Background: an optimization exercise with open tools, aiming at small area and a short achievable clock period. Do not read the settings as production practice. At most, simulation tests tie the RTL to the original design; equivalence was not proved. Not every run is shown, and edits may drop behaviour that the tests do not exercise. The RTL of runs 2 to 6, 13 and 14 was laid out without a check of its function. No driver is modelled on the clock port, so clocking that relies on it looks cheaper here than on a real chip.

===== flow/run.sh =====
#!/bin/bash
# synth_recipe.tcl (not shown) runs the flow's synth.tcl, then flattens the netlist and writes it again
# the make line also repeats each setting of config.mk as NAME=value (left out here)
make -C /OpenROAD-flow-scripts/flow DESIGN_CONFIG=/design/flow/config.mk WORK_HOME=/design/flow/orfs CLKGATE_MAP_FILE= SYNTH_SCRIPT=/design/flow/synth_recipe.tcl finish

===== flow/constraint.sdc =====
create_clock -name core_clock -period 12.5 [get_ports {CLK}]
set_input_delay 2.5000 -clock core_clock [delete_from_list [all_inputs] [get_ports {CLK}]]
set_output_delay 2.5000 -clock core_clock [all_outputs]
set_load 0.01 [all_outputs]

===== flow/config.mk =====
export PLATFORM = sky130hd
export DESIGN_NAME = FP_MUL
export DESIGN_NICKNAME = FP_MUL
export VERILOG_FILES = /design/flow/design.v
export SDC_FILE = /design/flow/constraint.sdc
export NUM_CORES = 4
export LEC_CHECK = 0
export CAP_MARGIN = 20
export CORE_MARGIN = 2
export CORE_UTILIZATION = 40
export SLEW_MARGIN = 20

===== flow/design.v =====
`timescale 1ns/10ps
module FP_MUL(CLK, RESET, ENABLE, DATA_IN, DATA_OUT, READY);
input         CLK;
input         RESET;
input         ENABLE;
input   [7:0] DATA_IN;
output  [7:0] DATA_OUT;
output        READY;
reg     [7:0] DATA_OUT;
reg           READY;
reg     [6:0] t;
always @(posedge CLK) begin
	if (RESET || t == 7'd72)
		t <= 7'd0;
	else
		t <= t + 7'd1;
end
reg op;
always @(posedge CLK) begin
	if (t == 7'd16)
		op <= ENABLE;
end
reg    [51:0] A;
reg    [10:0] E;
reg           s;
reg    [48:0] B;
always @(posedge CLK) begin
	if (t == 7'd1) A[7:0]   <= DATA_IN;
	if (t == 7'd2) A[15:8]  <= DATA_IN;
	if (t == 7'd3) A[23:16] <= DATA_IN;
	if (t == 7'd4) A[31:24] <= DATA_IN;
	if (t == 7'd5) A[39:32] <= DATA_IN;
	if (t == 7'd6) A[47:40] <= DATA_IN;
	if (t == 7'd7) A[51:48] <= DATA_IN[3:0];
end
always @(posedge CLK) begin
	if (t == 7'd7)
		E[3:0] <= DATA_IN[7:4];
	else if (t == 7'd8)
		E[10:4] <= DATA_IN[6:0];
	else if (t == 7'd17)
		E <= E + B[48:38] + 11'd1025;    
end
always @(posedge CLK) begin
	if (t == 7'd8)
		s <= DATA_IN[7];
	else if (t == 7'd16)
		s <= s ^ DATA_IN[7];
end
integer k, j;
always @(posedge CLK) begin
	B <= {2'b00, B[48:2]};
	for (k = 0; k < 8; k = k + 1)
		if (t == 7'd9 + k)
			for (j = 0; j < 8; j = j + 1)
				if (6*k + j < 49)
					B[6*k + j] <= DATA_IN[j];
end
reg    [54:0] S;
reg    [52:0] C;
reg           cser;
reg           cflag;
reg           rc;
wire          run = (t >= 7'd10) && (t <= 7'd62);
wire          b0  = (t <= 7'd35) ? B[0] : (t == 7'd36);    
wire          b1  = (t <= 7'd35) & B[1];
wire   [52:0] MA  = {1'b1, A};
wire   [56:0] pp0 = b0 ? {4'd0, MA} : 57'd0;
wire   [56:0] pp1 = b1 ? {3'd0, MA, 1'b0} : 57'd0;
wire   [56:0] Sx  = {2'd0, S};
wire   [56:0] Cx  = {4'd0, C};
wire   [56:0] sum1 = Sx ^ Cx ^ pp0;
wire   [56:0] car1 = {(Sx[55:0] & Cx[55:0]) | (Sx[55:0] & pp0[55:0]) | (Cx[55:0] & pp0[55:0]), 1'b0};
wire   [56:0] sum2 = sum1 ^ car1 ^ pp1;
wire   [56:0] car2 = {(sum1[55:0] & car1[55:0]) | (sum1[55:0] & pp1[55:0]) | (car1[55:0] & pp1[55:0]), 1'b0};
wire          out0 = sum2[0] ^ cser;
wire          k0   = sum2[0] & cser;
wire          out1 = sum2[1] ^ car2[1] ^ k0;
wire          cout = (sum2[1] & car2[1]) | (sum2[1] & k0) | (car2[1] & k0);
wire          ins1 = (t >= 7'd35) & out1;
wire          ins0 = (t >= 7'd36) & out0;
always @(posedge CLK) begin
	if (run) begin
		S    <= {ins1, ins0, sum2[54:2]};
		C    <= car2[54:2];
		cser <= cout;
	end else begin
		S    <= {8'd0, S[54:8]};
		C    <= 53'd0;
		cser <= 1'b0;
	end
end
wire    [7:0] win = cflag ? S[9:2] : S[8:1];
wire    [8:0] inc = {1'b0, win} + {8'd0, rc};
wire    [4:0] lo  = {1'b0, win[3:0]} + {4'd0, rc};
wire    [4:0] hi  = {1'b0, E[3:0]} + {4'd0, cflag};
wire    [6:0] eh  = E[10:4] + {6'd0, rc};
always @(posedge CLK) begin
	if (t == 7'd62)
		cflag <= out1;
end
always @(posedge CLK) begin
	if (t == 7'd62) begin
		rc <= out1 ? S[3] : S[2];
	end else if (t == 7'd69) begin
		rc <= hi[4];
	end else begin
		rc <= inc[8];
	end
end
always @(posedge CLK) begin
	if (t == 7'd69)
		DATA_OUT <= {hi[3:0], lo[3:0]};
	else if (t == 7'd70)
		DATA_OUT <= {s, eh};
	else
		DATA_OUT <= inc[7:0];
end
always @(posedge CLK) begin
	if (RESET)
		READY <= 1'b0;
	else
		READY <= op && (t >= 7'd63) && (t <= 7'd70);
end
endmodule

run_1/flops_by_reg.png
Bar = 50 um. Other sequential cells in the stronger grey, the rest of the logic in the fainter grey.
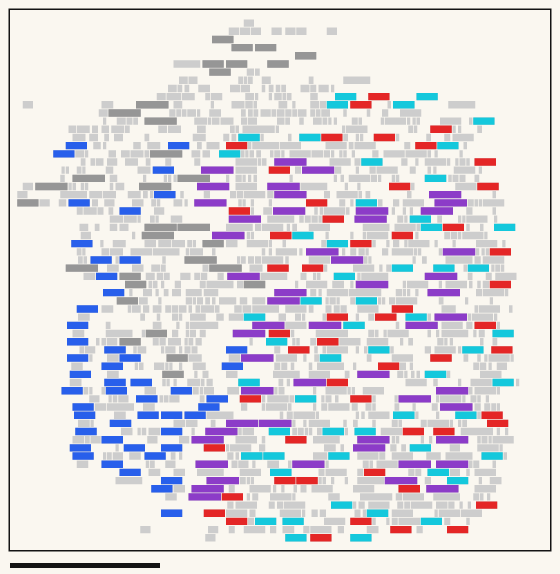
legend:
  blue:
    netlist_name: `B`
    flops: 49
  purple:
    netlist_name: `A`
    flops: 52
  cyan:
    netlist_name: `S`
    flops: 55
  red:
    netlist_name: `C`
    flops: 53
not coloured: 32

run_1/cell_density.png
18 x 18 tiles, from black (low) to pale yellow (high), 0 to 100% covered.
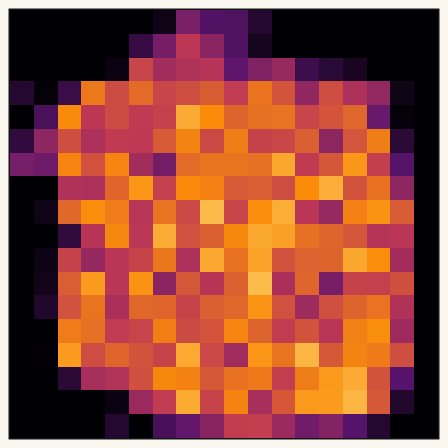
tiles over 75% full: 10%
densest ninth of the die: middle
fullest tile: 86%
nearly empty tiles: 23%

==> impl_metrics.ini, run 1 <==
[layout]
multi_input_area_share = 0.429
top_regs = S: 55 flops, C: 53 flops, A: 52 flops
final-clk-cell-share = 0.0691
final_area_sq_um = 13800
sh_seq_area = 0.398
num-nets-final = 1316
top_register = S
buf_share = 0.0160
buffers_excl_clock = 23
top_area_cell_class = multi-input gates
final_cell_mix = 193 x inv_1, 175 x dfxtp_1, 127 x and2_1
register_area_sq_um = 5490
largest_register_ffs = 55

[die]
die_area_sq_um = 32300
nWellTaps = 396
ios = 20
num_rows = 64
initial_utilization = 0.405
die_w_um = 180

[routing]
dr.pass1.iters = 4
dr_total_vias = 7584
wl_per_cell_um = 15.8
dr.max_layer_used = met4
drtIter0Drc = 522
wl_met1_um = 11800
detail-route-antenna-nets = 0
drt-total-wl_um = 25100
wl_met3_um = 789

[clock_tree]
postCtsResizedCells = 0
clock_path_buffers = 3
htree_levels = 1
clkTransAtPathRegs_ns = 0.06
root_buffer = clkbuf_16
insertion_delay_ns = 0.53
cts_sinks = 241

[synthesis]
netlist_top_cells_area = dfxtp_1 28%, fa_1 17%, edfxtp_1 16%, and2_1 6.4%, inv_1 5.9%
netlist_top_cells_count = 193 x inv_1, 175 x dfxtp_1, 127 x and2_1, 114 x nand2_1, 107 x fa_1
postSynthAreaPerCell_sq_um = 10.6
synth_enable_flop_cells = 66
synth_area_leader_cell = dfxtp_1
ys.flop_type = dfxtp_1
synth-compound-area-share = 0.0528
synthDistinctLibCells = 60
seq_area_frac_synth = 0.444
synth_top_area_frac = 0.283
synth_area_sq_um = 12400
syn_inst = 1162

[timing]
final.setup_skew_ns = 0.0105
hold_ws_ns = 0.453
clock.fmax_mhz = 241
hold_viol = 0
maxSlewHeadroom = 0.383
setup_viol = 0
slew_viol_final = 0
period_share = 0.332

[worst_setup_path]
critical_path_depth = 13
worstReg2RegEnd = rc
max_stage_delay_ns = 0.52
rr_startpoint = t[3]
crit_path_end = rc
end_kind = flop
cp_slowest_cell = buf_4
crit_type = flop to flop
worstPathArrival_ns = 4.58
reg2reg_slack_ns = 8.35
crit_family = adder cells
crit_chain = or3_1 -> a221oi_2 -> a31oi_2 -> o21ai_4 -> buf_4 -> nand2_1 -> fa_1 -> inv_1 -> fa_1 -> ha_1 -> nor2_1 -> a21oi_1 -> mux2_2

[placement]
hpwl_um = 17000
routabilityCongestion = 0.850
place_area_sq_um = 12800

[global_route]
grt.busiest_layer = met2
grt.total_usage = 0.160
antenna_found_initial = 0
globalRouteOverflowTotal = 0
grt_util_met1 = 0.216
first_global_vias = 7893

[min_path]
hold_depth = 1

[outcome]
status = complete, no violations
run_1/worst_path.png
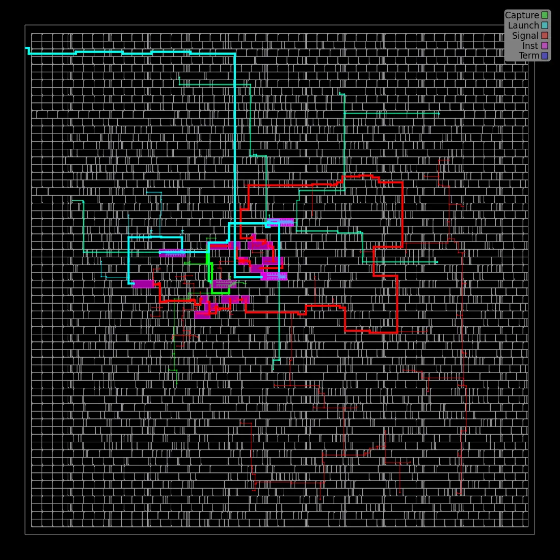
final non-filler cell total: 1,584
Tmin final: 4.15 ns
setup TNS: 0 ns
Setup WS post-layout: 8.35 ns
fin util: 0.452

run_1/logic_types.png
Bar = 50 um.
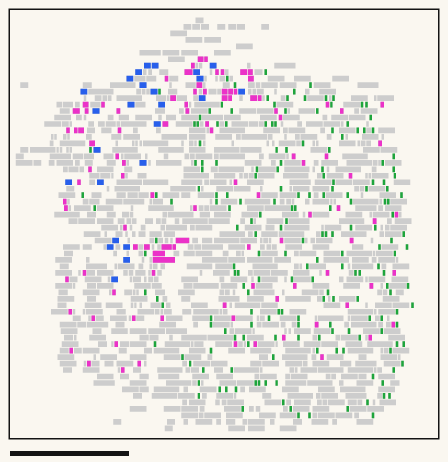

==> run 2, diff against run 1 <==
--- a/flow/design.v
+++ b/flow/design.v
@@ -57,5 +57,7 @@
 					B[6*k + j] <= DATA_IN[j];
+	if (t == 7'd17)
+		B[48:36] <= 13'd1;
 end
-reg    [54:0] S;
-reg    [52:0] C;
+reg    [54:0] Sn;
+reg    [52:0] Cn;
 reg           cser;
@@ -64,17 +66,20 @@
 wire          run = (t >= 7'd10) && (t <= 7'd62);
-wire          b0  = (t <= 7'd35) ? B[0] : (t == 7'd36);    
-wire          b1  = (t <= 7'd35) & B[1];
-wire   [52:0] MA  = {1'b1, A};
-wire   [56:0] pp0 = b0 ? {4'd0, MA} : 57'd0;
-wire   [56:0] pp1 = b1 ? {3'd0, MA, 1'b0} : 57'd0;
-wire   [56:0] Sx  = {2'd0, S};
-wire   [56:0] Cx  = {4'd0, C};
-wire   [56:0] sum1 = Sx ^ Cx ^ pp0;
-wire   [56:0] car1 = {(Sx[55:0] & Cx[55:0]) | (Sx[55:0] & pp0[55:0]) | (Cx[55:0] & pp0[55:0]), 1'b0};
-wire   [56:0] sum2 = sum1 ^ car1 ^ pp1;
-wire   [56:0] car2 = {(sum1[55:0] & car1[55:0]) | (sum1[55:0] & pp1[55:0]) | (car1[55:0] & pp1[55:0]), 1'b0};
-wire          out0 = sum2[0] ^ cser;
-wire          k0   = sum2[0] & cser;
-wire          out1 = sum2[1] ^ car2[1] ^ k0;
-wire          cout = (sum2[1] & car2[1]) | (sum2[1] & k0) | (car2[1] & k0);
+wire          b0  = B[0];
+wire          b1  = B[1];
+wire   [52:0] MA   = {1'b1, A};
+wire   [56:0] pp0n = ~({57{b0}} & {4'd0, MA});
+wire   [56:0] pp1n = ~({57{b1}} & {3'd0, MA, 1'b0});
+wire   [56:0] Sxn  = {2'b11, Sn};
+wire   [56:0] Cxn  = {4'b1111, Cn};
+wire   [56:0] sum1n = Sxn ^ Cxn ^ pp0n;
+wire   [56:0] car1n = {(Sxn[55:0] & Cxn[55:0]) | (Sxn[55:0] & pp0n[55:0]) | (Cxn[55:0] & pp0n[55:0]), 1'b1};
+wire   [56:0] sum2n = sum1n ^ car1n ^ pp1n;
+wire   [56:0] car2n = {(sum1n[55:0] & car1n[55:0]) | (sum1n[55:0] & pp1n[55:0]) | (car1n[55:0] & pp1n[55:0]), 1'b1};
+wire          s20  = ~sum2n[0];
+wire          s21  = ~sum2n[1];
+wire          c21  = ~car2n[1];
+wire          out0 = s20 ^ cser;
+wire          k0   = s20 & cser;
+wire          out1 = s21 ^ c21 ^ k0;
+wire          cout = (s21 & c21) | (s21 & k0) | (c21 & k0);
 wire          ins1 = (t >= 7'd35) & out1;
@@ -83,8 +88,8 @@
 	if (run) begin
-		S    <= {ins1, ins0, sum2[54:2]};
-		C    <= car2[54:2];
+		Sn   <= {~ins1, ~ins0, sum2n[54:2]};
+		Cn   <= car2n[54:2];
 		cser <= cout;
 	end else begin
-		S    <= {8'd0, S[54:8]};
-		C    <= 53'd0;
+		Sn   <= {8'hff, Sn[54:8]};
+		Cn   <= {53{1'b1}};
 		cser <= 1'b0;
@@ -92,2 +97,3 @@
 end
+wire   [54:0] S = ~Sn;
 wire    [7:0] win = cflag ? S[9:2] : S[8:1];
--- a/flow/config.mk
+++ b/flow/config.mk
@@ -7,2 +7,3 @@
 export LEC_CHECK = 0
+export ABC_AREA = 1
 export CAP_MARGIN = 20
@@ -10,2 +11,3 @@
 export CORE_UTILIZATION = 40
+export CTS_BUF_LIST = sky130_fd_sc_hd__clkbuf_2 sky130_fd_sc_hd__clkbuf_4
 export SLEW_MARGIN = 20
run_2/logic_types.png
Bar = 50 um.
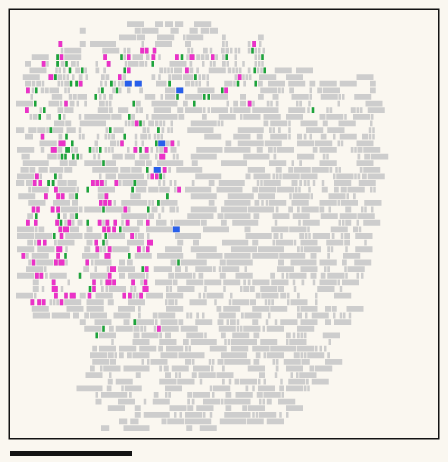
legend:
  magenta:
    family: inverting AOI/OAI gates
    cells: 117
  green:
    family: inverters
    cells: 86
  blue:
    family: XOR/XNOR gates
    cells: 6

run_2/flops_by_reg.png
Bar = 50 um. Other sequential cells in the stronger grey, the rest of the logic in the fainter grey.
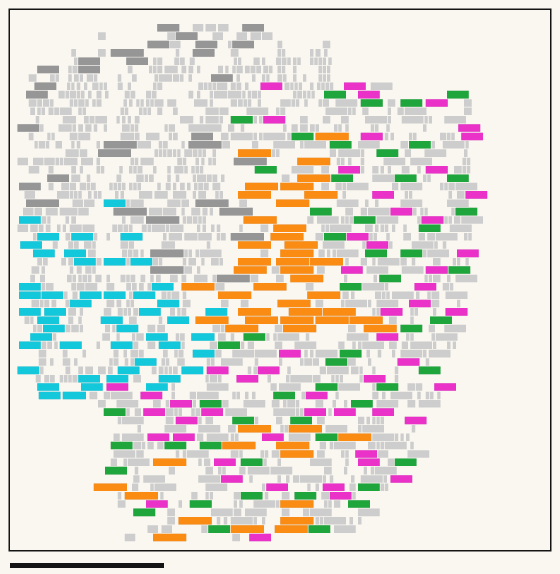
sequential cell area share: 0.417

==> run 2 against run 1 <==
  * Still clean
  * Maximum frequency rose by 3.5%
  * Via count rose by 7.1%
  * Clock-buffer cell count rose by 72
  * Worst hold slack got worse by 0.022 ns
  * Sequential share of layout area rose by 2.0 points
  * Core utilization rose by 0.34 points
  * Register-to-register slack improved by 1.1 ns
  * Routed wire length rose by 5.1%
  * Cell area fell by 4.7%
  * Critical path depth fell by 12
  * Sequential cell count did not move
  * Critical endpoint is now READY
  * Highest routed layer unchanged
==> impl_metrics.ini, run 2 <==
[timing]
rsz0062_at_grt = no
hold_ws_ns = 0.431
worst_pin_slew_ns = 0.916
clock.fmax_mhz = 249
min_period_ns = 4.01
setup_viol = 0
slew_viol_final = 0
final.setup_skew_ns = 0.0436
hold_viol = 0
maxSlewHeadroom = 0.386
period_share = 0.321
tns_ns = 0
fin_ws_ns = 8.49

[routing]
dr.pass1.iters = 5
dr.max_layer_used = met4
wl_per_cell_um = 15.5
drt-total-wl_um = 26300
drc = 0
wl_met3_um = 1470
wl_met1_um = 12100
drtIter0Drc = 464
detail-route-antenna-nets = 0

[placement]
place_area_sq_um = 12300
hpwl_um = 18500
routabilityCongestion = 0.906

[layout]
fin_util = 0.456
multi_input_area_share = 0.437
buf_share = 0.0167
top_register = Sn
final_cell_mix = 404 x nand2_1, 173 x dfxtp_1, 109 x clkbuf_4
num-nets-final = 1408
largest_register_ffs = 55
top_area_cell_class = multi-input gates
buffers_excl_clock = 23
final-clk-cell-share = 0.0678
top_regs = Sn: 55 flops, Cn: 53 flops, A: 52 flops
register_area_sq_um = 5490
stdcell_count = 1696
final_area_sq_um = 13100

[clock_tree]
clkTransAtPathRegs_ns = 0.07
htree_levels = 3
root_buffer = clkbuf_4
post_cts_buffers = 0
postCtsResizedCells = 0
insertion_delay_ns = 0.67
clock_path_buffers = 3

[die]
initial_utilization = 0.409
ios = 20
num_rows = 62
die_w_um = 176
nWellTaps = 384
die_area_sq_um = 30900

[synthesis]
synth_top_area_frac = 0.297
ys.flop_type = dfxtp_1
synth_area_leader_cell = dfxtp_1
synth_enable_flop_cells = 66
synth_area_sq_um = 11800
seq_area_frac_synth = 0.465
syn_inst = 1205
postSynthAreaPerCell_sq_um = 9.80
netlist_top_cells_count = 404 x nand2_1, 175 x dfxtp_1, 107 x fa_1, 71 x inv_1, 66 x edfxtp_1
synth_top_family_by_area = adder cells
synthDistinctLibCells = 43

[worst_setup_path]
cp_slowest_cell = clkdlybuf4s50_1
rr_startpoint = B[0]
worstReg2RegEnd = rc
max_stage_delay_ns = 0.53
critical_path_depth = 1
end_kind = output port
crit_path_end = READY
crit_type = flop to output port
worstPathArrival_ns = 1.51
crit_chain = clkdlybuf4s50_1
crit_family = buffers and inverters
reg2reg_slack_ns = 9.48

[global_route]
grt.busiest_layer = met2
globalRouteOverflowTotal = 0
grt.total_usage = 0.182
grt_util_met1 = 0.250
antenna_found_initial = 1
first_global_vias = 8300

[outcome]
status = complete, no violations
run_2/worst_path.png
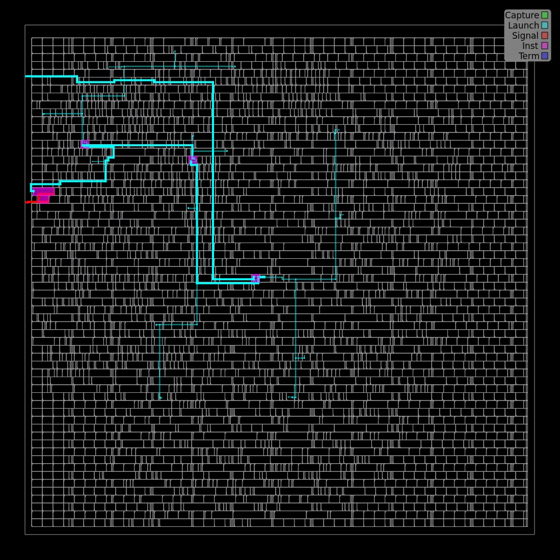

==> run 3, diff against run 2 <==
--- a/flow/config.mk
+++ b/flow/config.mk
@@ -7,3 +7,2 @@
 export LEC_CHECK = 0
-export ABC_AREA = 1
 export CAP_MARGIN = 20
@@ -11,3 +10,2 @@
 export CORE_UTILIZATION = 40
-export CTS_BUF_LIST = sky130_fd_sc_hd__clkbuf_2 sky130_fd_sc_hd__clkbuf_4
 export SLEW_MARGIN = 20
run_3/worst_path.png
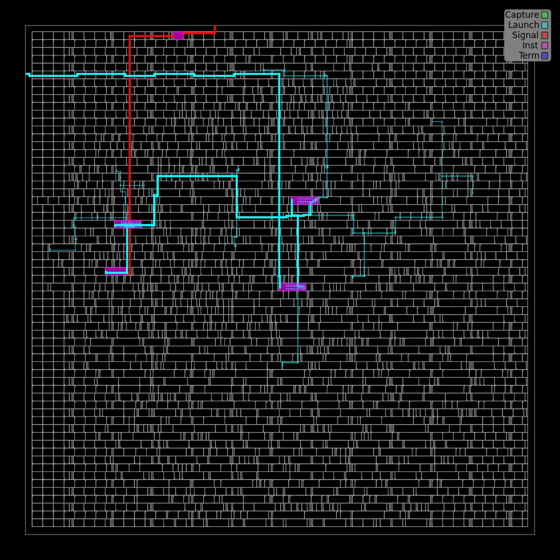
Setup WS post-layout: 8.52 ns
Tmin final: 3.98 ns
final non-filler cell total: 1,383
fin util: 0.450

==> run 3 against run 2 <==
  * Critical path depth unchanged
  * Sequential cell count unchanged
  * Still clean on timing, DRC and antenna
==> impl_metrics.ini, run 3 <==
[synthesis]
synth_top_area_frac = 0.295
ys.flop_type = dfxtp_1
synthDistinctLibCells = 64
syn_inst = 965
synth_enable_flop_cells = 66
synth_area_leader_cell = dfxtp_1
synth_top_family_by_area = adder cells
synth_area_sq_um = 11900
seq_area_frac_synth = 0.462
postSynthAreaPerCell_sq_um = 12.3
netlist_top_cells_count = 175 x dfxtp_1, 142 x nand2_1, 107 x fa_1, 66 x edfxtp_1, 59 x or2_1
synth_fa_ha_area_frac = 0.213
synth_xor_area_frac = 0.0177

[layout]
multi_input_area_share = 0.455
largest_register_ffs = 55
num-nets-final = 1120
buf_share = 0.0183
buffers_excl_clock = 26
top_register = Sn
final_cell_mix = 173 x dfxtp_1, 142 x nand2_1, 107 x fa_1
multi_input_cells = 650
final_area_sq_um = 13200
top_area_cell_class = multi-input gates
final-clk-cell-share = 0.0689
multi_input_area_sq_um = 6020
top_regs = Sn: 55 flops, Cn: 53 flops, A: 52 flops

[routing]
detail-route-antenna-nets = 0
drtIter0Drc = 368
drc = 0
dr.max_layer_used = met4
vias_per_cell = 4.92
wl_met1_um = 11300
dr.pass1.iters = 4
wl_per_cell_um = 17.4
wl_met3_um = 690
drt-total-wl_um = 24100

[worst_setup_path]
crit_type = flop to output port
crit_path_end = READY
rr_startpoint = t[2]
startpoint = READY
critical_path_depth = 1
worstPathRequired_ns = 10.00
end_kind = output port
cp_slowest_cell = clkdlybuf4s50_1
max_stage_delay_ns = 0.56
crit_chain = clkdlybuf4s50_1
crit_family = buffers and inverters
reg2reg_slack_ns = 9.32
worstPathArrival_ns = 1.48
worst-path-max-fanout = 1

[die]
num_rows = 63
initial_utilization = 0.404
die_area_sq_um = 31100
nWellTaps = 390
die_w_um = 176
ios = 20

[global_route]
first_global_vias = 7040
globalRouteOverflowTotal = 0
grt.busiest_layer = met2
grt.total_usage = 0.162
antenna_found_initial = 0

[placement]
dp.cells = 1331
routabilityCongestion = 0.778
place_area_sq_um = 12300
hpwl_um = 16100

[clock_tree]
root_buffer = clkbuf_16
clkTransAtPathRegs_ns = 0.06
insertion_delay_ns = 0.53
numCtsBuffers = 28
postCtsResizedCells = 0
clock_path_buffers = 3
post_cts_buffers = 0
htree_levels = 1

[timing]
setup_viol = 0
rsz0062_at_grt = no
tns_ns = 0
final.setup_skew_ns = 0.00975
worst_pin_slew_ns = 0.975
hold_ws_ns = 0.449
clock.fmax_mhz = 251
period_share = 0.318
hold_viol = 0
slew_viol_final = 0
maxSlewHeadroom = 0.348

[outcome]
status = complete, no violations
run_3/flops_by_reg.png
Bar = 50 um. Other sequential cells in the stronger grey, the rest of the logic in the fainter grey.
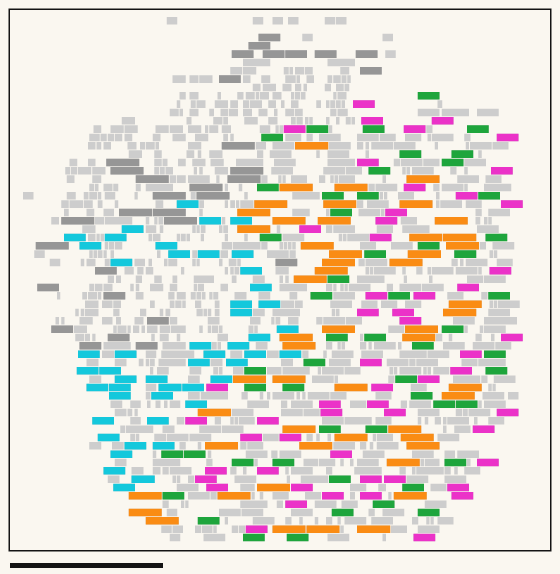
FF+latch area: 5490 sq um
sequential cell area share: 0.414

run_3/cell_density.png
18 x 18 tiles, from black (low) to pale yellow (high), 0 to 100% covered.
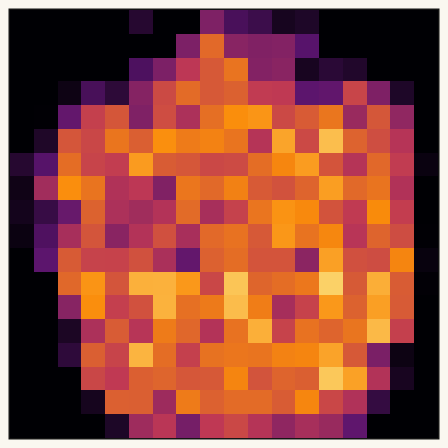

==> run 4, diff against run 3 <==
==> flow/flow/run.sh (new file) <==
#!/bin/bash
# Standard ORFS layout with fast port buffers and a larger setup margin for repair_timing.
set -euo pipefail
bash standard.sh "BUFFER_PORTS_ARGS=-buffer_cell sky130_fd_sc_hd__buf_2" SETUP_SLACK_MARGIN=9 finish > make_finish.log 2>&1
==> flow/standard.sh (new file) <==
#!/bin/bash
# synth_recipe.tcl (not shown) runs the flow's synth.tcl, then flattens the netlist and writes it again
# the make line also repeats each setting of config.mk as NAME=value (left out here)
make -C /OpenROAD-flow-scripts/flow DESIGN_CONFIG=/design/flow/config.mk WORK_HOME=/design/flow/orfs CLKGATE_MAP_FILE= SYNTH_SCRIPT=/design/flow/synth_recipe.tcl "${@:-finish}"
removed: flow/run.sh
run_4/cell_density.png
18 x 18 tiles, from black (low) to pale yellow (high), 0 to 100% covered.
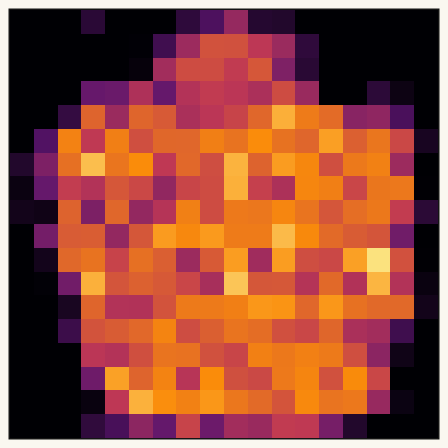
tiles over 75% full: 7.4%
fullest tile: 94%
mean over tiles: 41%
emptiest ninth of the die: top left
nearly empty tiles: 24%

run_4/logic_types.png
Bar = 50 um.
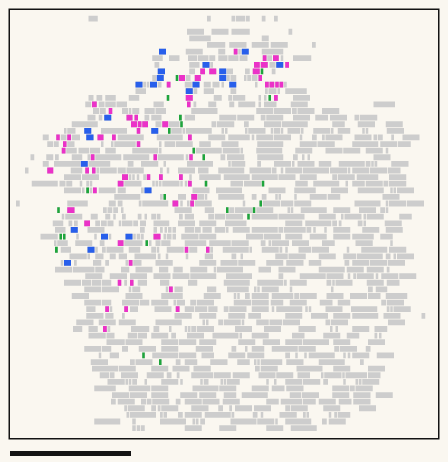
legend:
  blue:
    family: XOR/XNOR gates
    cells: 24
  green:
    family: inverters
    cells: 24
  magenta:
    family: inverting AOI/OAI gates
    cells: 67

==> run 4 against run 3 <==
  * Cell area is 0.76% lower
  * Worst hold slack worse by 0.0022 ns
  * Synthesized cell count did not move
  * Die area is the same
  * Clock-buffer cell count grew 8
==> impl_metrics.ini, run 4 <==
[worst_setup_path]
worstPathArrival_ns = 1.00
worstPathRequired_ns = 10.00
crit_family = flip-flops
max_stage_delay_ns = 0.35
crit_chain = buf_6
crit_type = flop to output port
rr_startpoint = t[2]
reg2reg_slack_ns = 9.36
cp_slowest_cell = dfxtp_4
startpoint = READY
end_kind = output port
critical_path_depth = 1
worst-path-max-fanout = 1

[die]
nWellTaps = 390
ios = 20
num_rows = 63
die_w_um = 176
die_area_sq_um = 31100
initial_utilization = 0.404

[clock_tree]
insertion_delay_ns = 0.54
htree_levels = 1
root_buffer = clkbuf_16
clock_path_buffers = 3
postCtsResizedCells = 4
post_cts_buffers = 0
numCtsBuffers = 28
clkTransAtPathRegs_ns = 0.06

[routing]
drc = 0
wl_met3_um = 924
drt-total-wl_um = 23700
dr.pass1.iters = 4
wl_met1_um = 11100
dr.max_layer_used = met4
wl_per_cell_um = 17.1
vias_per_cell = 4.96
drtIter0Drc = 484

[timing]
setup_viol = 0
hold_viol = 0
slew_viol_final = 0
period_share = 0.280
final.setup_skew_ns = 0.0224
hold_ws_ns = 0.446
worst_pin_slew_ns = 0.856
fin_ws_ns = 9.00

[synthesis]
netlist_top_cells_count = 175 x dfxtp_1, 142 x nand2_1, 107 x fa_1, 66 x edfxtp_1, 59 x or2_1
synthDistinctLibCells = 64
seq_area_frac_synth = 0.462
synth_top_family_by_area = adder cells
synth_xor_area_frac = 0.0177
synth_fa_ha_area_frac = 0.213
synth_enable_flop_cells = 66
synth_area_leader_cell = dfxtp_1
syn_inst = 965
ys.flop_type = dfxtp_1
synth_area_sq_um = 11900

[layout]
final-clk-cell-share = 0.0674
top_regs = Sn: 55 flops, Cn: 53 flops, A: 52 flops
buffers_excl_clock = 26
final_cell_mix = 169 x dfxtp_1, 142 x nand2_1, 107 x fa_1
top_register = Sn
buf_share = 0.0122
n_antenna_cell = 0
top_area_cell_class = multi-input gates
largest_register_ffs = 55
num-nets-final = 1120
stdcell_count = 1383
multi_input_area_sq_um = 6020
sh_seq_area = 0.418
fin_util = 0.447
register_area_sq_um = 5500

[global_route]
grt.total_usage = 0.160
antenna_found_initial = 0
grt.busiest_layer = met2
first_global_vias = 6991
globalRouteOverflowTotal = 0

[placement]
place_area_sq_um = 12200
routabilityCongestion = 0.748
hpwl_um = 15900

[outcome]
status = complete, no violations
run_4/placement.png
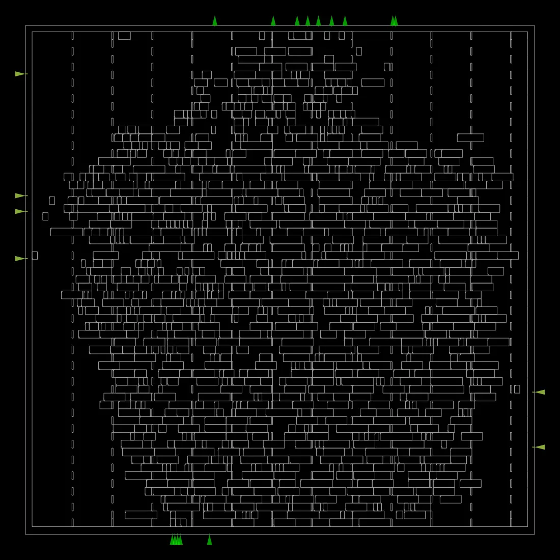

==> run 5, diff against run 4 <==
==> flow/flow/run.sh (replaced) <==
#!/bin/bash
# Standard ORFS layout with fast port buffers and a larger setup margin for repair_timing.
set -euo pipefail
bash standard.sh "BUFFER_PORTS_ARGS=-buffer_cell sky130_fd_sc_hd__buf_2" SETUP_SLACK_MARGIN=0 finish > make_finish.log 2>&1
run_5/placement.png
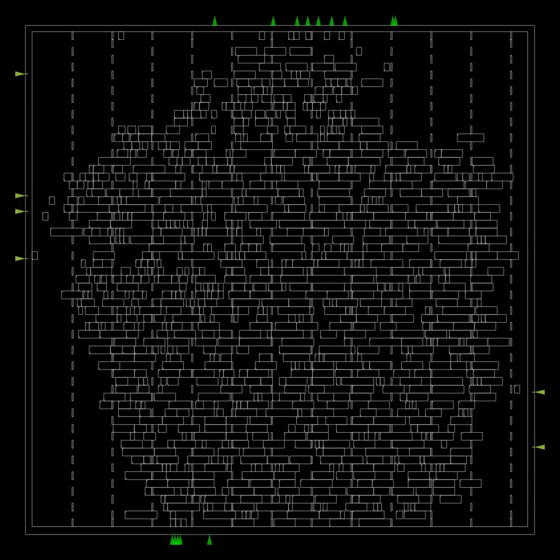
CORE AREA: 29,400 sq um
fin util: 0.446
Filler cells: 2,661
Tapcells: 390

run_5/flops_by_reg.png
Bar = 50 um. Other sequential cells in the stronger grey, the rest of the logic in the fainter grey.
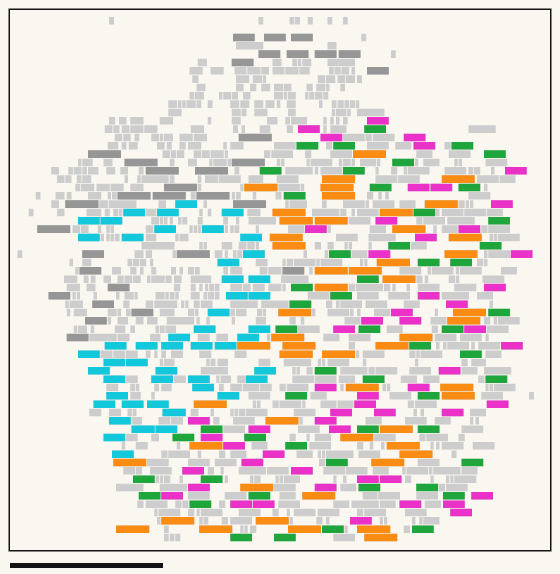
legend:
  magenta:
    netlist_name: `Sn`
    flops: 55
  cyan:
    netlist_name: `B`
    flops: 49
  green:
    netlist_name: `Cn`
    flops: 53
  orange:
    netlist_name: `A`
    flops: 52

==> run 5 against run 4 <==
  * Non-clock buffer count unchanged
  * Setup slack got worse by 0.063 ns
  * Register-to-register slack about the same
  * Final cell count stayed put
  * Core utilization decreased by 0.068 points
  * Highest routed layer unchanged
  * Worst hold slack is essentially flat
  * Cell area shrank 0.15%
  * First-iteration DRC count decreased by 0.83%
  * Maximum frequency fell by 1.8%
==> impl_metrics.ini, run 5 <==
[routing]
drt-total-wl_um = 23700
wl_per_cell_um = 17.1
drc = 0
dr.max_layer_used = met4
vias_per_cell = 4.97
wl_met1_um = 11100
dr.pass1.iters = 5

[worst_setup_path]
crit_chain = buf_2
startpoint = READY
max_stage_delay_ns = 0.37
end_kind = output port
crit_family = flip-flops
cp_slowest_cell = dfxtp_1
rr_startpoint = t[2]
worstPathRequired_ns = 10.00
reg2reg_slack_ns = 9.36
crit_type = flop to output port
critical_path_depth = 1
worstPathArrival_ns = 1.06

[clock_tree]
insertion_delay_ns = 0.54
postCtsResizedCells = 0
clkTransAtPathRegs_ns = 0.06
root_buffer = clkbuf_16
clock_path_buffers = 3

[global_route]
first_global_vias = 6988
globalRouteOverflowTotal = 0
antenna_found_initial = 0
grt.busiest_layer = met2

[layout]
buffers_excl_clock = 26
final-clk-cell-share = 0.0675
sh_seq_area = 0.418
stdcell_count = 1383
register_area_sq_um = 5490
final_cell_mix = 173 x dfxtp_1, 142 x nand2_1, 107 x fa_1
top_register = Sn
top_regs = Sn: 55 flops, Cn: 53 flops, A: 52 flops
largest_register_ffs = 55
buf_share = 0.0113
top_area_cell_class = multi-input gates
num-nets-final = 1120

[outcome]
status = complete, no violations

[placement]
hpwl_um = 15900
routabilityCongestion = 0.748
place_area_sq_um = 12200

[timing]
hold_viol = 0
setup_viol = 0
period_share = 0.285
hold_ws_ns = 0.446
slew_viol_final = 0

[synthesis]
syn_inst = 965
synth_fa_ha_area_frac = 0.213
ys.flop_type = dfxtp_1
netlist_top_cells_count = 175 x dfxtp_1, 142 x nand2_1, 107 x fa_1, 66 x edfxtp_1, 59 x or2_1
synthDistinctLibCells = 64

[die]
die_w_um = 176
num_rows = 63
initial_utilization = 0.404
==> run 6, diff against run 5 <==
==> flow/flow/run.sh (replaced) <==
#!/bin/bash
# Standard ORFS layout with fast port buffers and a larger setup margin for repair_timing.
set -euo pipefail
bash standard.sh "BUFFER_PORTS_ARGS=-buffer_cell sky130_fd_sc_hd__buf_2" SETUP_SLACK_MARGIN=8 finish > make_finish.log 2>&1
run_6/cell_density.png
18 x 18 tiles, from black (low) to pale yellow (high), 0 to 100% covered.
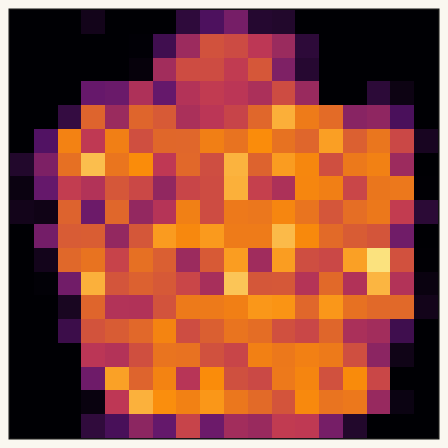
Initial Utilization: 0.404

==> run 6 against run 5 <==
  * Sequential cell count did not move
  * Final cell count unchanged
  * Clock-buffer cell count unchanged
  * Sequential share of layout area unchanged
  * Synthesized area did not move
  * Highest routed layer unchanged
  * First-iteration DRC count did not move
==> impl_metrics.ini, run 6 <==
[outcome]
status = complete, no violations

[timing]
hold_ws_ns = 0.446
hold_viol = 0
setup_viol = 0
slew_viol_final = 0
period_share = 0.285

[worst_setup_path]
max_stage_delay_ns = 0.37
rr_startpoint = t[2]
crit_family = flip-flops
critical_path_depth = 1
worstPathRequired_ns = 10.00
crit_chain = buf_2
cp_slowest_cell = dfxtp_1
end_kind = output port
worstPathArrival_ns = 1.06
startpoint = READY

[clock_tree]
postCtsResizedCells = 0
clkTransAtPathRegs_ns = 0.06
clock_path_buffers = 3
root_buffer = clkbuf_16
insertion_delay_ns = 0.54

[synthesis]
synth_fa_ha_area_frac = 0.213
synthDistinctLibCells = 64
netlist_top_cells_count = 175 x dfxtp_1, 142 x nand2_1, 107 x fa_1, 66 x edfxtp_1, 59 x or2_1
syn_inst = 965
ys.flop_type = dfxtp_1

[routing]
drc = 0
wl_per_cell_um = 17.1
drt-total-wl_um = 23700
vias_per_cell = 4.97
dr.max_layer_used = met4
wl_met1_um = 11100

[layout]
fill_cells = 2661
top_register = Sn
final-clk-cell-share = 0.0675
register_area_sq_um = 5490
final_cell_mix = 173 x dfxtp_1, 142 x nand2_1, 107 x fa_1
top_regs = Sn: 55 flops, Cn: 53 flops, A: 52 flops
fin_util = 0.446
largest_register_ffs = 55
num-nets-final = 1120

[placement]
routabilityCongestion = 0.748
hpwl_um = 15900
place_area_sq_um = 12200

[global_route]
antenna_found_initial = 0
first_global_vias = 6988
globalRouteOverflowTotal = 0

[die]
die_w_um = 176
num_rows = 63
nWellTaps = 390
run_6/worst_path.png
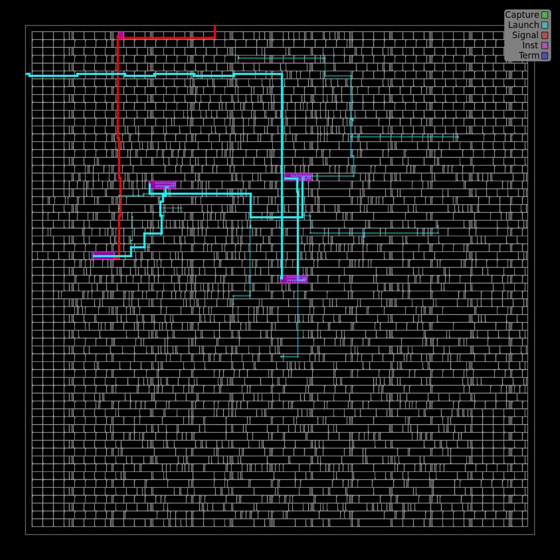
Tmin final: 3.56 ns
Setup WS post-layout: 8.94 ns

run_6/layer_met2.png
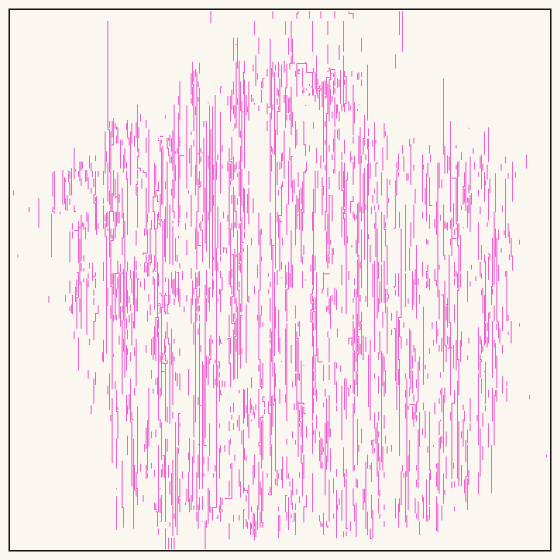

==> run 7, diff against run 6 <==
--- a/flow/design.v
+++ b/flow/design.v
@@ -25,3 +25,4 @@
 reg           s;
-reg    [48:0] B;
+reg    [39:0] B;
+wire    [4:0] elo = {1'b0, E[3:0]} + {1'b0, DATA_OUT[7:4]} + 5'd1;
 always @(posedge CLK) begin
@@ -38,6 +39,8 @@
 		E[3:0] <= DATA_IN[7:4];
-	else if (t == 7'd8)
+	else if (t == 7'd16)
+		E[3:0] <= elo[3:0];
+	if (t == 7'd8)
 		E[10:4] <= DATA_IN[6:0];
 	else if (t == 7'd17)
-		E <= E + B[48:38] + 11'd1025;    
+		E[10:4] <= E[10:4] + DATA_OUT[6:0] + {6'd0, rc} + 7'h40;
 end
@@ -51,10 +54,10 @@
 always @(posedge CLK) begin
-	B <= {2'b00, B[48:2]};
-	for (k = 0; k < 8; k = k + 1)
+	B <= {2'b00, B[39:2]};
+	for (k = 0; k < 7; k = k + 1)
 		if (t == 7'd9 + k)
 			for (j = 0; j < 8; j = j + 1)
-				if (6*k + j < 49)
+				if (6*k + j < 40)
 					B[6*k + j] <= DATA_IN[j];
-	if (t == 7'd17)
-		B[48:36] <= 13'd1;
+	if (t == 7'd16)
+		B[38] <= 1'b1;
 end
@@ -66,4 +69,6 @@
 wire          run = (t >= 7'd10) && (t <= 7'd62);
-wire          b0  = B[0];
-wire          b1  = B[1];
+reg           g;       
+always @(posedge CLK) g <= !RESET && (t >= 7'd9) && (t <= 7'd35);
+wire          b0  = B[0] & g;
+wire          b1  = B[1] & g;
 wire   [52:0] MA   = {1'b1, A};
@@ -87,11 +92,8 @@
 always @(posedge CLK) begin
-	if (run) begin
-		Sn   <= {~ins1, ~ins0, sum2n[54:2]};
-		Cn   <= car2n[54:2];
-		cser <= cout;
-	end else begin
-		Sn   <= {8'hff, Sn[54:8]};
-		Cn   <= {53{1'b1}};
-		cser <= 1'b0;
-	end
+	Cn   <= car2n[54:2];
+	cser <= cout;
+	if (run)
+		Sn <= {~ins1, ~ins0, sum2n[54:2]};
+	else
+		Sn <= {8'hff, Sn[54:8]};
 end
@@ -108,3 +110,5 @@
 always @(posedge CLK) begin
-	if (t == 7'd62) begin
+	if (t == 7'd16) begin
+		rc <= elo[4];
+	end else if (t == 7'd62) begin
 		rc <= out1 ? S[3] : S[2];
@@ -117,3 +121,5 @@
 always @(posedge CLK) begin
-	if (t == 7'd69)
+	if (t == 7'd15 || t == 7'd16)
+		DATA_OUT <= DATA_IN;
+	else if (t == 7'd69)
 		DATA_OUT <= {hi[3:0], lo[3:0]};
==> flow/flow/run.sh (replaced) <==
#!/bin/bash
# Standard ORFS layout with fast port buffers and a larger setup margin for repair_timing.
set -euo pipefail
bash standard.sh "BUFFER_PORTS_ARGS=-buffer_cell sky130_fd_sc_hd__buf_2" SETUP_SLACK_MARGIN=9.3 CTS_CLUSTER_SIZE=30 CTS_CLUSTER_DIAMETER=100 finish > make_finish.log 2>&1
run_7/layer_met2.png
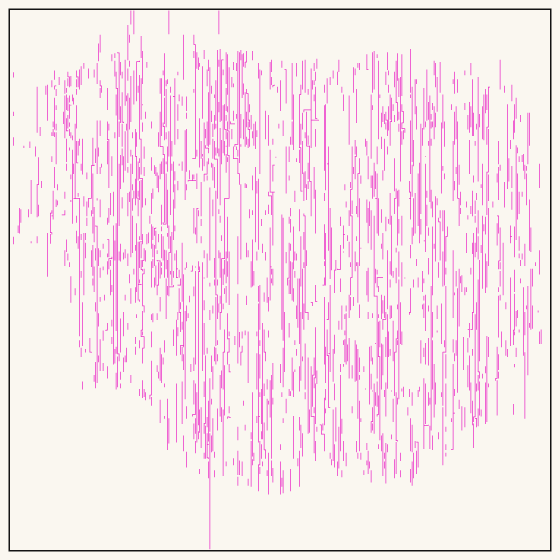
longest straight run: 83.4 um
main direction: vertical
share of all routed wire: 46%
nets with wire on the layer: 874

==> run 7 against run 6 <==
  * Routed wire length fell by 8.4%
  * Highest routed layer unchanged
  * Critical path type unchanged
  * Worst hold slack lost 0.010 ns
  * Register-to-register slack better by 0.19 ns
  * Global-route usage is essentially flat
  * Sequential share of layout area up 3.3 points
==> impl_metrics.ini, run 7 <==
[outcome]
status = complete, no violations

[worst_setup_path]
cp_slowest_cell = dfxtp_2
reg2reg_depth = 9
max_stage_delay_ns = 0.38
startpoint = DATA_OUT[7]
crit_chain = buf_6
crit_family = flip-flops
worst-path-max-fanout = 2
worstPathArrival_ns = 0.97
worstPathRequired_ns = 10.00
end_kind = output port
critical_path_depth = 1
rr_startpoint = g

[clock_tree]
postCtsResizedCells = 16
clkTransAtPathRegs_ns = 0.11
clock_path_buffers = 3
root_buffer = clkbuf_16
insertion_delay_ns = 0.48

[timing]
setup_viol = 0
hold_ws_ns = 0.436
fin_ws_ns = 9.03
min_period_ns = 3.47
hold_viol = 0
period_share = 0.278
slew_viol_final = 0

[global_route]
globalRouteOverflowTotal = 0
antenna_found_initial = 0
first_global_vias = 6622

[routing]
vias_per_cell = 5.02
wl_met1_um = 10800
drc = 0
drt-total-wl_um = 21700
dr.max_layer_used = met4
wl_per_cell_um = 17.8

[layout]
stdcell_count = 1219
multi_input_area_sq_um = 5340
top_register = Sn
register_area_sq_um = 5340
num-nets-final = 1017
fin_util = 0.439
final_area_sq_um = 11800
final-clk-cell-share = 0.0325
multi_input_cells = 566
area_delta_synth_final_pct = 7.88
top_regs = Sn: 55 flops, Cn: 53 flops, A: 52 flops
largest_register_ffs = 55
final_cell_mix = 159 x dfxtp_1, 140 x nand2_1, 109 x fa_1
fill_cells = 2512

[die]
initial_utilization = 0.407
nWellTaps = 341

[placement]
place_area_sq_um = 11300
routabilityCongestion = 0.809
hpwl_um = 14900

[synthesis]
synth_fa_ha_area_frac = 0.229
synthDistinctLibCells = 60
ys.flop_type = dfxtp_1
netlist_top_cells_count = 167 x dfxtp_1, 140 x nand2_1, 109 x fa_1, 66 x edfxtp_1, 44 x mux2_1
run_7/placement.png
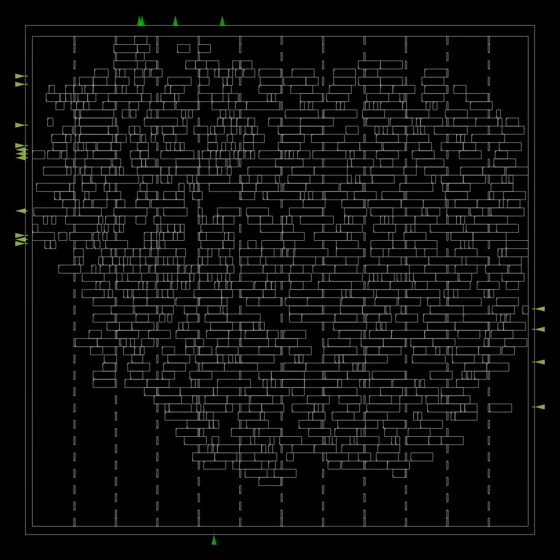
Placement Rows: 60
sequential cells: 233
CORE AREA: 27,000 sq um

run_7/cell_density.png
17 x 17 tiles, from black (low) to pale yellow (high), 0 to 100% covered.
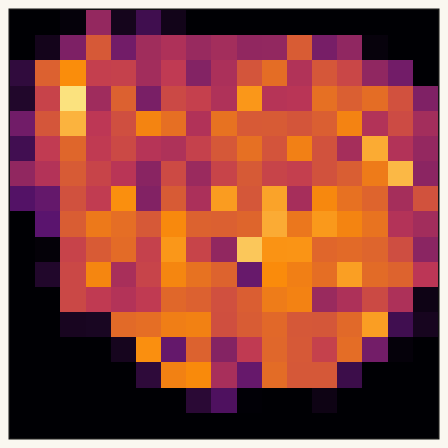

==> run 8, diff against run 7 <==
==> flow/flow/run.sh (replaced) <==
#!/bin/bash
# Standard ORFS layout with fast port buffers and a larger setup margin for repair_timing.
set -euo pipefail
bash standard.sh "BUFFER_PORTS_ARGS=-buffer_cell sky130_fd_sc_hd__buf_2" SETUP_SLACK_MARGIN=9.3 CTS_CLUSTER_SIZE=20 CTS_CLUSTER_DIAMETER=60 finish > make_finish.log 2>&1
run_8/cell_density.png
17 x 17 tiles, from black (low) to pale yellow (high), 0 to 100% covered.
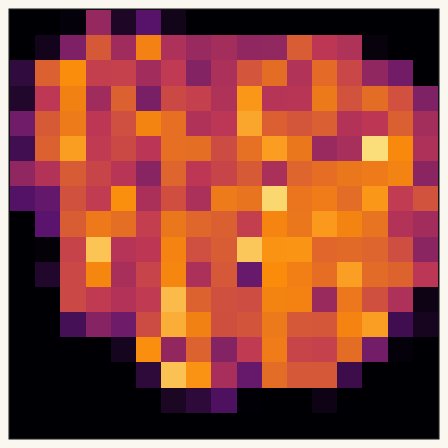
nearly empty tiles: 24%
tiles over 75% full: 7.3%
mean over tiles: 41%

run_8/worst_path.png
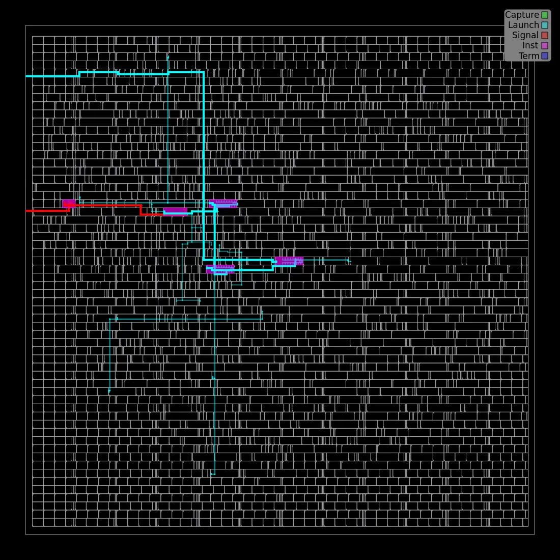
Setup WS post-layout: 9.03 ns
final non-filler cell total: 1,233
fin util: 0.449

==> run 8 against run 7 <==
  * Highest routed layer unchanged
  * Final cell count is 1.1% higher
  * Non-clock buffer count stayed put
  * Synthesized area stayed put
  * Still clean on timing, DRC and antenna
  * Setup slack hardly changed
  * Register-to-register slack worse by 0.02 ns
==> impl_metrics.ini, run 8 <==
[clock_tree]
root_buffer = clkbuf_16
hold_buffers = 0
clkTransAtPathRegs_ns = 0.07
insertion_delay_ns = 0.51
postCtsResizedCells = 17
htree_levels = 1
clock_path_buffers = 3

[worst_setup_path]
reg2reg_depth = 7
critical_path_depth = 1
crit_family = flip-flops
end_kind = output port
worstPathArrival_ns = 0.97
crit_chain = buf_6
worstPathRequired_ns = 10.00
cp_slowest_cell = dfxtp_2
max_stage_delay_ns = 0.36
startpoint = DATA_OUT[7]
rr_startpoint = cflag

[placement]
hpwl_um = 14900
routabilityCongestion = 0.809
portBuffers = 19
place_area_sq_um = 11300

[layout]
num-nets-final = 1025
fill_cells = 2482
design.seq.count = 233
top_register = Sn
largest_register_ffs = 55
final-clk-cell-share = 0.0547
multi_input_area_sq_um = 5340
register_area_sq_um = 5340
final_cell_mix = 159 x dfxtp_1, 140 x nand2_1, 109 x fa_1
final_area_sq_um = 12100
top_regs = Sn: 55 flops, Cn: 53 flops, A: 52 flops

[min_path]
worstHoldStart = B[2]

[synthesis]
synth-compound-area-share = 0.0434
netlist_top_cells_count = 167 x dfxtp_1, 140 x nand2_1, 109 x fa_1, 66 x edfxtp_1, 44 x mux2_1
synthDistinctLibCells = 60
synth_area_sq_um = 11000
synth_mux_area_frac = 0.100
ys.flop_type = dfxtp_1
synth_fa_ha_area_frac = 0.229
postSynthAreaPerCell_sq_um = 12.6

[routing]
vias_per_cell = 5.04
wl_met1_um = 10800
dr.pass1.iters = 4
dr_total_vias = 6212
dr.max_layer_used = met4
drc = 0
drt-total-wl_um = 22000

[timing]
hold_ws_ns = 0.446
setup_viol = 0
slew_viol_final = 0
hold_viol = 0
min_period_ns = 3.47

[outcome]
status = complete, no violations

[global_route]
grtUsageMet2 = 0.258
first_global_vias = 6688
antenna_found_initial = 0
globalRouteOverflowTotal = 0

[die]
fp.coreArea_sq_um = 27000
initial_utilization = 0.407
nWellTaps = 341
num_rows = 60
die_area_sq_um = 28700

[flow_run]
maxCapViolCount = 0
run_8/placement.png
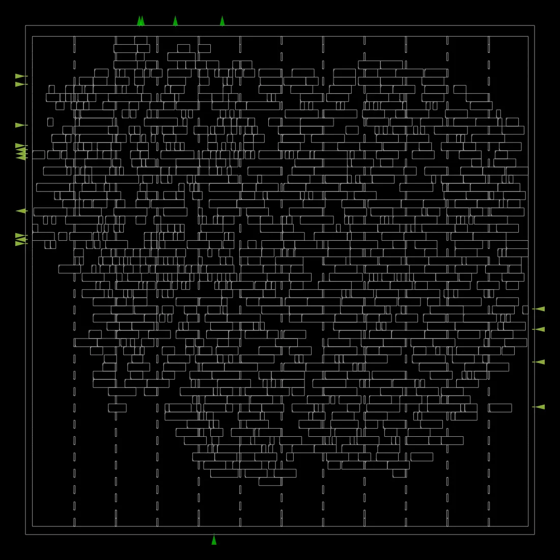

==> run 9, diff against run 8 <==
==> flow/flow/run.sh (replaced) <==
#!/bin/bash
# Standard ORFS layout with fast port buffers and a larger setup margin for repair_timing.
set -euo pipefail
bash standard.sh "BUFFER_PORTS_ARGS=-buffer_cell sky130_fd_sc_hd__buf_2" SETUP_SLACK_MARGIN=9 finish > make_finish.log 2>&1
run_9/placement.png
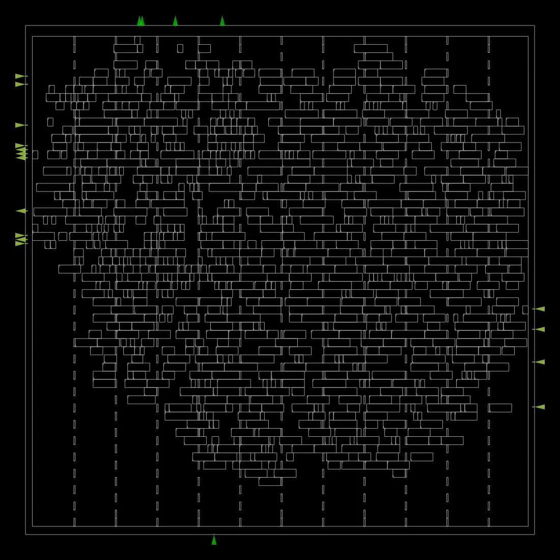
Tapcells: 341
sequential cell area share: 0.439

==> run 9 against run 8 <==
  * Still clean on timing, DRC and antenna
  * Setup slack worse by 0.021 ns
  * Global-route usage is essentially flat
  * Sequential cell count did not move
  * Die area stayed put
  * Critical path depth did not move
  * First-iteration DRC count is 0.22% higher
  * Final cell count rose by 0.32%
  * Maximum frequency shrank 0.61%
  * Worst hold slack gained 0.0025 ns
==> impl_metrics.ini, run 9 <==
[synthesis]
netlist_top_cells_count = 167 x dfxtp_1, 140 x nand2_1, 109 x fa_1, 66 x edfxtp_1, 44 x mux2_1
synth-compound-area-share = 0.0434
synthDistinctLibCells = 60
ys.flop_type = dfxtp_1
synth_area_sq_um = 11000
synth_mux_area_frac = 0.100
postSynthAreaPerCell_sq_um = 12.6

[worst_setup_path]
reg2reg_depth = 9
rr_startpoint = g
crit_chain = buf_2
cp_slowest_cell = dfxtp_4
worstPathRequired_ns = 10.00
startpoint = DATA_OUT[5]
max_stage_delay_ns = 0.35

[clock_tree]
clkTransAtPathRegs_ns = 0.06
postCtsResizedCells = 8
root_buffer = clkbuf_16
hold_buffers = 0
insertion_delay_ns = 0.52

[layout]
design.seq.count = 233
top_regs = Sn: 55 flops, Cn: 53 flops, A: 52 flops
largest_register_ffs = 55
fill_cells = 2456
top_register = Sn
final_area_sq_um = 12200
multi_input_area_sq_um = 5340
final_cell_mix = 159 x dfxtp_1, 140 x nand2_1, 109 x fa_1
num-nets-final = 1025

[placement]
routabilityCongestion = 0.809
hpwl_um = 14900

[routing]
vias_per_cell = 5.06
wl_met1_um = 10800
dr_total_vias = 6258
drc = 0
dr.max_layer_used = met4
dr.pass1.iters = 5
drt-total-wl_um = 22000

[global_route]
first_global_vias = 6724
globalRouteOverflowTotal = 0
antenna_found_initial = 0

[die]
die_area_sq_um = 28700
initial_utilization = 0.407
num_rows = 60

[min_path]
worstHoldStart = B[35]

[timing]
min_period_ns = 3.49
setup_viol = 0
slew_viol_final = 0
hold_ws_ns = 0.449

[flow_run]
maxCapViolCount = 0

[outcome]
status = complete, no violations
run_9/flops_by_reg.png
Bar = 50 um. Other sequential cells in the stronger grey, the rest of the logic in the fainter grey.
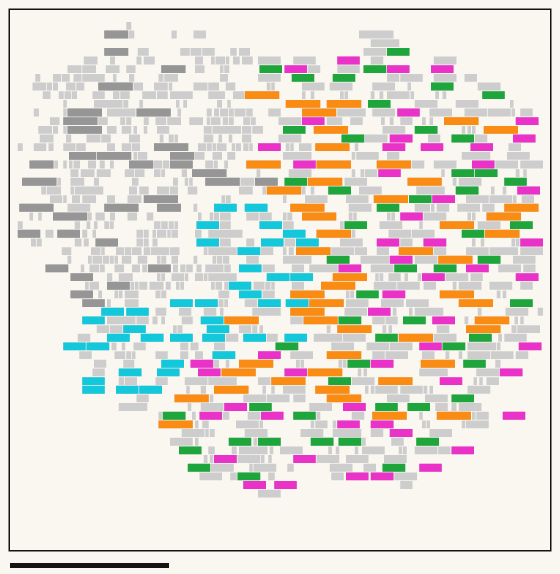
fin util: 0.451
FF+latch area: 5340 sq um

run_9/cell_density.png
17 x 17 tiles, from black (low) to pale yellow (high), 0 to 100% covered.
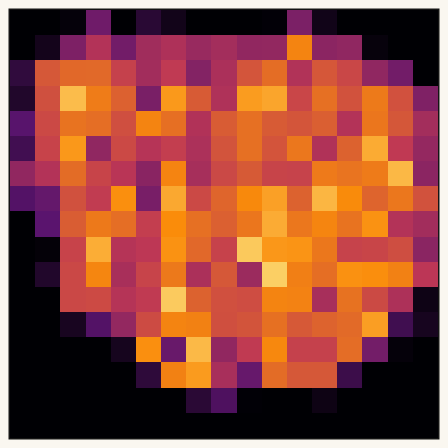

==> run 10, diff against run 9 <==
==> flow/flow/run.sh (replaced) <==
#!/bin/bash
set -euo pipefail
bash standard.sh "BUFFER_PORTS_ARGS=-buffer_cell sky130_fd_sc_hd__buf_2" SETUP_SLACK_MARGIN=9.5 CTS_CLUSTER_SIZE=30 CTS_CLUSTER_DIAMETER=100 CTS_BUF_LIST=sky130_fd_sc_hd__clkbuf_16 finish > make_finish.log 2>&1
run_10/cell_density.png
17 x 17 tiles, from black (low) to pale yellow (high), 0 to 100% covered.
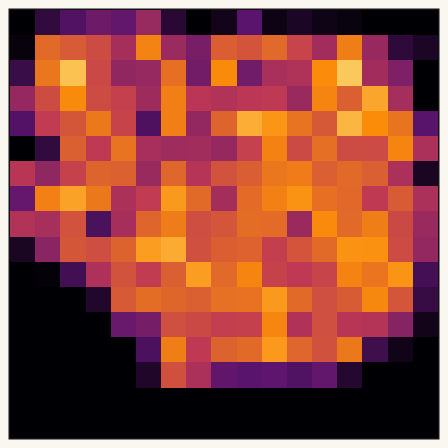
fullest tile: 88%
emptiest ninth of the die: bottom left
nearly empty tiles: 23%
mean over tiles: 40%
tiles over 75% full: 5.9%

run_10/worst_path.png
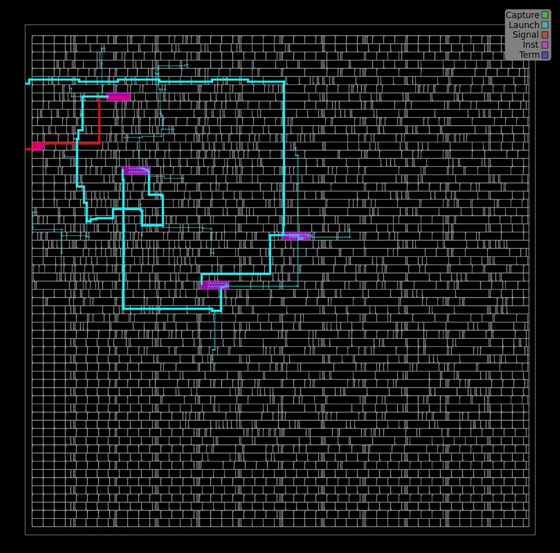
Setup WS post-layout: 9.03 ns
final non-filler cell total: 1,217
Tmin final: 3.47 ns
fin util: 0.439

==> run 10 against run 9 <==
  * Still clean
  * Critical path depth stayed put
  * Sequential share of layout area up 1.3 points
  * Worst hold slack improved by 0.0053 ns
  * Clock skew rose by 0.014 ns
  * Non-clock buffer count grew 6
  * Die area unchanged
  * Setup slack better by 0.022 ns
  * Routed wire length increased by 0.21%
  * Highest routed layer unchanged
==> impl_metrics.ini, run 10 <==
[outcome]
status = complete, no violations

[worst_setup_path]
max_stage_delay_ns = 0.38
crit_chain = buf_6
reg2reg_depth = 6
end_kind = output port
startpoint = DATA_OUT[4]
cp_slowest_cell = dfxtp_2
worstPathRequired_ns = 10.00
critical_path_depth = 1
rr_startpoint = t[3]

[timing]
slew_viol_final = 0
final.setup_skew_ns = 0.0228
hold_ws_ns = 0.454
setup_viol = 0
hold_viol = 0

[synthesis]
synth-compound-area-share = 0.0434
ys.flop_type = dfxtp_1
synth_area_sq_um = 11000
synthDistinctLibCells = 60
synth_enable_flop_cells = 66
synth-simple-area-share = 0.0983
synth_mux_area_frac = 0.100
postSynthAreaPerCell_sq_um = 12.6
netlist_top_cells_count = 167 x dfxtp_1, 140 x nand2_1, 109 x fa_1, 66 x edfxtp_1, 44 x mux2_1

[layout]
multi_input_area_sq_um = 5350
register_area_sq_um = 5340
largest_register_ffs = 55
clockBufferCount = 11
final-clk-cell-share = 0.0275
final_cell_mix = 158 x dfxtp_1, 140 x nand2_1, 109 x fa_1
num-nets-final = 1018
top_register = Sn
design.seq.count = 233
top_regs = Sn: 55 flops, Cn: 53 flops, A: 52 flops
sh_seq_area = 0.452
fill_cells = 2487
final_area_sq_um = 11800

[global_route]
grt.total_usage = 0.160
antenna_found_initial = 0
grt_pass1_wl_um = 35800
grt.busiest_layer = met2
globalRouteOverflowTotal = 0
grt_max_degree = 54
first_global_vias = 6356

[die]
initial_utilization = 0.407
num_rows = 60
nWellTaps = 341
ios = 20
die_area_sq_um = 28700

[min_path]
worstHoldStart = Sn[54]
whs_endpoint = Sn[52]

[clock_tree]
numCtsBuffers = 11
root_buffer = clkbuf_16
insertion_delay_ns = 0.48
htree_levels = 1
hold_buffers = 0
postCtsResizedCells = 20
clkTransAtPathRegs_ns = 0.12
post_cts_buffers = 6

[routing]
wl_met2_um = 9900
dr.pass1.iters = 5
dr.max_layer_used = met4
dr_total_vias = 6188
wl_met1_um = 10900
drt-total-wl_um = 22000
drc = 0
vias_per_cell = 5.08

[flow_run]
maxCapViolCount = 0

[placement]
routabilityCongestion = 0.809
hpwl_um = 14900
run_10/logic_types.png
Bar = 50 um.
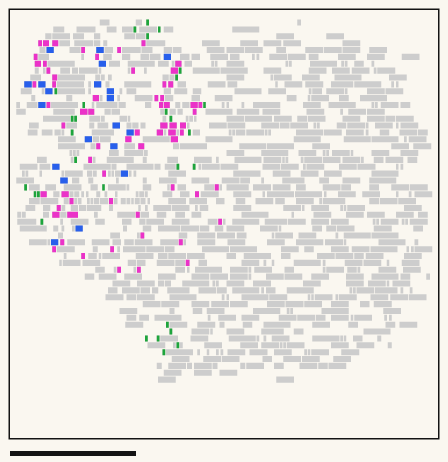

==> run 11, diff against run 10 <==
==> flow/flow/run.sh (replaced) <==
#!/bin/bash
set -euo pipefail
bash standard.sh "BUFFER_PORTS_ARGS=-buffer_cell sky130_fd_sc_hd__buf_2" \
  SETUP_SLACK_MARGIN=9.3 CTS_CLUSTER_SIZE=30 CTS_CLUSTER_DIAMETER=100 \
  finish > make_finish.log 2>&1
run_11/logic_types.png
Bar = 50 um.
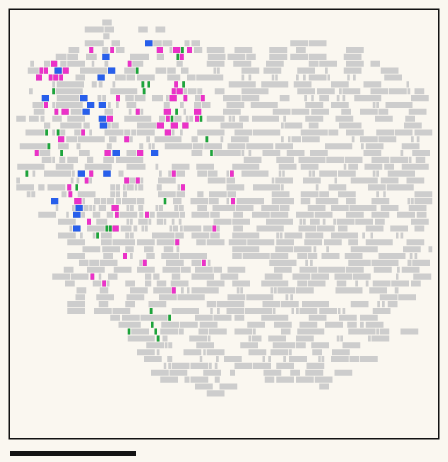
legend:
  green:
    family: inverters
    cells: 29
  magenta:
    family: inverting AOI/OAI gates
    cells: 65
  blue:
    family: XOR/XNOR gates
    cells: 20

==> run 11 against run 10 <==
  * Non-clock buffer count fell by 2
  * Synthesized area did not move
  * Final cell count rose by 0.16%
  * Core utilization barely moved
  * Sequential share of layout area barely moved
  * Clock skew rose by 0.0048 ns
  * Critical path depth did not move
  * Largest cell class unchanged
==> impl_metrics.ini, run 11 <==
[synthesis]
synth-compound-area-share = 0.0434
postSynthAreaPerCell_sq_um = 12.6
synth-simple-area-share = 0.0983
synthDistinctLibCells = 60
netlist_top_cells_count = 167 x dfxtp_1, 140 x nand2_1, 109 x fa_1, 66 x edfxtp_1, 44 x mux2_1
synth_area_sq_um = 11000

[clock_tree]
htree_levels = 1
postCtsResizedCells = 16
post_cts_buffers = 5
insertion_delay_ns = 0.48
root_buffer = clkbuf_16
clkTransAtPathRegs_ns = 0.11
numCtsBuffers = 12

[worst_setup_path]
startpoint = DATA_OUT[7]
end_kind = output port
reg2reg_depth = 9
crit_chain = buf_6
rr_startpoint = g
worstPathRequired_ns = 10.00
critical_path_depth = 1
cp_slowest_cell = dfxtp_2

[outcome]
status = complete, no violations

[layout]
num-nets-final = 1017
sh_seq_area = 0.451
final_cell_mix = 159 x dfxtp_1, 140 x nand2_1, 109 x fa_1
design.seq.count = 233
final-clk-cell-share = 0.0325
final_area_sq_um = 11800
top_register = Sn
stdcell_count = 1219
clockBufferCount = 18
largest_register_ffs = 55

[global_route]
grt.busiest_layer = met2
antenna_found_initial = 0
grt_max_degree = 54
grt.total_usage = 0.160

[timing]
setup_viol = 0
min_period_ns = 3.47
fin_ws_ns = 9.03

[routing]
drc = 0
wl_met2_um = 10000
dr_total_vias = 6121
dr.pass1.iters = 4
vias_per_cell = 5.02
wl_met1_um = 10800

[flow_run]
maxCapViolCount = 0

[min_path]
whs_endpoint = B[0]

[die]
num_rows = 60
initial_utilization = 0.407

[placement]
routabilityCongestion = 0.809
hpwl_um = 14900
run_11/flops_by_reg.png
Bar = 50 um. Other sequential cells in the stronger grey, the rest of the logic in the fainter grey.
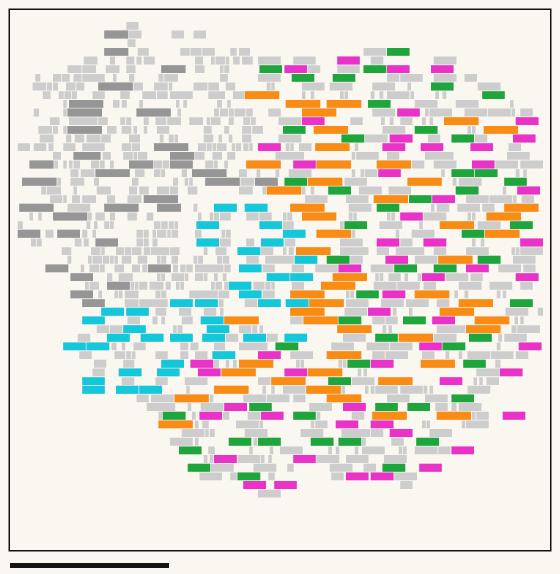
legend:
  magenta:
    netlist_name: `Sn`
    flops: 55
  cyan:
    netlist_name: `B`
    flops: 40
  orange:
    netlist_name: `A`
    flops: 52
  green:
    netlist_name: `Cn`
    flops: 53
not coloured: 33

run_11/worst_path.png
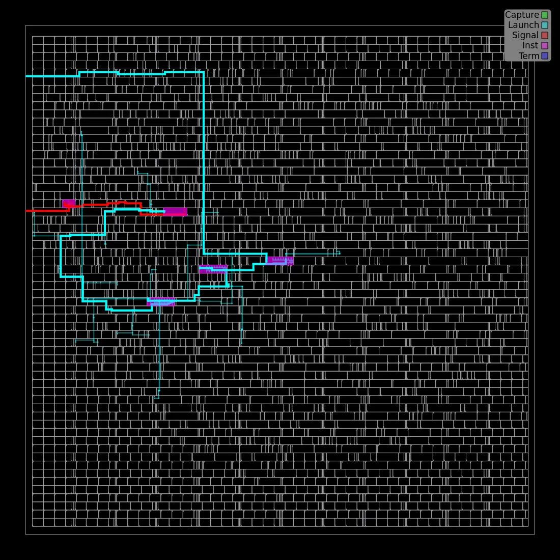

==> run 12, diff against run 11 <==
==> flow/flow/run.sh (replaced) <==
#!/bin/bash
# Standard ORFS layout (standard.sh) with these changes:
#  - port buffers use buf_2 instead of the default pick (a slow delay cell);
#  - after CTS, the clock tree's middle level is removed (collapse_clk.tcl), so
#    the clock reaches every register through two buffers instead of three.
# Each tool's output goes to a log file in this folder; ORFS keeps its step logs in orfs/logs.
set -euo pipefail
VARS=("BUFFER_PORTS_ARGS=-buffer_cell sky130_fd_sc_hd__buf_2"
      SETUP_SLACK_MARGIN=9.3 CTS_CLUSTER_SIZE=30 CTS_CLUSTER_DIAMETER=100)
bash standard.sh "${VARS[@]}" cts > make_cts.log 2>&1
R=orfs/results/sky130hd/FP_MUL/base
CTS_ODB=$R/4_cts.odb openroad -no_init -exit flow/collapse_clk.tcl > collapse_clk.log 2>&1
bash standard.sh "${VARS[@]}" finish > make_finish.log 2>&1
==> flow/flow/collapse_clk.tcl (new file) <==
# Remove the intermediate levels of the clock tree that CTS built: every clock
# buffer that is fed by another buffer and drives only clock buffers is taken
# out, and its loads are moved to the net that feeds it. The root buffer then
# drives the leaf buffers directly; every register keeps the same number of
# buffers between it and the clock port.
read_db $::env(CTS_ODB)
set block [ord::get_db_block]
proc is_clkbuf {inst} { string match "sky130_fd_sc_hd__clkbuf_*" [[$inst getMaster] getName] }
set removed 0
set changed 1
while {$changed} {
  set changed 0
  foreach inst [$block getInsts] {
    if {![is_clkbuf $inst]} continue
    set in [$inst findITerm A]
    set out [$inst findITerm X]
    set innet [$in getNet]
    set outnet [$out getNet]
    if {$innet eq "NULL" || $outnet eq "NULL"} continue
    if {[llength [$innet getBTerms]] > 0} continue
    set drv ""
    foreach it [$innet getITerms] { if {[$it isOutputSignal]} { set drv [$it getInst] } }
    if {$drv eq "" || ![is_clkbuf $drv]} continue
    set ok 1
    set loads {}
    foreach it [$outnet getITerms] {
      if {[$it isOutputSignal]} continue
      if {![is_clkbuf [$it getInst]]} { set ok 0; break }
      lappend loads $it
    }
    if {!$ok || [llength $loads] == 0} continue
    foreach it $loads { $it disconnect; $it connect $innet }
    $in disconnect
    $out disconnect
    puts "removed [$inst getName] ([llength $loads] loads moved to [$innet getName])"
    odb::dbInst_destroy $inst
    odb::dbNet_destroy $outnet
    incr removed
    set changed 1
    break
  }
}
puts "removed $removed clock buffers"
write_db $::env(CTS_ODB)
run_12/worst_path.png
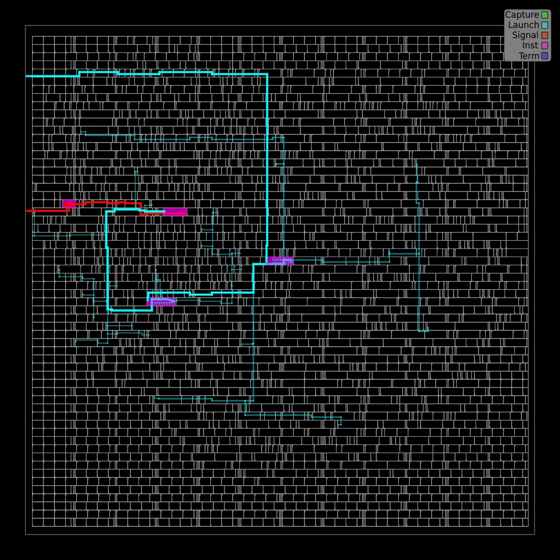
Setup WS post-layout: 9.09 ns
final non-filler cell total: 1,215
fin util: 0.437

run_12/cell_density.png
17 x 17 tiles, from black (low) to pale yellow (high), 0 to 100% covered.
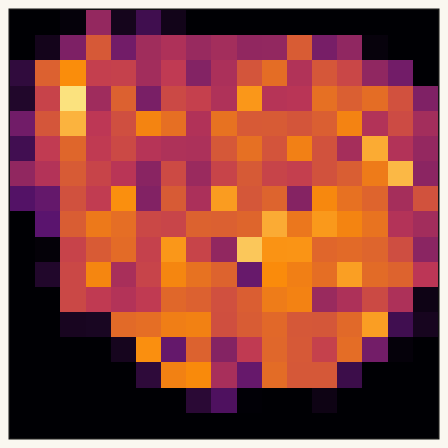
tiles over 75% full: 5.9%
fullest tile: 94%
emptiest ninth of the die: bottom left
nearly empty tiles: 25%
mean over tiles: 39%

==> run 12 against run 11 <==
  * Highest routed layer unchanged
  * Critical endpoint unchanged
  * Largest cell class unchanged
  * Critical path type unchanged
  * Worst hold slack worse by 0.0013 ns
  * Non-clock buffer count is 1 lower
  * Routed wire length shrank 0.12%
  * Maximum frequency up 1.7%
  * Setup slack better by 0.059 ns
  * Register-to-register slack lost 0.07 ns
==> impl_metrics.ini, run 12 <==
[synthesis]
synth_area_sq_um = 11000
synth_fa_ha_area_frac = 0.229
synth-compound-area-share = 0.0434
postSynthAreaPerCell_sq_um = 12.6

[layout]
num-nets-final = 1014
final_area_sq_um = 11800
clockBufferCount = 16
design.seq.count = 233
final_cell_mix = 159 x dfxtp_1, 140 x nand2_1, 109 x fa_1
sh_seq_area = 0.454
largest_register_ffs = 55

[clock_tree]
clkTransAtPathRegs_ns = 0.12
post_cts_buffers = 5
htree_levels = 1
numCtsBuffers = 12
root_buffer = clkbuf_16
postCtsResizedCells = 16
insertion_delay_ns = 0.43

[flow_run]
maxCapViolCount = 0

[worst_setup_path]
startpoint = DATA_OUT[7]
end_kind = output port
critical_path_depth = 1
cp_slowest_cell = dfxtp_2
rr_startpoint = cflag
reg2reg_depth = 7
crit_chain = buf_6

[placement]
routabilityCongestion = 0.809

[global_route]
grt.busiest_layer = met2
grt_max_degree = 54
antenna_found_initial = 0

[die]
num_rows = 60
initial_utilization = 0.407

[routing]
dr.pass1.iters = 4
wl_met2_um = 9970
wl_met1_um = 10800
vias_per_cell = 5.06

[outcome]
status = complete, no violations

[timing]
min_period_ns = 3.41
setup_viol = 0

[min_path]
whs_endpoint = B[0]
run_12/flops_by_reg.png
Bar = 50 um. Other sequential cells in the stronger grey, the rest of the logic in the fainter grey.
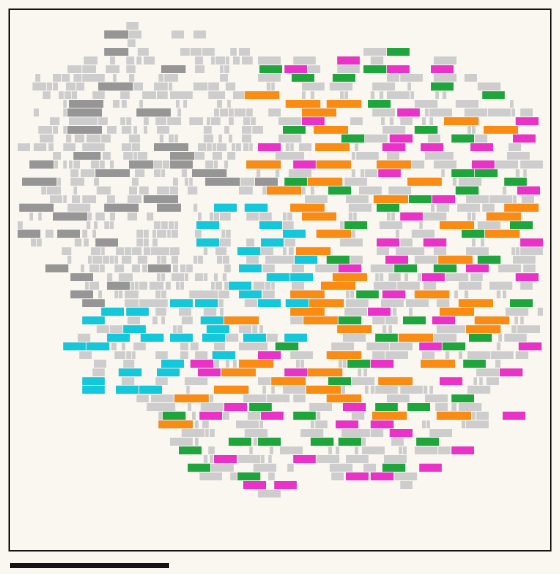

==> run 13, diff against run 12 <==
--- a/flow/design.v
+++ b/flow/design.v
@@ -62,6 +62,7 @@
 		B[38] <= 1'b1;
+	if (t < 7'd9 || t > 7'd35)
+		B[1:0] <= 2'b00;
 end
 reg    [54:0] Sn;
-reg    [52:0] Cn;
-reg           cser;
+reg    [26:0] Kn;
 reg           cflag;
@@ -69,22 +70,37 @@
 wire          run = (t >= 7'd10) && (t <= 7'd62);
-reg           g;       
-always @(posedge CLK) g <= !RESET && (t >= 7'd9) && (t <= 7'd35);
-wire          b0  = B[0] & g;
-wire          b1  = B[1] & g;
+wire          b0  = B[0];
+wire          b1  = B[1];
 wire   [52:0] MA   = {1'b1, A};
-wire   [56:0] pp0n = ~({57{b0}} & {4'd0, MA});
-wire   [56:0] pp1n = ~({57{b1}} & {3'd0, MA, 1'b0});
-wire   [56:0] Sxn  = {2'b11, Sn};
-wire   [56:0] Cxn  = {4'b1111, Cn};
-wire   [56:0] sum1n = Sxn ^ Cxn ^ pp0n;
-wire   [56:0] car1n = {(Sxn[55:0] & Cxn[55:0]) | (Sxn[55:0] & pp0n[55:0]) | (Cxn[55:0] & pp0n[55:0]), 1'b1};
-wire   [56:0] sum2n = sum1n ^ car1n ^ pp1n;
-wire   [56:0] car2n = {(sum1n[55:0] & car1n[55:0]) | (sum1n[55:0] & pp1n[55:0]) | (car1n[55:0] & pp1n[55:0]), 1'b1};
-wire          s20  = ~sum2n[0];
-wire          s21  = ~sum2n[1];
-wire          c21  = ~car2n[1];
-wire          out0 = s20 ^ cser;
-wire          k0   = s20 & cser;
-wire          out1 = s21 ^ c21 ^ k0;
-wire          cout = (s21 & c21) | (s21 & k0) | (c21 & k0);
+wire   [55:0] pp0n = ~({56{b0}} & {3'd0, MA});
+wire   [55:0] pp1n = ~({56{b1}} & {2'd0, MA, 1'b0});
+wire   [55:0] Sxn  = {1'b1, Sn};
+wire   [55:0] s1n;
+wire   [55:0] c1n;
+assign c1n[0]  = 1'b1;
+assign s1n[0]  = ~(Sxn[0] ^ pp0n[0]);
+assign c1n[1]  = Sxn[0] | pp0n[0];
+assign s1n[53] = ~(Sxn[53] ^ pp1n[53]);
+assign c1n[54] = Sxn[53] | pp1n[53];
+assign s1n[54] = Sxn[54];
+assign c1n[55] = 1'b1;
+assign s1n[55] = 1'b1;
+genvar i;
+generate for (i = 1; i < 53; i = i + 1) begin : row
+	FP_MUL_fa fa (.a(Sxn[i]), .b(pp0n[i]), .c(pp1n[i]), .s(s1n[i]), .co(c1n[i+1]));
+end endgenerate
+wire   [54:0] rn;
+wire   [26:0] kn;       
+wire   [27:0] hn;
+assign rn[0] = ~(s1n[0] ^ Kn[0]);
+assign hn[0] = s1n[0] | Kn[0];
+assign rn[54] = ~(s1n[54] ^ c1n[54]);
+genvar m;
+generate for (m = 0; m < 27; m = m + 1) begin : pair
+	if (m > 0) begin : l
+		FP_MUL_fa lo (.a(s1n[2*m]), .b(c1n[2*m]), .c(Kn[m]), .s(rn[2*m]), .co(hn[m]));
+	end
+	FP_MUL_fa hi (.a(s1n[2*m+1]), .b(c1n[2*m+1]), .c(hn[m]), .s(rn[2*m+1]), .co(kn[m]));
+end endgenerate
+wire          out0 = ~rn[0];
+wire          out1 = ~rn[1];
 wire          ins1 = (t >= 7'd35) & out1;
@@ -92,6 +108,5 @@
 always @(posedge CLK) begin
-	Cn   <= car2n[54:2];
-	cser <= cout;
+	Kn <= kn;
 	if (run)
-		Sn <= {~ins1, ~ins0, sum2n[54:2]};
+		Sn <= {~ins1, ~ins0, rn[54:2]};
 	else
@@ -137 +152,7 @@
 endmodule
+module FP_MUL_fa(a, b, c, s, co);
+input  a, b, c;
+output s, co;
+assign s  = a ^ b ^ c;
+assign co = (a & b) | (a & c) | (b & c);
+endmodule
--- a/flow/flow/run.sh
+++ b/flow/flow/run.sh
@@ -8,3 +8,3 @@
 VARS=("BUFFER_PORTS_ARGS=-buffer_cell sky130_fd_sc_hd__buf_2"
-      SETUP_SLACK_MARGIN=9.3 CTS_CLUSTER_SIZE=30 CTS_CLUSTER_DIAMETER=100)
+      SETUP_SLACK_MARGIN=9.3 SYNTH_HIERARCHICAL=1 ABC_AREA=1 CTS_CLUSTER_SIZE=30 CTS_CLUSTER_DIAMETER=100)
 bash standard.sh "${VARS[@]}" cts > make_cts.log 2>&1
run_13/flops_by_reg.png
Bar = 50 um. Other sequential cells in the stronger grey, the rest of the logic in the fainter grey.
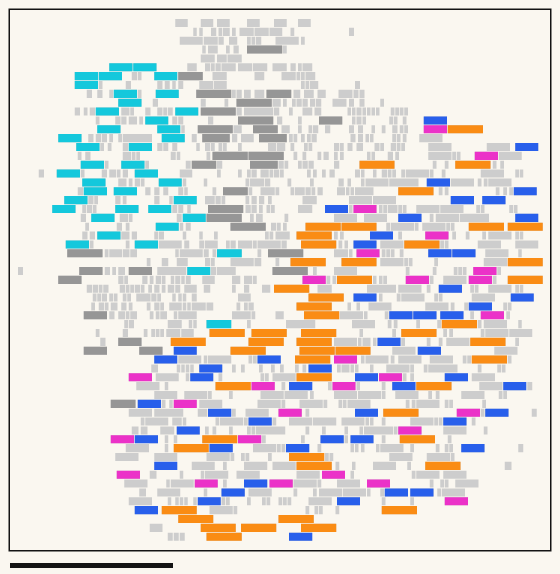
legend:
  cyan:
    netlist_name: `B`
    flops: 40
  orange:
    netlist_name: `A`
    flops: 52
  magenta:
    netlist_name: `Kn`
    flops: 27
  blue:
    netlist_name: `Sn`
    flops: 55

run_13/placement.png
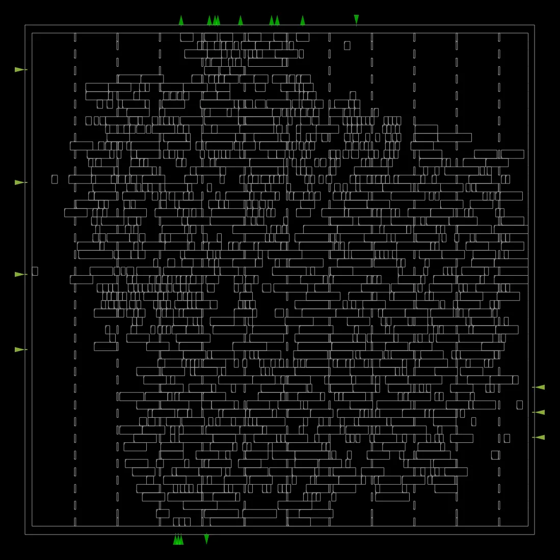
Placement Rows: 59
Filler cells: 2,488
final non-filler cell total: 1,390
sequential cell area share: 0.424
Tapcells: 335

==> run 13 against run 12 <==
  * Synthesized cell count grew 20%
  * Still clean on timing, DRC and antenna
  * Setup slack lost 0.0014 ns
  * Register-to-register slack lost 0.02 ns
  * Via count grew 10%
==> impl_metrics.ini, run 13 <==
[layout]
final_cell_mix = 345 x nand2_1, 128 x dfxtp_1, 108 x fa_1
clockBufferCount = 15
top_regs = Sn: 55 flops, A: 52 flops, B: 40 flops
num-nets-final = 1195
design.seq.count = 205
largest_register_ffs = 55
area_delta_synth_final_pct = 7.70
layout-drive-gt1-share = 0.0882
multi_input_area_sq_um = 5210
final_area_sq_um = 11300

[clock_tree]
root_buffer = clkbuf_16
numCtsBuffers = 12
insertion_delay_ns = 0.44
postCtsResizedCells = 21
clkTransAtPathRegs_ns = 0.11
htree_levels = 1
post_cts_buffers = 4

[placement]
hpwl_um = 16400
routabilityCongestion = 0.870

[routing]
wl_met2_um = 11200
dr.pass1.iters = 5
dr_total_vias = 6782
wl_met1_um = 10600

[worst_setup_path]
cp_slowest_cell = dfxtp_2
rr_startpoint = B[0]
end_kind = output port
crit_chain = buf_6
reg2reg_slack_ns = 9.46
startpoint = DATA_OUT[7]
reg2reg_depth = 6
critical_path_depth = 1
worstPathRequired_ns = 10.00

[synthesis]
postSynthAreaPerCell_sq_um = 10.1
synth_fa_ha_area_frac = 0.239
yosysWarnings = 7
synth_area_sq_um = 10500
async_flop_share = 0
synth_top_family_by_area = adder cells
ys_ff_latch = 205
netlist_top_cells_count = 345 x nand2_1, 139 x dfxtp_1, 108 x fa_1, 68 x inv_1

[die]
die_w_um = 166
die_area_sq_um = 27500
initial_utilization = 0.404

[global_route]
grt_max_degree = 53
grt.busiest_layer = met2
first_global_vias = 7043
antenna_found_initial = 0

[timing]
tns_ns = 0
clock.fmax_mhz = 293
fin_ws_ns = 9.09
min_period_ns = 3.41

[outcome]
status = complete, no violations

[min_path]
whs_endpoint = B[26]

[flow_run]
maxCapViolCount = 0
run_13/logic_types.png
Bar = 50 um.
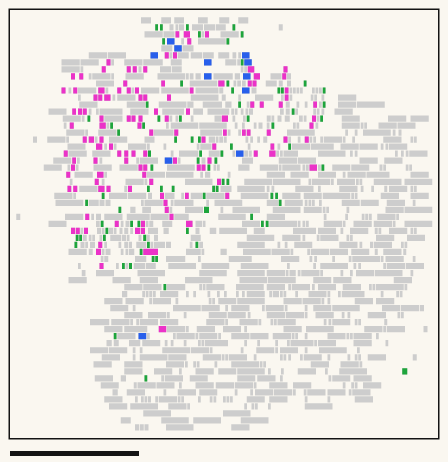

==> run 14, diff against run 13 <==
--- a/flow/flow/run.sh
+++ b/flow/flow/run.sh
@@ -8,3 +8,3 @@
 VARS=("BUFFER_PORTS_ARGS=-buffer_cell sky130_fd_sc_hd__buf_2"
-      SETUP_SLACK_MARGIN=9.3 SYNTH_HIERARCHICAL=1 ABC_AREA=1 CTS_CLUSTER_SIZE=30 CTS_CLUSTER_DIAMETER=100)
+      SETUP_SLACK_MARGIN=9.3 SYNTH_HIERARCHICAL=1 CTS_CLUSTER_SIZE=30 CTS_CLUSTER_DIAMETER=100)
 bash standard.sh "${VARS[@]}" cts > make_cts.log 2>&1
run_14/logic_types.png
Bar = 50 um.
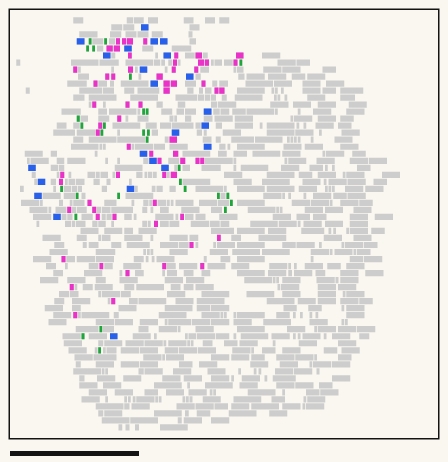
legend:
  green:
    family: inverters
    cells: 29
  blue:
    family: XOR/XNOR gates
    cells: 23
  magenta:
    family: inverting AOI/OAI gates
    cells: 65

==> run 14 against run 13 <==
  * Sequential share of layout area decreased by 0.12 points
  * Clock-buffer cell count decreased by 3
  * Critical path type unchanged
  * Critical endpoint unchanged
  * Global-route usage decreased by 1.4 points
  * Register-to-register slack got worse by 0.03 ns
  * Via count decreased by 13%
  * Largest cell class unchanged
==> impl_metrics.ini, run 14 <==
[synthesis]
synth_area_sq_um = 10500
async_flop_share = 0
yosysWarnings = 7
postSynthAreaPerCell_sq_um = 12.5
synth-compound-area-share = 0.0442
netlist_top_cells_count = 139 x dfxtp_1, 135 x nand2_1, 108 x fa_1, 66 x edfxtp_1, 42 x mux2_4
synth_fa_ha_area_frac = 0.239
netlist_top_cells_area = dfxtp_1 27%, fa_1 21%, edfxtp_1 19%, mux2_4 6.0%, nand2_1 4.8%
ys_ff_latch = 205
synth_top_family_by_area = adder cells
syn_inst = 837
synth_mux_area_frac = 0.114
seq_area_frac_synth = 0.455
ys.flop_type = dfxtp_1

[die]
die_w_um = 166
die_area_sq_um = 27500
initial_utilization = 0.405
die_h_um = 166
nWellTaps = 335
num_rows = 59

[layout]
stdcell_count = 1183
buffers_excl_clock = 33
n_all_inverters = 29
multi_input_cells = 566
multi_input_area_sq_um = 5450
final_cell_mix = 135 x nand2_1, 128 x dfxtp_1, 108 x fa_1
layout-drive-gt1-share = 0.171
fin_util = 0.437
sh_seq_area = 0.423
clockBufferCount = 12
num-nets-final = 990
largest_register_ffs = 55
design.seq.count = 205
area_delta_synth_final_pct = 8.08
top_regs = Sn: 55 flops, A: 52 flops, B: 40 flops
final_area_sq_um = 11300
fill_cells = 2384

[timing]
maxSlewHeadroom = 0.395
tns_ns = 0
fin_ws_ns = 9.10
min_period_ns = 3.40
setup_viol = 0
clock.fmax_mhz = 294

[global_route]
first_global_vias = 6255
grt.busiest_layer = met2
globalRouteOverflowTotal = 0
grt_pass1_wl_um = 34800
grt_util_met1 = 0.228
grt_max_degree = 56
antenna_found_initial = 0

[routing]
dr.pass1.iters = 4
dr_total_vias = 5903
wl_met1_um = 10100
detail-route-antenna-nets = 0
wl_met2_um = 10400
drt-total-wl_um = 21400

[min_path]
whs_endpoint = B[11]
min_path_type = flop to flop
hold_depth = 1

[clock_tree]
numCtsBuffers = 11
root_buffer = clkbuf_16
insertion_delay_ns = 0.41
post_cts_buffers = 5
postCtsResizedCells = 22
htree_levels = 1
cts_sinks = 205
clock_path_buffers = 3
clkTransAtPathRegs_ns = 0.12
cts_tree = yes

[flow_run]
maxCapViolCount = 0

[worst_setup_path]
startpoint = DATA_OUT[7]
critical_path_depth = 1
cp.buffers_inverters = 1
reg2reg_depth = 7
rr_startpoint = t[0]
worstPathArrival_ns = 0.90
reg2reg_slack_ns = 9.43
crit_type = flop to output port
end_kind = output port
worstPathRequired_ns = 10.00
cp_slowest_cell = dfxtp_2
worst-path-max-fanout = 2
crit_chain = buf_6

[placement]
routabilityCongestion = 0.794
hpwl_um = 14800

[outcome]
status = complete, no violations
run_14/flops_by_reg.png
Bar = 50 um. Other sequential cells in the stronger grey, the rest of the logic in the fainter grey.
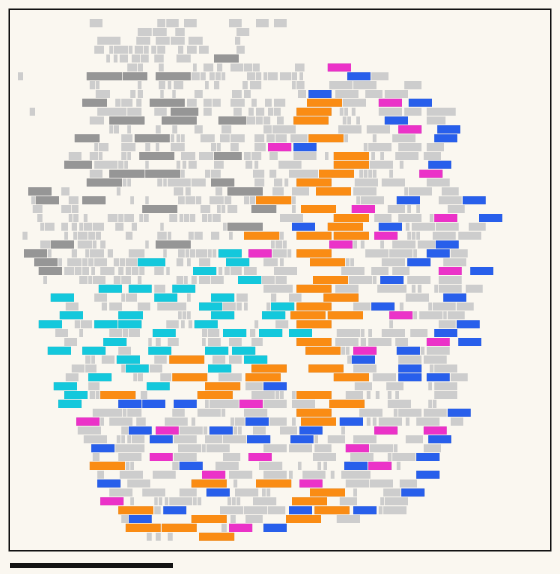
legend:
  cyan:
    netlist_name: `B`
    flops: 40
  blue:
    netlist_name: `Sn`
    flops: 55
  orange:
    netlist_name: `A`
    flops: 52
  magenta:
    netlist_name: `Kn`
    flops: 27

run_14/placement.png
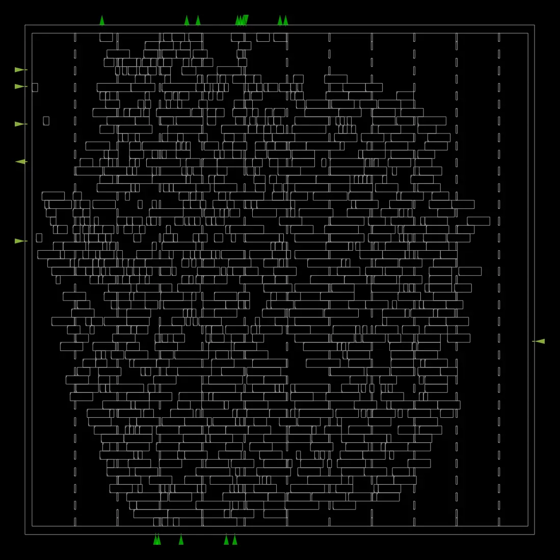

==> run 15, diff against run 14 <==
--- a/flow/design.v
+++ b/flow/design.v
@@ -116,6 +116,9 @@
 wire    [7:0] win = cflag ? S[9:2] : S[8:1];
-wire    [8:0] inc = {1'b0, win} + {8'd0, rc};
-wire    [4:0] lo  = {1'b0, win[3:0]} + {4'd0, rc};
-wire    [4:0] hi  = {1'b0, E[3:0]} + {4'd0, cflag};
-wire    [6:0] eh  = E[10:4] + {6'd0, rc};
+wire    [7:0] X   = (t == 7'd70) ? {s, E[10:4]} :
+                    (t == 7'd69) ? {E[3:0], win[3:0]} : win;
+wire    [4:0] lo  = {1'b0, X[3:0]} + {4'd0, rc};
+wire          c4  = (t == 7'd69) ? cflag : lo[4];
+wire    [3:0] hi  = {1'b0, X[6:4]} + {3'd0, c4};
+wire          b7  = (t == 7'd70) ? X[7] : X[7] ^ hi[3];
+wire          c8  = X[7] & hi[3];
 always @(posedge CLK) begin
@@ -125,11 +128,8 @@
 always @(posedge CLK) begin
-	if (t == 7'd16) begin
+	if (t == 7'd16)
 		rc <= elo[4];
-	end else if (t == 7'd62) begin
+	else if (t == 7'd62)
 		rc <= out1 ? S[3] : S[2];
-	end else if (t == 7'd69) begin
-		rc <= hi[4];
-	end else begin
-		rc <= inc[8];
-	end
+	else
+		rc <= c8;
 end
@@ -138,8 +138,4 @@
 		DATA_OUT <= DATA_IN;
-	else if (t == 7'd69)
-		DATA_OUT <= {hi[3:0], lo[3:0]};
-	else if (t == 7'd70)
-		DATA_OUT <= {s, eh};
 	else
-		DATA_OUT <= inc[7:0];
+		DATA_OUT <= {b7, hi[2:0], lo[3:0]};
 end
run_15/placement.png
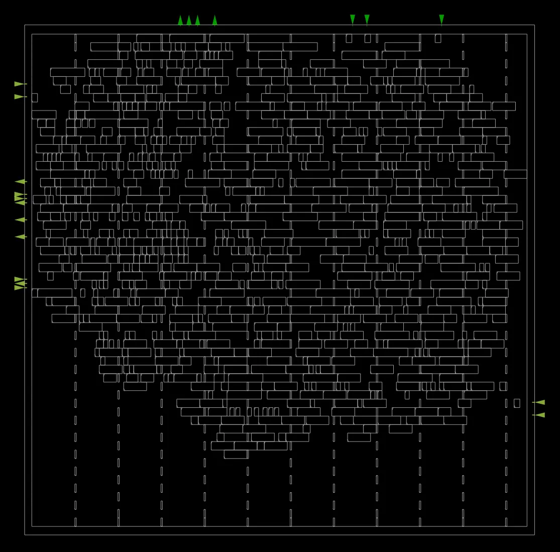
Tapcells: 330
final non-filler cell total: 1,158

==> run 15 against run 14 <==
  * Routed wire length is 2.9% lower
  * Core utilization fell by 0.11 points
  * Synthesized area is 3.0% lower
  * Sequential share of layout area up 1.6 points
  * Largest cell class unchanged
==> impl_metrics.ini, run 15 <==
[worst_setup_path]
cp_slowest_cell = dfxtp_4
rr_startpoint = t[0]
critical_path_depth = 1
worstPathRequired_ns = 10.00
worstPathArrival_ns = 0.90
crit_type = flop to output port
startpoint = DATA_OUT[2]
crit_chain = buf_6

[clock_tree]
cts_tree = yes
postCtsResizedCells = 21
htree_levels = 1
cts_sinks = 205

[outcome]
status = complete, no violations

[synthesis]
async_flop_share = 0
yosysWarnings = 7
syn_inst = 825
ys_ff_latch = 205
synth-compound-area-share = 0.0454
netlist_top_cells_area = dfxtp_1 27%, fa_1 21%, edfxtp_1 19%, mux2_2 7.0%, nand2_1 5.5%

[die]
die_h_um = 163
num_rows = 58

[layout]
fin_util = 0.436
largest_register_ffs = 55
fill_cells = 2329
clockBufferCount = 11
top_regs = Sn: 55 flops, A: 52 flops, B: 40 flops
area_delta_synth_final_pct = 7.38
n_all_inverters = 29
buffers_excl_clock = 28
design.seq.count = 205
layout-drive-gt1-share = 0.163
multi_input_cells = 551
final_cell_mix = 149 x nand2_1, 125 x dfxtp_1, 108 x fa_1
multi_input_area_sq_um = 5110

[timing]
setup_viol = 0
min_period_ns = 3.40
tns_ns = 0
fin_ws_ns = 9.10
maxSlewHeadroom = 0.401

[global_route]
first_global_vias = 6050
grt_max_degree = 56
grt.busiest_layer = met2

[min_path]
min_path_type = flop to flop
whs_endpoint = B[14]
hold_depth = 2

[routing]
wl_met2_um = 9500
dr.pass1.iters = 4
run_15/layer_met2.png
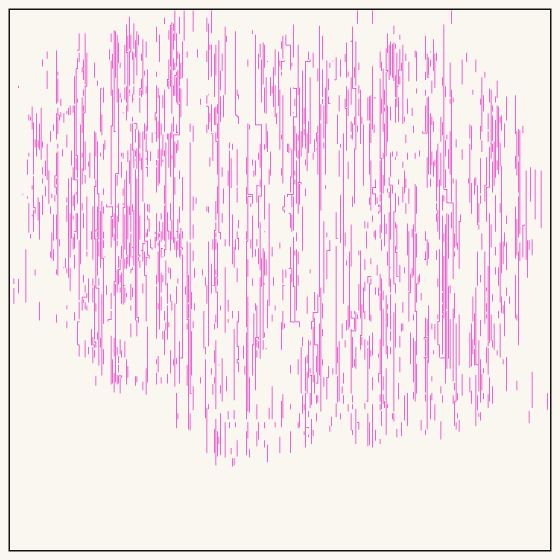
DRT Wirelength: 20,800 um
met2 Use GR: 0.260
vias: 5,716

run_15/logic_types.png
Bar = 50 um.
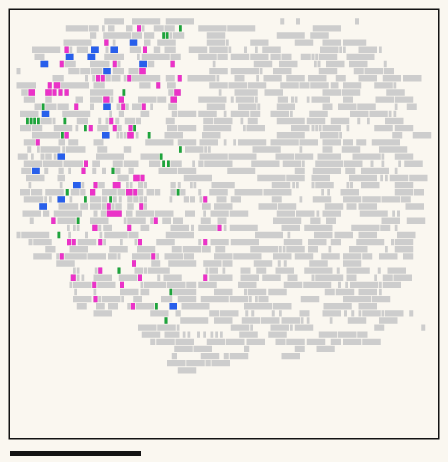

==> run 16, diff against run 15 <==
--- a/flow/flow/run.sh
+++ b/flow/flow/run.sh
@@ -8,3 +8,3 @@
 VARS=("BUFFER_PORTS_ARGS=-buffer_cell sky130_fd_sc_hd__buf_2"
-      SETUP_SLACK_MARGIN=9.3 SYNTH_HIERARCHICAL=1 CTS_CLUSTER_SIZE=30 CTS_CLUSTER_DIAMETER=100)
+      SETUP_SLACK_MARGIN=9.0 SYNTH_HIERARCHICAL=1 CTS_CLUSTER_SIZE=30 CTS_CLUSTER_DIAMETER=100)
 bash standard.sh "${VARS[@]}" cts > make_cts.log 2>&1
run_16/logic_types.png
Bar = 50 um.
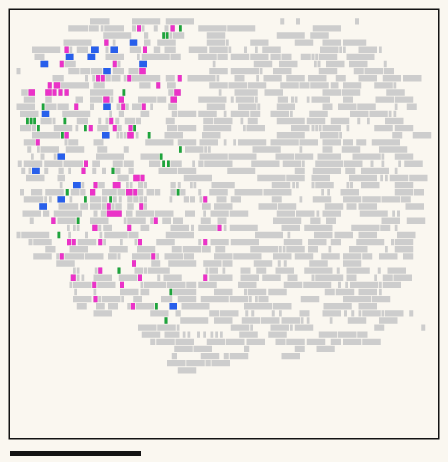
legend:
  magenta:
    family: inverting AOI/OAI gates
    cells: 68
  green:
    family: inverters
    cells: 29
  blue:
    family: XOR/XNOR gates
    cells: 17

==> run 16 against run 15 <==
  * Still clean on timing, DRC and antenna
  * Core utilization shrank 0.48 points
  * Final cell count shrank 0.60%
  * Maximum frequency shrank 1.3%
  * Synthesized area is the same
  * Sequential share of layout area grew 0.39 points
  * Sequential cell count is the same
  * Via count shrank 0.10%
  * Largest cell class unchanged
==> impl_metrics.ini, run 16 <==
[placement]
hpwl_um = 14300
dp.cells = 1136
pre_cts_slack_ns = 9.15
routabilityCongestion = 0.847

[layout]
multi_input_cells = 551
largest_register_ffs = 55
clockBufferCount = 11
mostFrequentLayoutCell = nand2_1
final_cell_mix = 149 x nand2_1, 130 x dfxtp_1, 108 x fa_1
stdcell_count = 1151
multi_input_area_share = 0.473
layout-drive-gt1-share = 0.147
top_area_cell_class = multi-input gates
buf_share = 0.0102
sh_seq_area = 0.443
top_regs = Sn: 55 flops, A: 52 flops, B: 40 flops
final-clk-cell-share = 0.0257
num-nets-final = 962
fill_cells = 2345
n_all_inverters = 29
design.seq.count = 205
buffers_excl_clock = 21
fin_util = 0.431
area_delta_synth_final_pct = 6.19
multi_input_area_sq_um = 5110

[synthesis]
ys_ff_latch = 205
synth_mux_area_frac = 0.0984
synth_enable_flop_cells = 66
netlist_top_cells_count = 149 x nand2_1, 139 x dfxtp_1, 108 x fa_1, 66 x edfxtp_1, 63 x mux2_2
async_flop_share = 0
postSynthAreaPerCell_sq_um = 12.3
synth_top_family_by_area = adder cells
syn_inst = 825
synth_nets = 970
yosysWarnings = 7
synth-compound-area-share = 0.0454
synth-simple-area-share = 0.0991
netlist_top_cells_area = dfxtp_1 27%, fa_1 21%, edfxtp_1 19%, mux2_2 7.0%, nand2_1 5.5%
ys.flop_type = dfxtp_1
yosysMostFrequentCell = nand2_1
synth_fa_ha_area_frac = 0.245

[timing]
slew_viol_final = 0
fin_ws_ns = 9.05
min_period_ns = 3.45
maxSlewHeadroom = 0.396
setup_viol = 0
tns_ns = 0
rsz0062_at_grt = no

[global_route]
grt_pass1_wl_um = 33800
first_global_vias = 5976
grt.busiest_layer = met2
globalRouteOverflowTotal = 0
grt_max_degree = 56
grtUsageMet2 = 0.257
grt.total_usage = 0.168

[clock_tree]
post_cts_buffers = 0
numCtsBuffers = 11
cts_sinks = 205
cts_tree = yes
clkTransAtPathRegs_ns = 0.11
htree_levels = 1
postCtsResizedCells = 4

[die]
die_area_sq_um = 26700
num_rows = 58
initial_utilization = 0.406
nWellTaps = 330
die_h_um = 163

[worst_setup_path]
end_kind = output port
cp.buffers_inverters = 1
critical_path_depth = 1
crit_family = flip-flops
rr_startpoint = t[5]
crit_chain = buf_2
cp_slowest_cell = dfxtp_2
crit_type = flop to output port
startpoint = DATA_OUT[5]
crit_path_end = DATA_OUT[5]
worstPathArrival_ns = 0.95
critPathLaunchType = flop
worstPathRequired_ns = 10.00

[min_path]
min_path_type = flop to flop
whs_endpoint = B[14]
hold_depth = 2

[routing]
wl_met3_um = 493
dr_total_vias = 5710
dr.pass1.iters = 5
wl_met2_um = 9460
dr.max_layer_used = met4
vias_per_cell = 4.96
drt-total-wl_um = 20700
drtIter0Drc = 390

[outcome]
status = complete, no violations
run_16/layer_met2.png
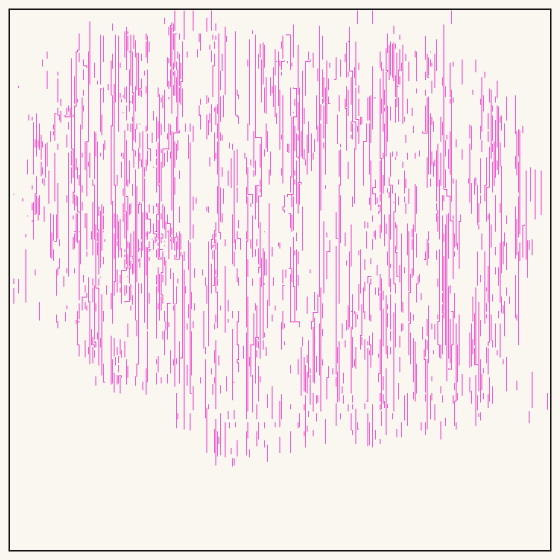
main direction: vertical
wire length on this layer: 9,460 um
nets with wire on the layer: 797

run_16/flops_by_reg.png
Bar = 50 um. Other sequential cells in the stronger grey, the rest of the logic in the fainter grey.
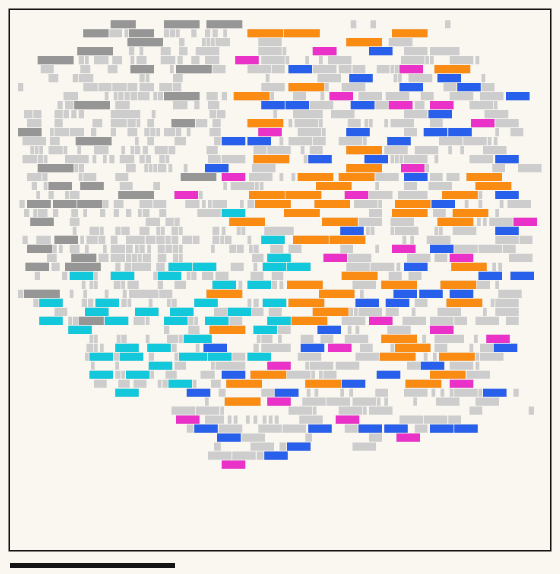

==> run 17, diff against run 16 <==
--- a/flow/flow/run.sh
+++ b/flow/flow/run.sh
@@ -8,3 +8,3 @@
 VARS=("BUFFER_PORTS_ARGS=-buffer_cell sky130_fd_sc_hd__buf_2"
-      SETUP_SLACK_MARGIN=9.0 SYNTH_HIERARCHICAL=1 CTS_CLUSTER_SIZE=30 CTS_CLUSTER_DIAMETER=100)
+      SETUP_SLACK_MARGIN=9.6 SYNTH_HIERARCHICAL=1 CTS_CLUSTER_SIZE=30 CTS_CLUSTER_DIAMETER=100)
 bash standard.sh "${VARS[@]}" cts > make_cts.log 2>&1
run_17/flops_by_reg.png
Bar = 50 um. Other sequential cells in the stronger grey, the rest of the logic in the fainter grey.
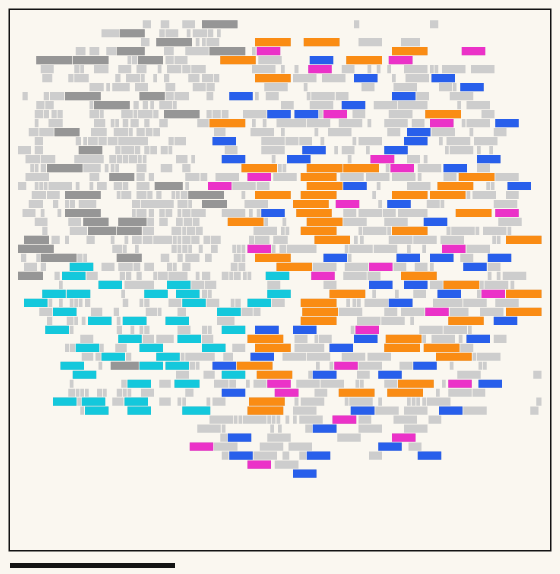
legend:
  cyan:
    netlist_name: `B`
    flops: 40
    where: left middle
  blue:
    netlist_name: `Sn`
    flops: 55
  orange:
    netlist_name: `A`
    flops: 52
  magenta:
    netlist_name: `Kn`
    flops: 27
not coloured: 31

==> run 17 against run 16 <==
  * Maximum frequency is 1.3% higher
  * Via count increased by 0.19%
  * Core utilization increased by 1.2 points
  * Clock skew fell by 0.0022 ns
  * Final cell count grew 1.5%
  * Routed wire length is 0.27% lower
  * Sequential share of layout area fell by 1.0 points
  * Synthesized cell count stayed put
==> impl_metrics.ini, run 17 <==
[min_path]
whs_endpoint = B[10]
min_path_type = flop to flop

[global_route]
grt.total_usage = 0.166
grt_max_degree = 56
grt.busiest_layer = met2
globalRouteOverflowTotal = 0
grtUsageMet2 = 0.258
grt_pass1_wl_um = 33500
first_global_vias = 5921

[synthesis]
synth_mux_area_frac = 0.0984
postSynthAreaPerCell_sq_um = 12.3
netlist_top_cells_count = 149 x nand2_1, 139 x dfxtp_1, 108 x fa_1, 66 x edfxtp_1, 63 x mux2_2
synth_top_family_by_area = adder cells
yosysWarnings = 7
async_flop_share = 0
yosysMostFrequentCell = nand2_1
syn_inst = 825
synth_nets = 970
synth_enable_flop_cells = 66

[timing]
maxSlewHeadroom = 0.387
min_period_ns = 3.40
setup_viol = 0
tns_ns = 0
fin_ws_ns = 9.10

[worst_setup_path]
worstPathArrival_ns = 0.90
crit_type = flop to output port
end_kind = output port
critPathLaunchType = flop
cp_slowest_cell = dfxtp_4
startpoint = DATA_OUT[2]

[outcome]
status = complete, no violations

[routing]
drtIter0Drc = 451
wl_met2_um = 9770
dr_total_vias = 5721

[clock_tree]
clkTransAtPathRegs_ns = 0.11
numCtsBuffers = 11
cts_tree = yes
htree_levels = 1

[die]
die_area_sq_um = 26700
nWellTaps = 330
num_rows = 58

[layout]
clockBufferCount = 11
multi_input_cells = 551
top_area_cell_class = multi-input gates
design.seq.count = 205
mostFrequentLayoutCell = nand2_1
fill_cells = 2313
stdcell_count = 1168

[placement]
routabilityCongestion = 0.808
hpwl_um = 14000
dp.cells = 1137
pre_cts_slack_ns = 9.14
run_17/cell_density.png
16 x 16 tiles, from black (low) to pale yellow (high), 0 to 100% covered.
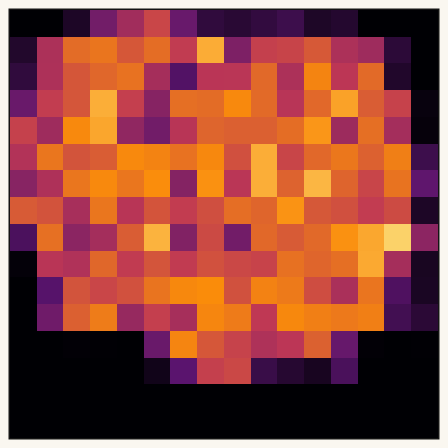
nearly empty tiles: 23%
mean over tiles: 40%
tiles over 75% full: 6.6%
emptiest ninth of the die: bottom left
fullest tile: 90%
densest ninth of the die: middle

run_17/layer_met2.png
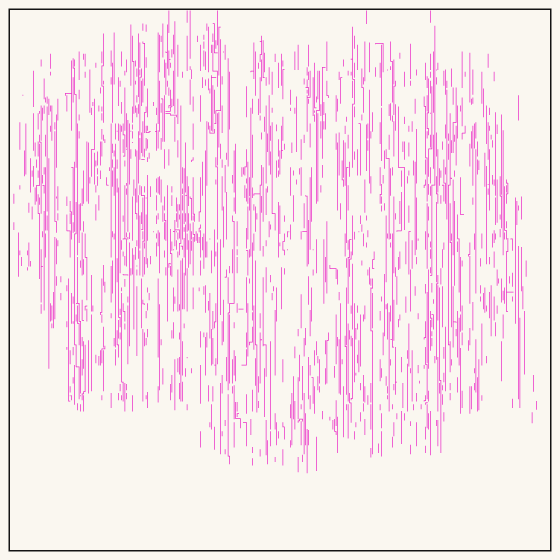

==> run 18, diff against run 17 <==
--- a/flow/flow/run.sh
+++ b/flow/flow/run.sh
@@ -3,2 +3,4 @@
 #  - port buffers use buf_2 instead of the default pick (a slow delay cell);
+#  - the design is synthesized module by module (SYNTH_HIERARCHICAL=1, then
+#    flattened by synth_recipe.tcl) so each FP_MUL_fa instance maps to one fa cell;
 #  - after CTS, the clock tree's middle level is removed (collapse_clk.tcl), so
@@ -8,3 +10,3 @@
 VARS=("BUFFER_PORTS_ARGS=-buffer_cell sky130_fd_sc_hd__buf_2"
-      SETUP_SLACK_MARGIN=9.6 SYNTH_HIERARCHICAL=1 CTS_CLUSTER_SIZE=30 CTS_CLUSTER_DIAMETER=100)
+      SETUP_SLACK_MARGIN=9.3 SYNTH_HIERARCHICAL=1 ABC_AREA=1 CTS_CLUSTER_SIZE=30 CTS_CLUSTER_DIAMETER=100)
 bash standard.sh "${VARS[@]}" cts > make_cts.log 2>&1
run_18/layer_met2.png
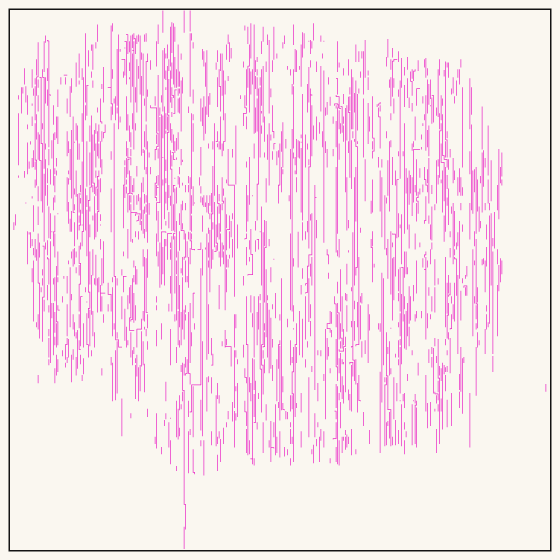
met2 Use GR: 0.288
DRT Wirelength: 22,000 um
vias: 6,516

run_18/worst_path.png
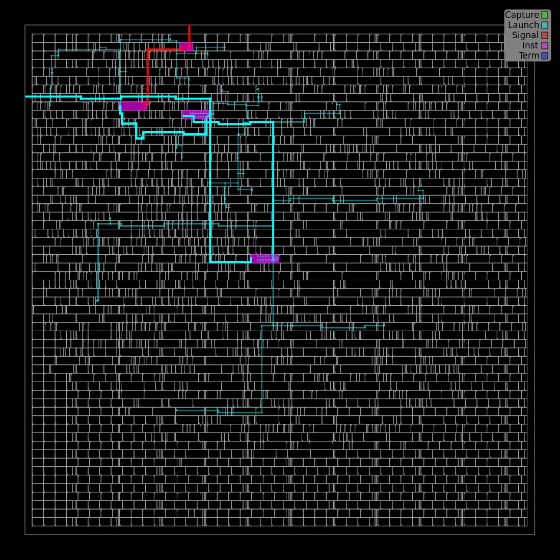
final non-filler cell total: 1,343
fin util: 0.437
Setup WS post-layout: 9.11 ns

==> run 18 against run 17 <==
  * Synthesized area about the same
  * Maximum frequency grew 0.33%
  * Sequential share of layout area rose by 0.50 points
  * Critical path type unchanged
  * Largest cell class unchanged
==> impl_metrics.ini, run 18 <==
[outcome]
status = complete, no violations

[worst_setup_path]
crit_family = flip-flops
cp_slowest_cell = dfxtp_4
reg2reg_slack_ns = 9.59
worstPathArrival_ns = 0.89
worstReg2RegEnd = DATA_OUT[7]
critPathLaunchType = flop
crit_type = flop to output port
max_stage_delay_ns = 0.37
end_kind = output port
startpoint = DATA_OUT[5]

[synthesis]
async_flop_share = 0
synth_mux_area_frac = 0
syn_inst = 1004
netlist_top_cells_area = dfxtp_1 27%, fa_1 21%, edfxtp_1 20%, nand2_1 13%, o21ai_0 3.4%
synth-compound-area-share = 0.0592
netlist_top_cells_count = 351 x nand2_1, 139 x dfxtp_1, 108 x fa_1, 69 x o21ai_0, 68 x inv_1
synth_nets = 1149
synth_fa_ha_area_frac = 0.245
yosysMostFrequentCell = nand2_1
synth_enable_flop_cells = 66
postSynthAreaPerCell_sq_um = 10.1
yosysWarnings = 7
synth_top_family_by_area = adder cells

[layout]
n_antenna_cell = 0
buffers_excl_clock = 29
layout-drive-gt1-share = 0.0681
sh_seq_area = 0.438
register_area_sq_um = 4790
top_area_cell_class = multi-input gates
final_cell_mix = 350 x nand2_1, 128 x dfxtp_1, 108 x fa_1
mostFrequentLayoutCell = nand2_1
num-nets-final = 1154
top_regs = Sn: 55 flops, A: 52 flops, B: 40 flops
clockBufferCount = 12
design.seq.count = 205
multi_input_cells = 691
fill_cells = 2425

[placement]
hpwl_um = 15700
dp.cells = 1321
routabilityCongestion = 0.890
pre_cts_slack_ns = 9.09

[clock_tree]
clock_path_buffers = 3
post_cts_buffers = 5
numCtsBuffers = 11
cts_tree = yes
htree_levels = 1
clkTransAtPathRegs_ns = 0.12

[global_route]
grt_pass1_wl_um = 36700
grt_max_degree = 54
globalRouteOverflowTotal = 0
antenna_found_initial = 0
first_global_vias = 6889
grt.total_usage = 0.180
grt.busiest_layer = met2

[die]
initial_utilization = 0.406
nWellTaps = 330
die_area_sq_um = 26700
num_rows = 58
ios = 20

[routing]
wl_met2_um = 10400
dr.max_layer_used = met4
dr.pass1.iters = 5
drtIter0Drc = 485

[min_path]
whs_endpoint = B[14]
min_path_type = flop to flop
hold_depth = 2

[timing]
min_period_ns = 3.39
final.setup_skew_ns = 0.0163
hold_viol = 0
tns_ns = 0
maxSlewHeadroom = 0.359
setup_viol = 0
run_18/flops_by_reg.png
Bar = 50 um. Other sequential cells in the stronger grey, the rest of the logic in the fainter grey.
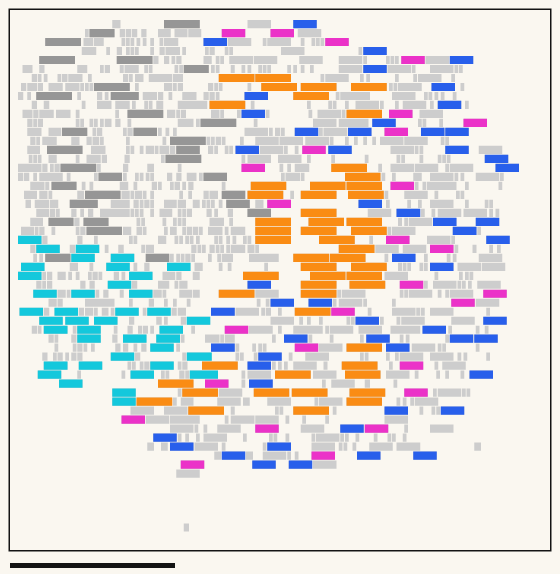

==> run 19, diff against run 18 <==
==> flow/flow/run.sh (replaced) <==
#!/bin/bash
# Standard ORFS layout (standard.sh) with these changes:
#  - port buffers use buf_2 instead of the default pick (a slow delay cell);
#  - after CTS, the clock tree's middle level is removed (clock_tree.tcl), so
#    the clock reaches every register through two buffers instead of three.
# Each tool's output goes to a log file in this folder; ORFS keeps its step logs in orfs/logs.
set -euo pipefail
VARS=("BUFFER_PORTS_ARGS=-buffer_cell sky130_fd_sc_hd__buf_2"
      SETUP_SLACK_MARGIN=9.3 SYNTH_HIERARCHICAL=1 CTS_CLUSTER_SIZE=30 CTS_CLUSTER_DIAMETER=100)
bash standard.sh "${VARS[@]}" cts > make_cts.log 2>&1
R=orfs/results/sky130hd/FP_MUL/base
CTS_ODB=$R/4_cts.odb openroad -no_init -exit flow/clock_tree.tcl > clock_tree.log 2>&1
bash standard.sh "${VARS[@]}" finish > make_finish.log 2>&1
==> flow/flow/clock_tree.tcl (new file) <==
# Reshape the clock tree that CTS built, keeping every register the same
# number of buffers away from the clock port:
#  1. remove the middle level: each clock buffer that is fed by another buffer
#     and drives only clock buffers is taken out, its loads moved to its input net;
#  2. split the root: the leaf buffers are divided into NROOT groups by position,
#     and each group gets its own root buffer fed from the clock port, placed at
#     the group's centre (the clock port then drives NROOT cells).
read_db $::env(CTS_ODB)
set block [ord::get_db_block]
set nroot [expr {[info exists ::env(NROOT)] ? $::env(NROOT) : 4}]
proc is_clkbuf {inst} { string match "sky130_fd_sc_hd__clkbuf_*" [[$inst getMaster] getName] }

set changed 1
while {$changed} {
  set changed 0
  foreach inst [$block getInsts] {
    if {![is_clkbuf $inst]} continue
    set in [$inst findITerm A]
    set out [$inst findITerm X]
    set innet [$in getNet]
    set outnet [$out getNet]
    if {$innet eq "NULL" || $outnet eq "NULL"} continue
    if {[llength [$innet getBTerms]] > 0} continue
    set drv ""
    foreach it [$innet getITerms] { if {[$it isOutputSignal]} { set drv [$it getInst] } }
    if {$drv eq "" || ![is_clkbuf $drv]} continue
    set ok 1
    set loads {}
    foreach it [$outnet getITerms] {
      if {[$it isOutputSignal]} continue
      if {![is_clkbuf [$it getInst]]} { set ok 0; break }
      lappend loads $it
    }
    if {!$ok || [llength $loads] == 0} continue
    foreach it $loads { $it disconnect; $it connect $innet }
    $in disconnect
    $out disconnect
    puts "removed [$inst getName] ([llength $loads] loads moved to [$innet getName])"
    odb::dbInst_destroy $inst
    odb::dbNet_destroy $outnet
    set changed 1
    break
  }
}

# the root: the clock buffer on the clock port's net
set clknet [$block findNet CLK]
set root ""
foreach it [$clknet getITerms] { if {[is_clkbuf [$it getInst]]} { set root [$it getInst] } }
set rootnet [[$root findITerm X] getNet]
set leaves {}
foreach it [$rootnet getITerms] { if {![$it isOutputSignal]} { lappend leaves $it } }
puts "root [$root getName] drives [llength $leaves] leaf buffers"

# order the leaves by angle around their centre and cut into nroot groups
set cx 0; set cy 0
foreach it $leaves { set b [[$it getInst] getBBox]; set cx [expr {$cx + ([$b xMin]+[$b xMax])/2.0}]; set cy [expr {$cy + ([$b yMin]+[$b yMax])/2.0}] }
set n [llength $leaves]
set cx [expr {$cx / $n}]; set cy [expr {$cy / $n}]
set keyed {}
foreach it $leaves {
  set b [[$it getInst] getBBox]
  set x [expr {([$b xMin]+[$b xMax])/2.0}]; set y [expr {([$b yMin]+[$b yMax])/2.0}]
  lappend keyed [list [expr {atan2($y-$cy, $x-$cx)}] $it $x $y]
}
set keyed [lsort -real -index 0 $keyed]
if {$nroot > $n} { set nroot $n }
set master [$root getMaster]
for {set g 0} {$g < $nroot} {incr g} {
  set lo [expr {($g * $n) / $nroot}]
  set hi [expr {(($g + 1) * $n) / $nroot}]
  set grp [lrange $keyed $lo [expr {$hi - 1}]]
  set gx 0; set gy 0
  foreach e $grp { set gx [expr {$gx + [lindex $e 2]}]; set gy [expr {$gy + [lindex $e 3]}] }
  set gx [expr {int($gx / [llength $grp])}]; set gy [expr {int($gy / [llength $grp])}]
  if {$g == 0} {
    set buf $root
  } else {
    set buf [odb::dbInst_create $block $master "clkroot_$g"]
    set net [odb::dbNet_create $block "clknet_root_$g"]
    $net setSigType CLOCK
    [$buf findITerm A] connect $clknet
    [$buf findITerm X] connect $net
    foreach e $grp { set it [lindex $e 1]; $it disconnect; $it connect $net }
  }
  $buf setLocation $gx $gy
  $buf setPlacementStatus PLACED
  puts "root $g: [$buf getName] drives [llength $grp] leaves at $gx $gy"
}
detailed_placement
check_placement
write_db $::env(CTS_ODB)
removed: flow/flow/collapse_clk.tcl
run_19/flops_by_reg.png
Bar = 50 um. Other sequential cells in the stronger grey, the rest of the logic in the fainter grey.
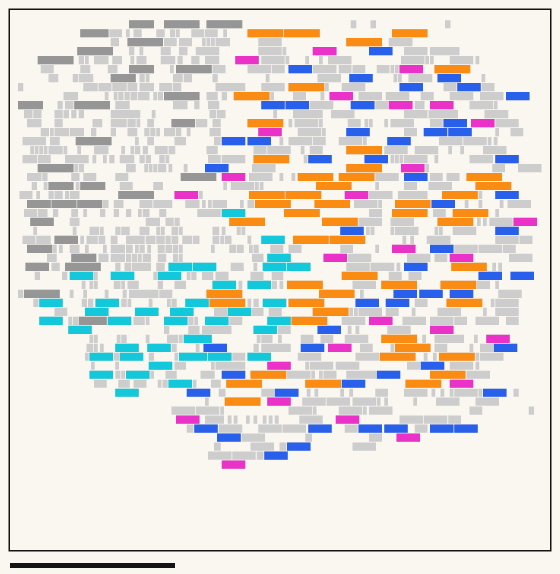
legend:
  blue:
    netlist_name: `Sn`
    flops: 55
  cyan:
    netlist_name: `B`
    flops: 40
  orange:
    netlist_name: `A`
    flops: 52
  magenta:
    netlist_name: `Kn`
    flops: 27
not coloured: 31

==> run 19 against run 18 <==
  * Worst hold slack got worse by 0.011 ns
  * Synthesized area barely moved
  * Critical path depth did not move
  * Critical endpoint is now DATA_OUT[2]
  * Die area barely moved
  * Clock-buffer cell count fell by 1
  * Setup slack improved by 0.095 ns
  * Synthesized cell count fell by 18%
  * Via count fell by 12%
==> impl_metrics.ini, run 19 <==
[global_route]
grt.total_usage = 0.168
grt_pass1_wl_um = 34200
globalRouteOverflowTotal = 0
grtUsageMet2 = 0.259
grt.busiest_layer = met2
antenna_found_initial = 0
first_global_vias = 6081
grt_max_degree = 56

[synthesis]
synth-simple-area-share = 0.0991
synth_area_leader_cell = dfxtp_1
synth_enable_flop_cells = 66
yosysWarnings = 7
synth_top_family_by_area = adder cells
synth_mux_area_frac = 0.0984
syn_inst = 825
synth_nets = 970
async_flop_share = 0
yosysMostFrequentCell = nand2_1
seq_area_frac_synth = 0.469
synth_xor_area_frac = 0.0146
postSynthAreaPerCell_sq_um = 12.3
ys.flop_type = dfxtp_1
synth_top_area_frac = 0.274
synth-compound-area-share = 0.0454
netlist_top_cells_count = 149 x nand2_1, 139 x dfxtp_1, 108 x fa_1, 66 x edfxtp_1, 63 x mux2_2
netlist_top_cells_area = dfxtp_1 27%, fa_1 21%, edfxtp_1 19%, mux2_2 7.0%, nand2_1 5.5%
synth_fa_ha_area_frac = 0.245

[die]
initial_utilization = 0.406
nWellTaps = 330
die_w_um = 163
ios = 20
die_h_um = 163
die_area_sq_um = 26700
num_rows = 58

[placement]
pre_cts_slack_ns = 9.15
hpwl_um = 14300
dp.cells = 1136
routabilityCongestion = 0.847

[layout]
final_cell_mix = 149 x nand2_1, 125 x dfxtp_1, 108 x fa_1
top_area_cell_class = multi-input gates
multi_input_cells = 551
buffers_excl_clock = 31
sh_seq_area = 0.436
register_area_sq_um = 4790
fill_cells = 2319
clockBufferCount = 11
area_delta_synth_final_pct = 8.12
num-nets-final = 972
mostFrequentLayoutCell = nand2_1
top_regs = Sn: 55 flops, A: 52 flops, B: 40 flops
design.seq.count = 205
n_antenna_cell = 0
n_all_inverters = 29
multi_input_area_share = 0.465
multi_input_area_sq_um = 5110
layout-drive-gt1-share = 0.166

[worst_setup_path]
max_stage_delay_ns = 0.38
worstPathArrival_ns = 0.80
worst-path-max-fanout = 2
crit_path_end = DATA_OUT[2]
crit_family = flip-flops
end_kind = output port
startpoint = DATA_OUT[2]
cp_slowest_cell = dfxtp_4
reg2reg_slack_ns = 9.50
critPathLaunchType = flop
worstReg2RegEnd = DATA_OUT[7]
crit_type = flop to output port

[routing]
dr.pass1.iters = 5
dr.max_layer_used = met4
drc = 0
detail-route-antenna-nets = 0
drt-total-wl_um = 20900
drtIter0Drc = 387
wl_per_cell_um = 18.0
wl_met2_um = 9510
wl_met3_um = 620
dr_total_vias = 5766

[min_path]
min_path_type = flop to flop
hold_depth = 2
whs_endpoint = B[14]

[clock_tree]
clock_path_buffers = 3
htree_levels = 1
cts_sinks = 205
clkTransAtPathRegs_ns = 0.11
cts_tree = yes
postCtsResizedCells = 21
post_cts_buffers = 7
numCtsBuffers = 11

[timing]
hold_viol = 0
hold_ws_ns = 0.430
setup_viol = 0
final.setup_skew_ns = 0.0220
tns_ns = 0
maxSlewHeadroom = 0.378

[outcome]
status = complete, no violations
run_19/worst_path.png
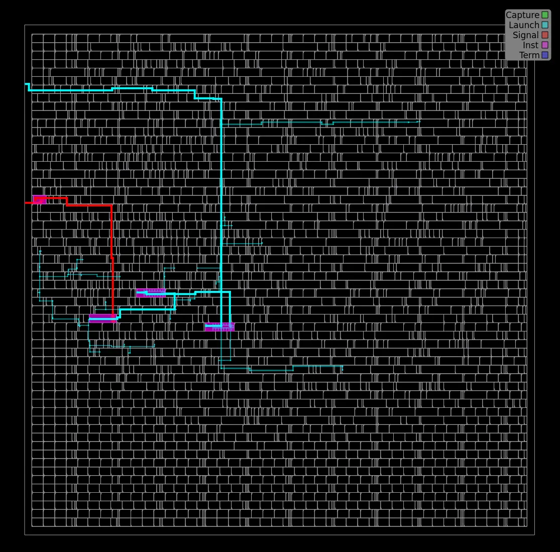
Tmin final: 3.30 ns
Setup WS post-layout: 9.20 ns
final non-filler cell total: 1,161
fin util: 0.439

separate check: timing with driven ports:
The flow's constraints put no driver on any port. The routed layouts listed below were extracted and timed again, unchanged, in two steps.
Step 1 sets driving cells, clkbuf_16 on the clock port and buf_2 on the other inputs (assumed; they add their load-dependent delay and slew).
Step 2 adds t to the input delays and takes it off the output delays; t is the mean of the earliest and latest rising clock arrival at the registers after step 1. Input paths then give back, and output paths get back, about the clock's delay inside the block.
a / b / c = ideal ports / drivers / drivers and shift; a / b = the first two.
run	shift t [ns]	setup slack, ns	latest minus earliest clock arrival (ns)	worst register clock-pin slew, ns
run 1	0.575	8.346 / 8.346 / 8.346	0.011 / 0.011	0.06 / 0.06
run 2	0.693	8.486 / 8.441 / 8.322	0.044 / 0.044	0.08 / 0.08
run 3	0.576	8.523 / 8.474 / 8.329	0.011 / 0.010	0.06 / 0.06
run 4	0.582	9.001 / 8.953 / 9.109	0.024 / 0.024	0.06 / 0.06
run 5	0.582	8.939 / 8.890 / 9.108	0.024 / 0.024	0.06 / 0.06
run 6	0.582	8.939 / 8.890 / 9.108	0.024 / 0.024	0.06 / 0.06
run 7	0.516	9.029 / 8.981 / 9.152	0.028 / 0.029	0.11 / 0.11
run 8	0.546	9.029 / 8.980 / 9.144	0.020 / 0.019	0.08 / 0.08
run 9	0.561	9.007 / 8.958 / 9.139	0.012 / 0.012	0.06 / 0.06
run 10	0.521	9.029 / 8.980 / 9.163	0.025 / 0.024	0.12 / 0.12
run 11	0.516	9.029 / 8.981 / 9.152	0.028 / 0.029	0.11 / 0.11
run 12	0.460	9.087 / 9.041 / 9.161	0.028 / 0.028	0.12 / 0.12
run 13	0.468	9.086 / 9.035 / 9.025	0.040 / 0.041	0.12 / 0.12
run 14	0.450	9.096 / 9.048 / 9.150	0.024 / 0.024	0.12 / 0.12
run 15	0.441	9.099 / 9.056 / 9.165	0.024 / 0.023	0.12 / 0.12
run 16	0.441	9.054 / 9.010 / 9.156	0.023 / 0.024	0.12 / 0.12
run 17	0.441	9.098 / 9.051 / 9.186	0.018 / 0.017	0.12 / 0.12
run 18	0.446	9.109 / 9.063 / 9.067	0.019 / 0.019	0.12 / 0.12
run 19	0.392	9.204 / 9.113 / 9.151	0.025 / 0.025	0.12 / 0.12
After both steps setup and hold are still met in every run listed. The setup slack of run 3, which loses most, moves by -0.049 ns with the drivers and by -0.194 ns with both steps.
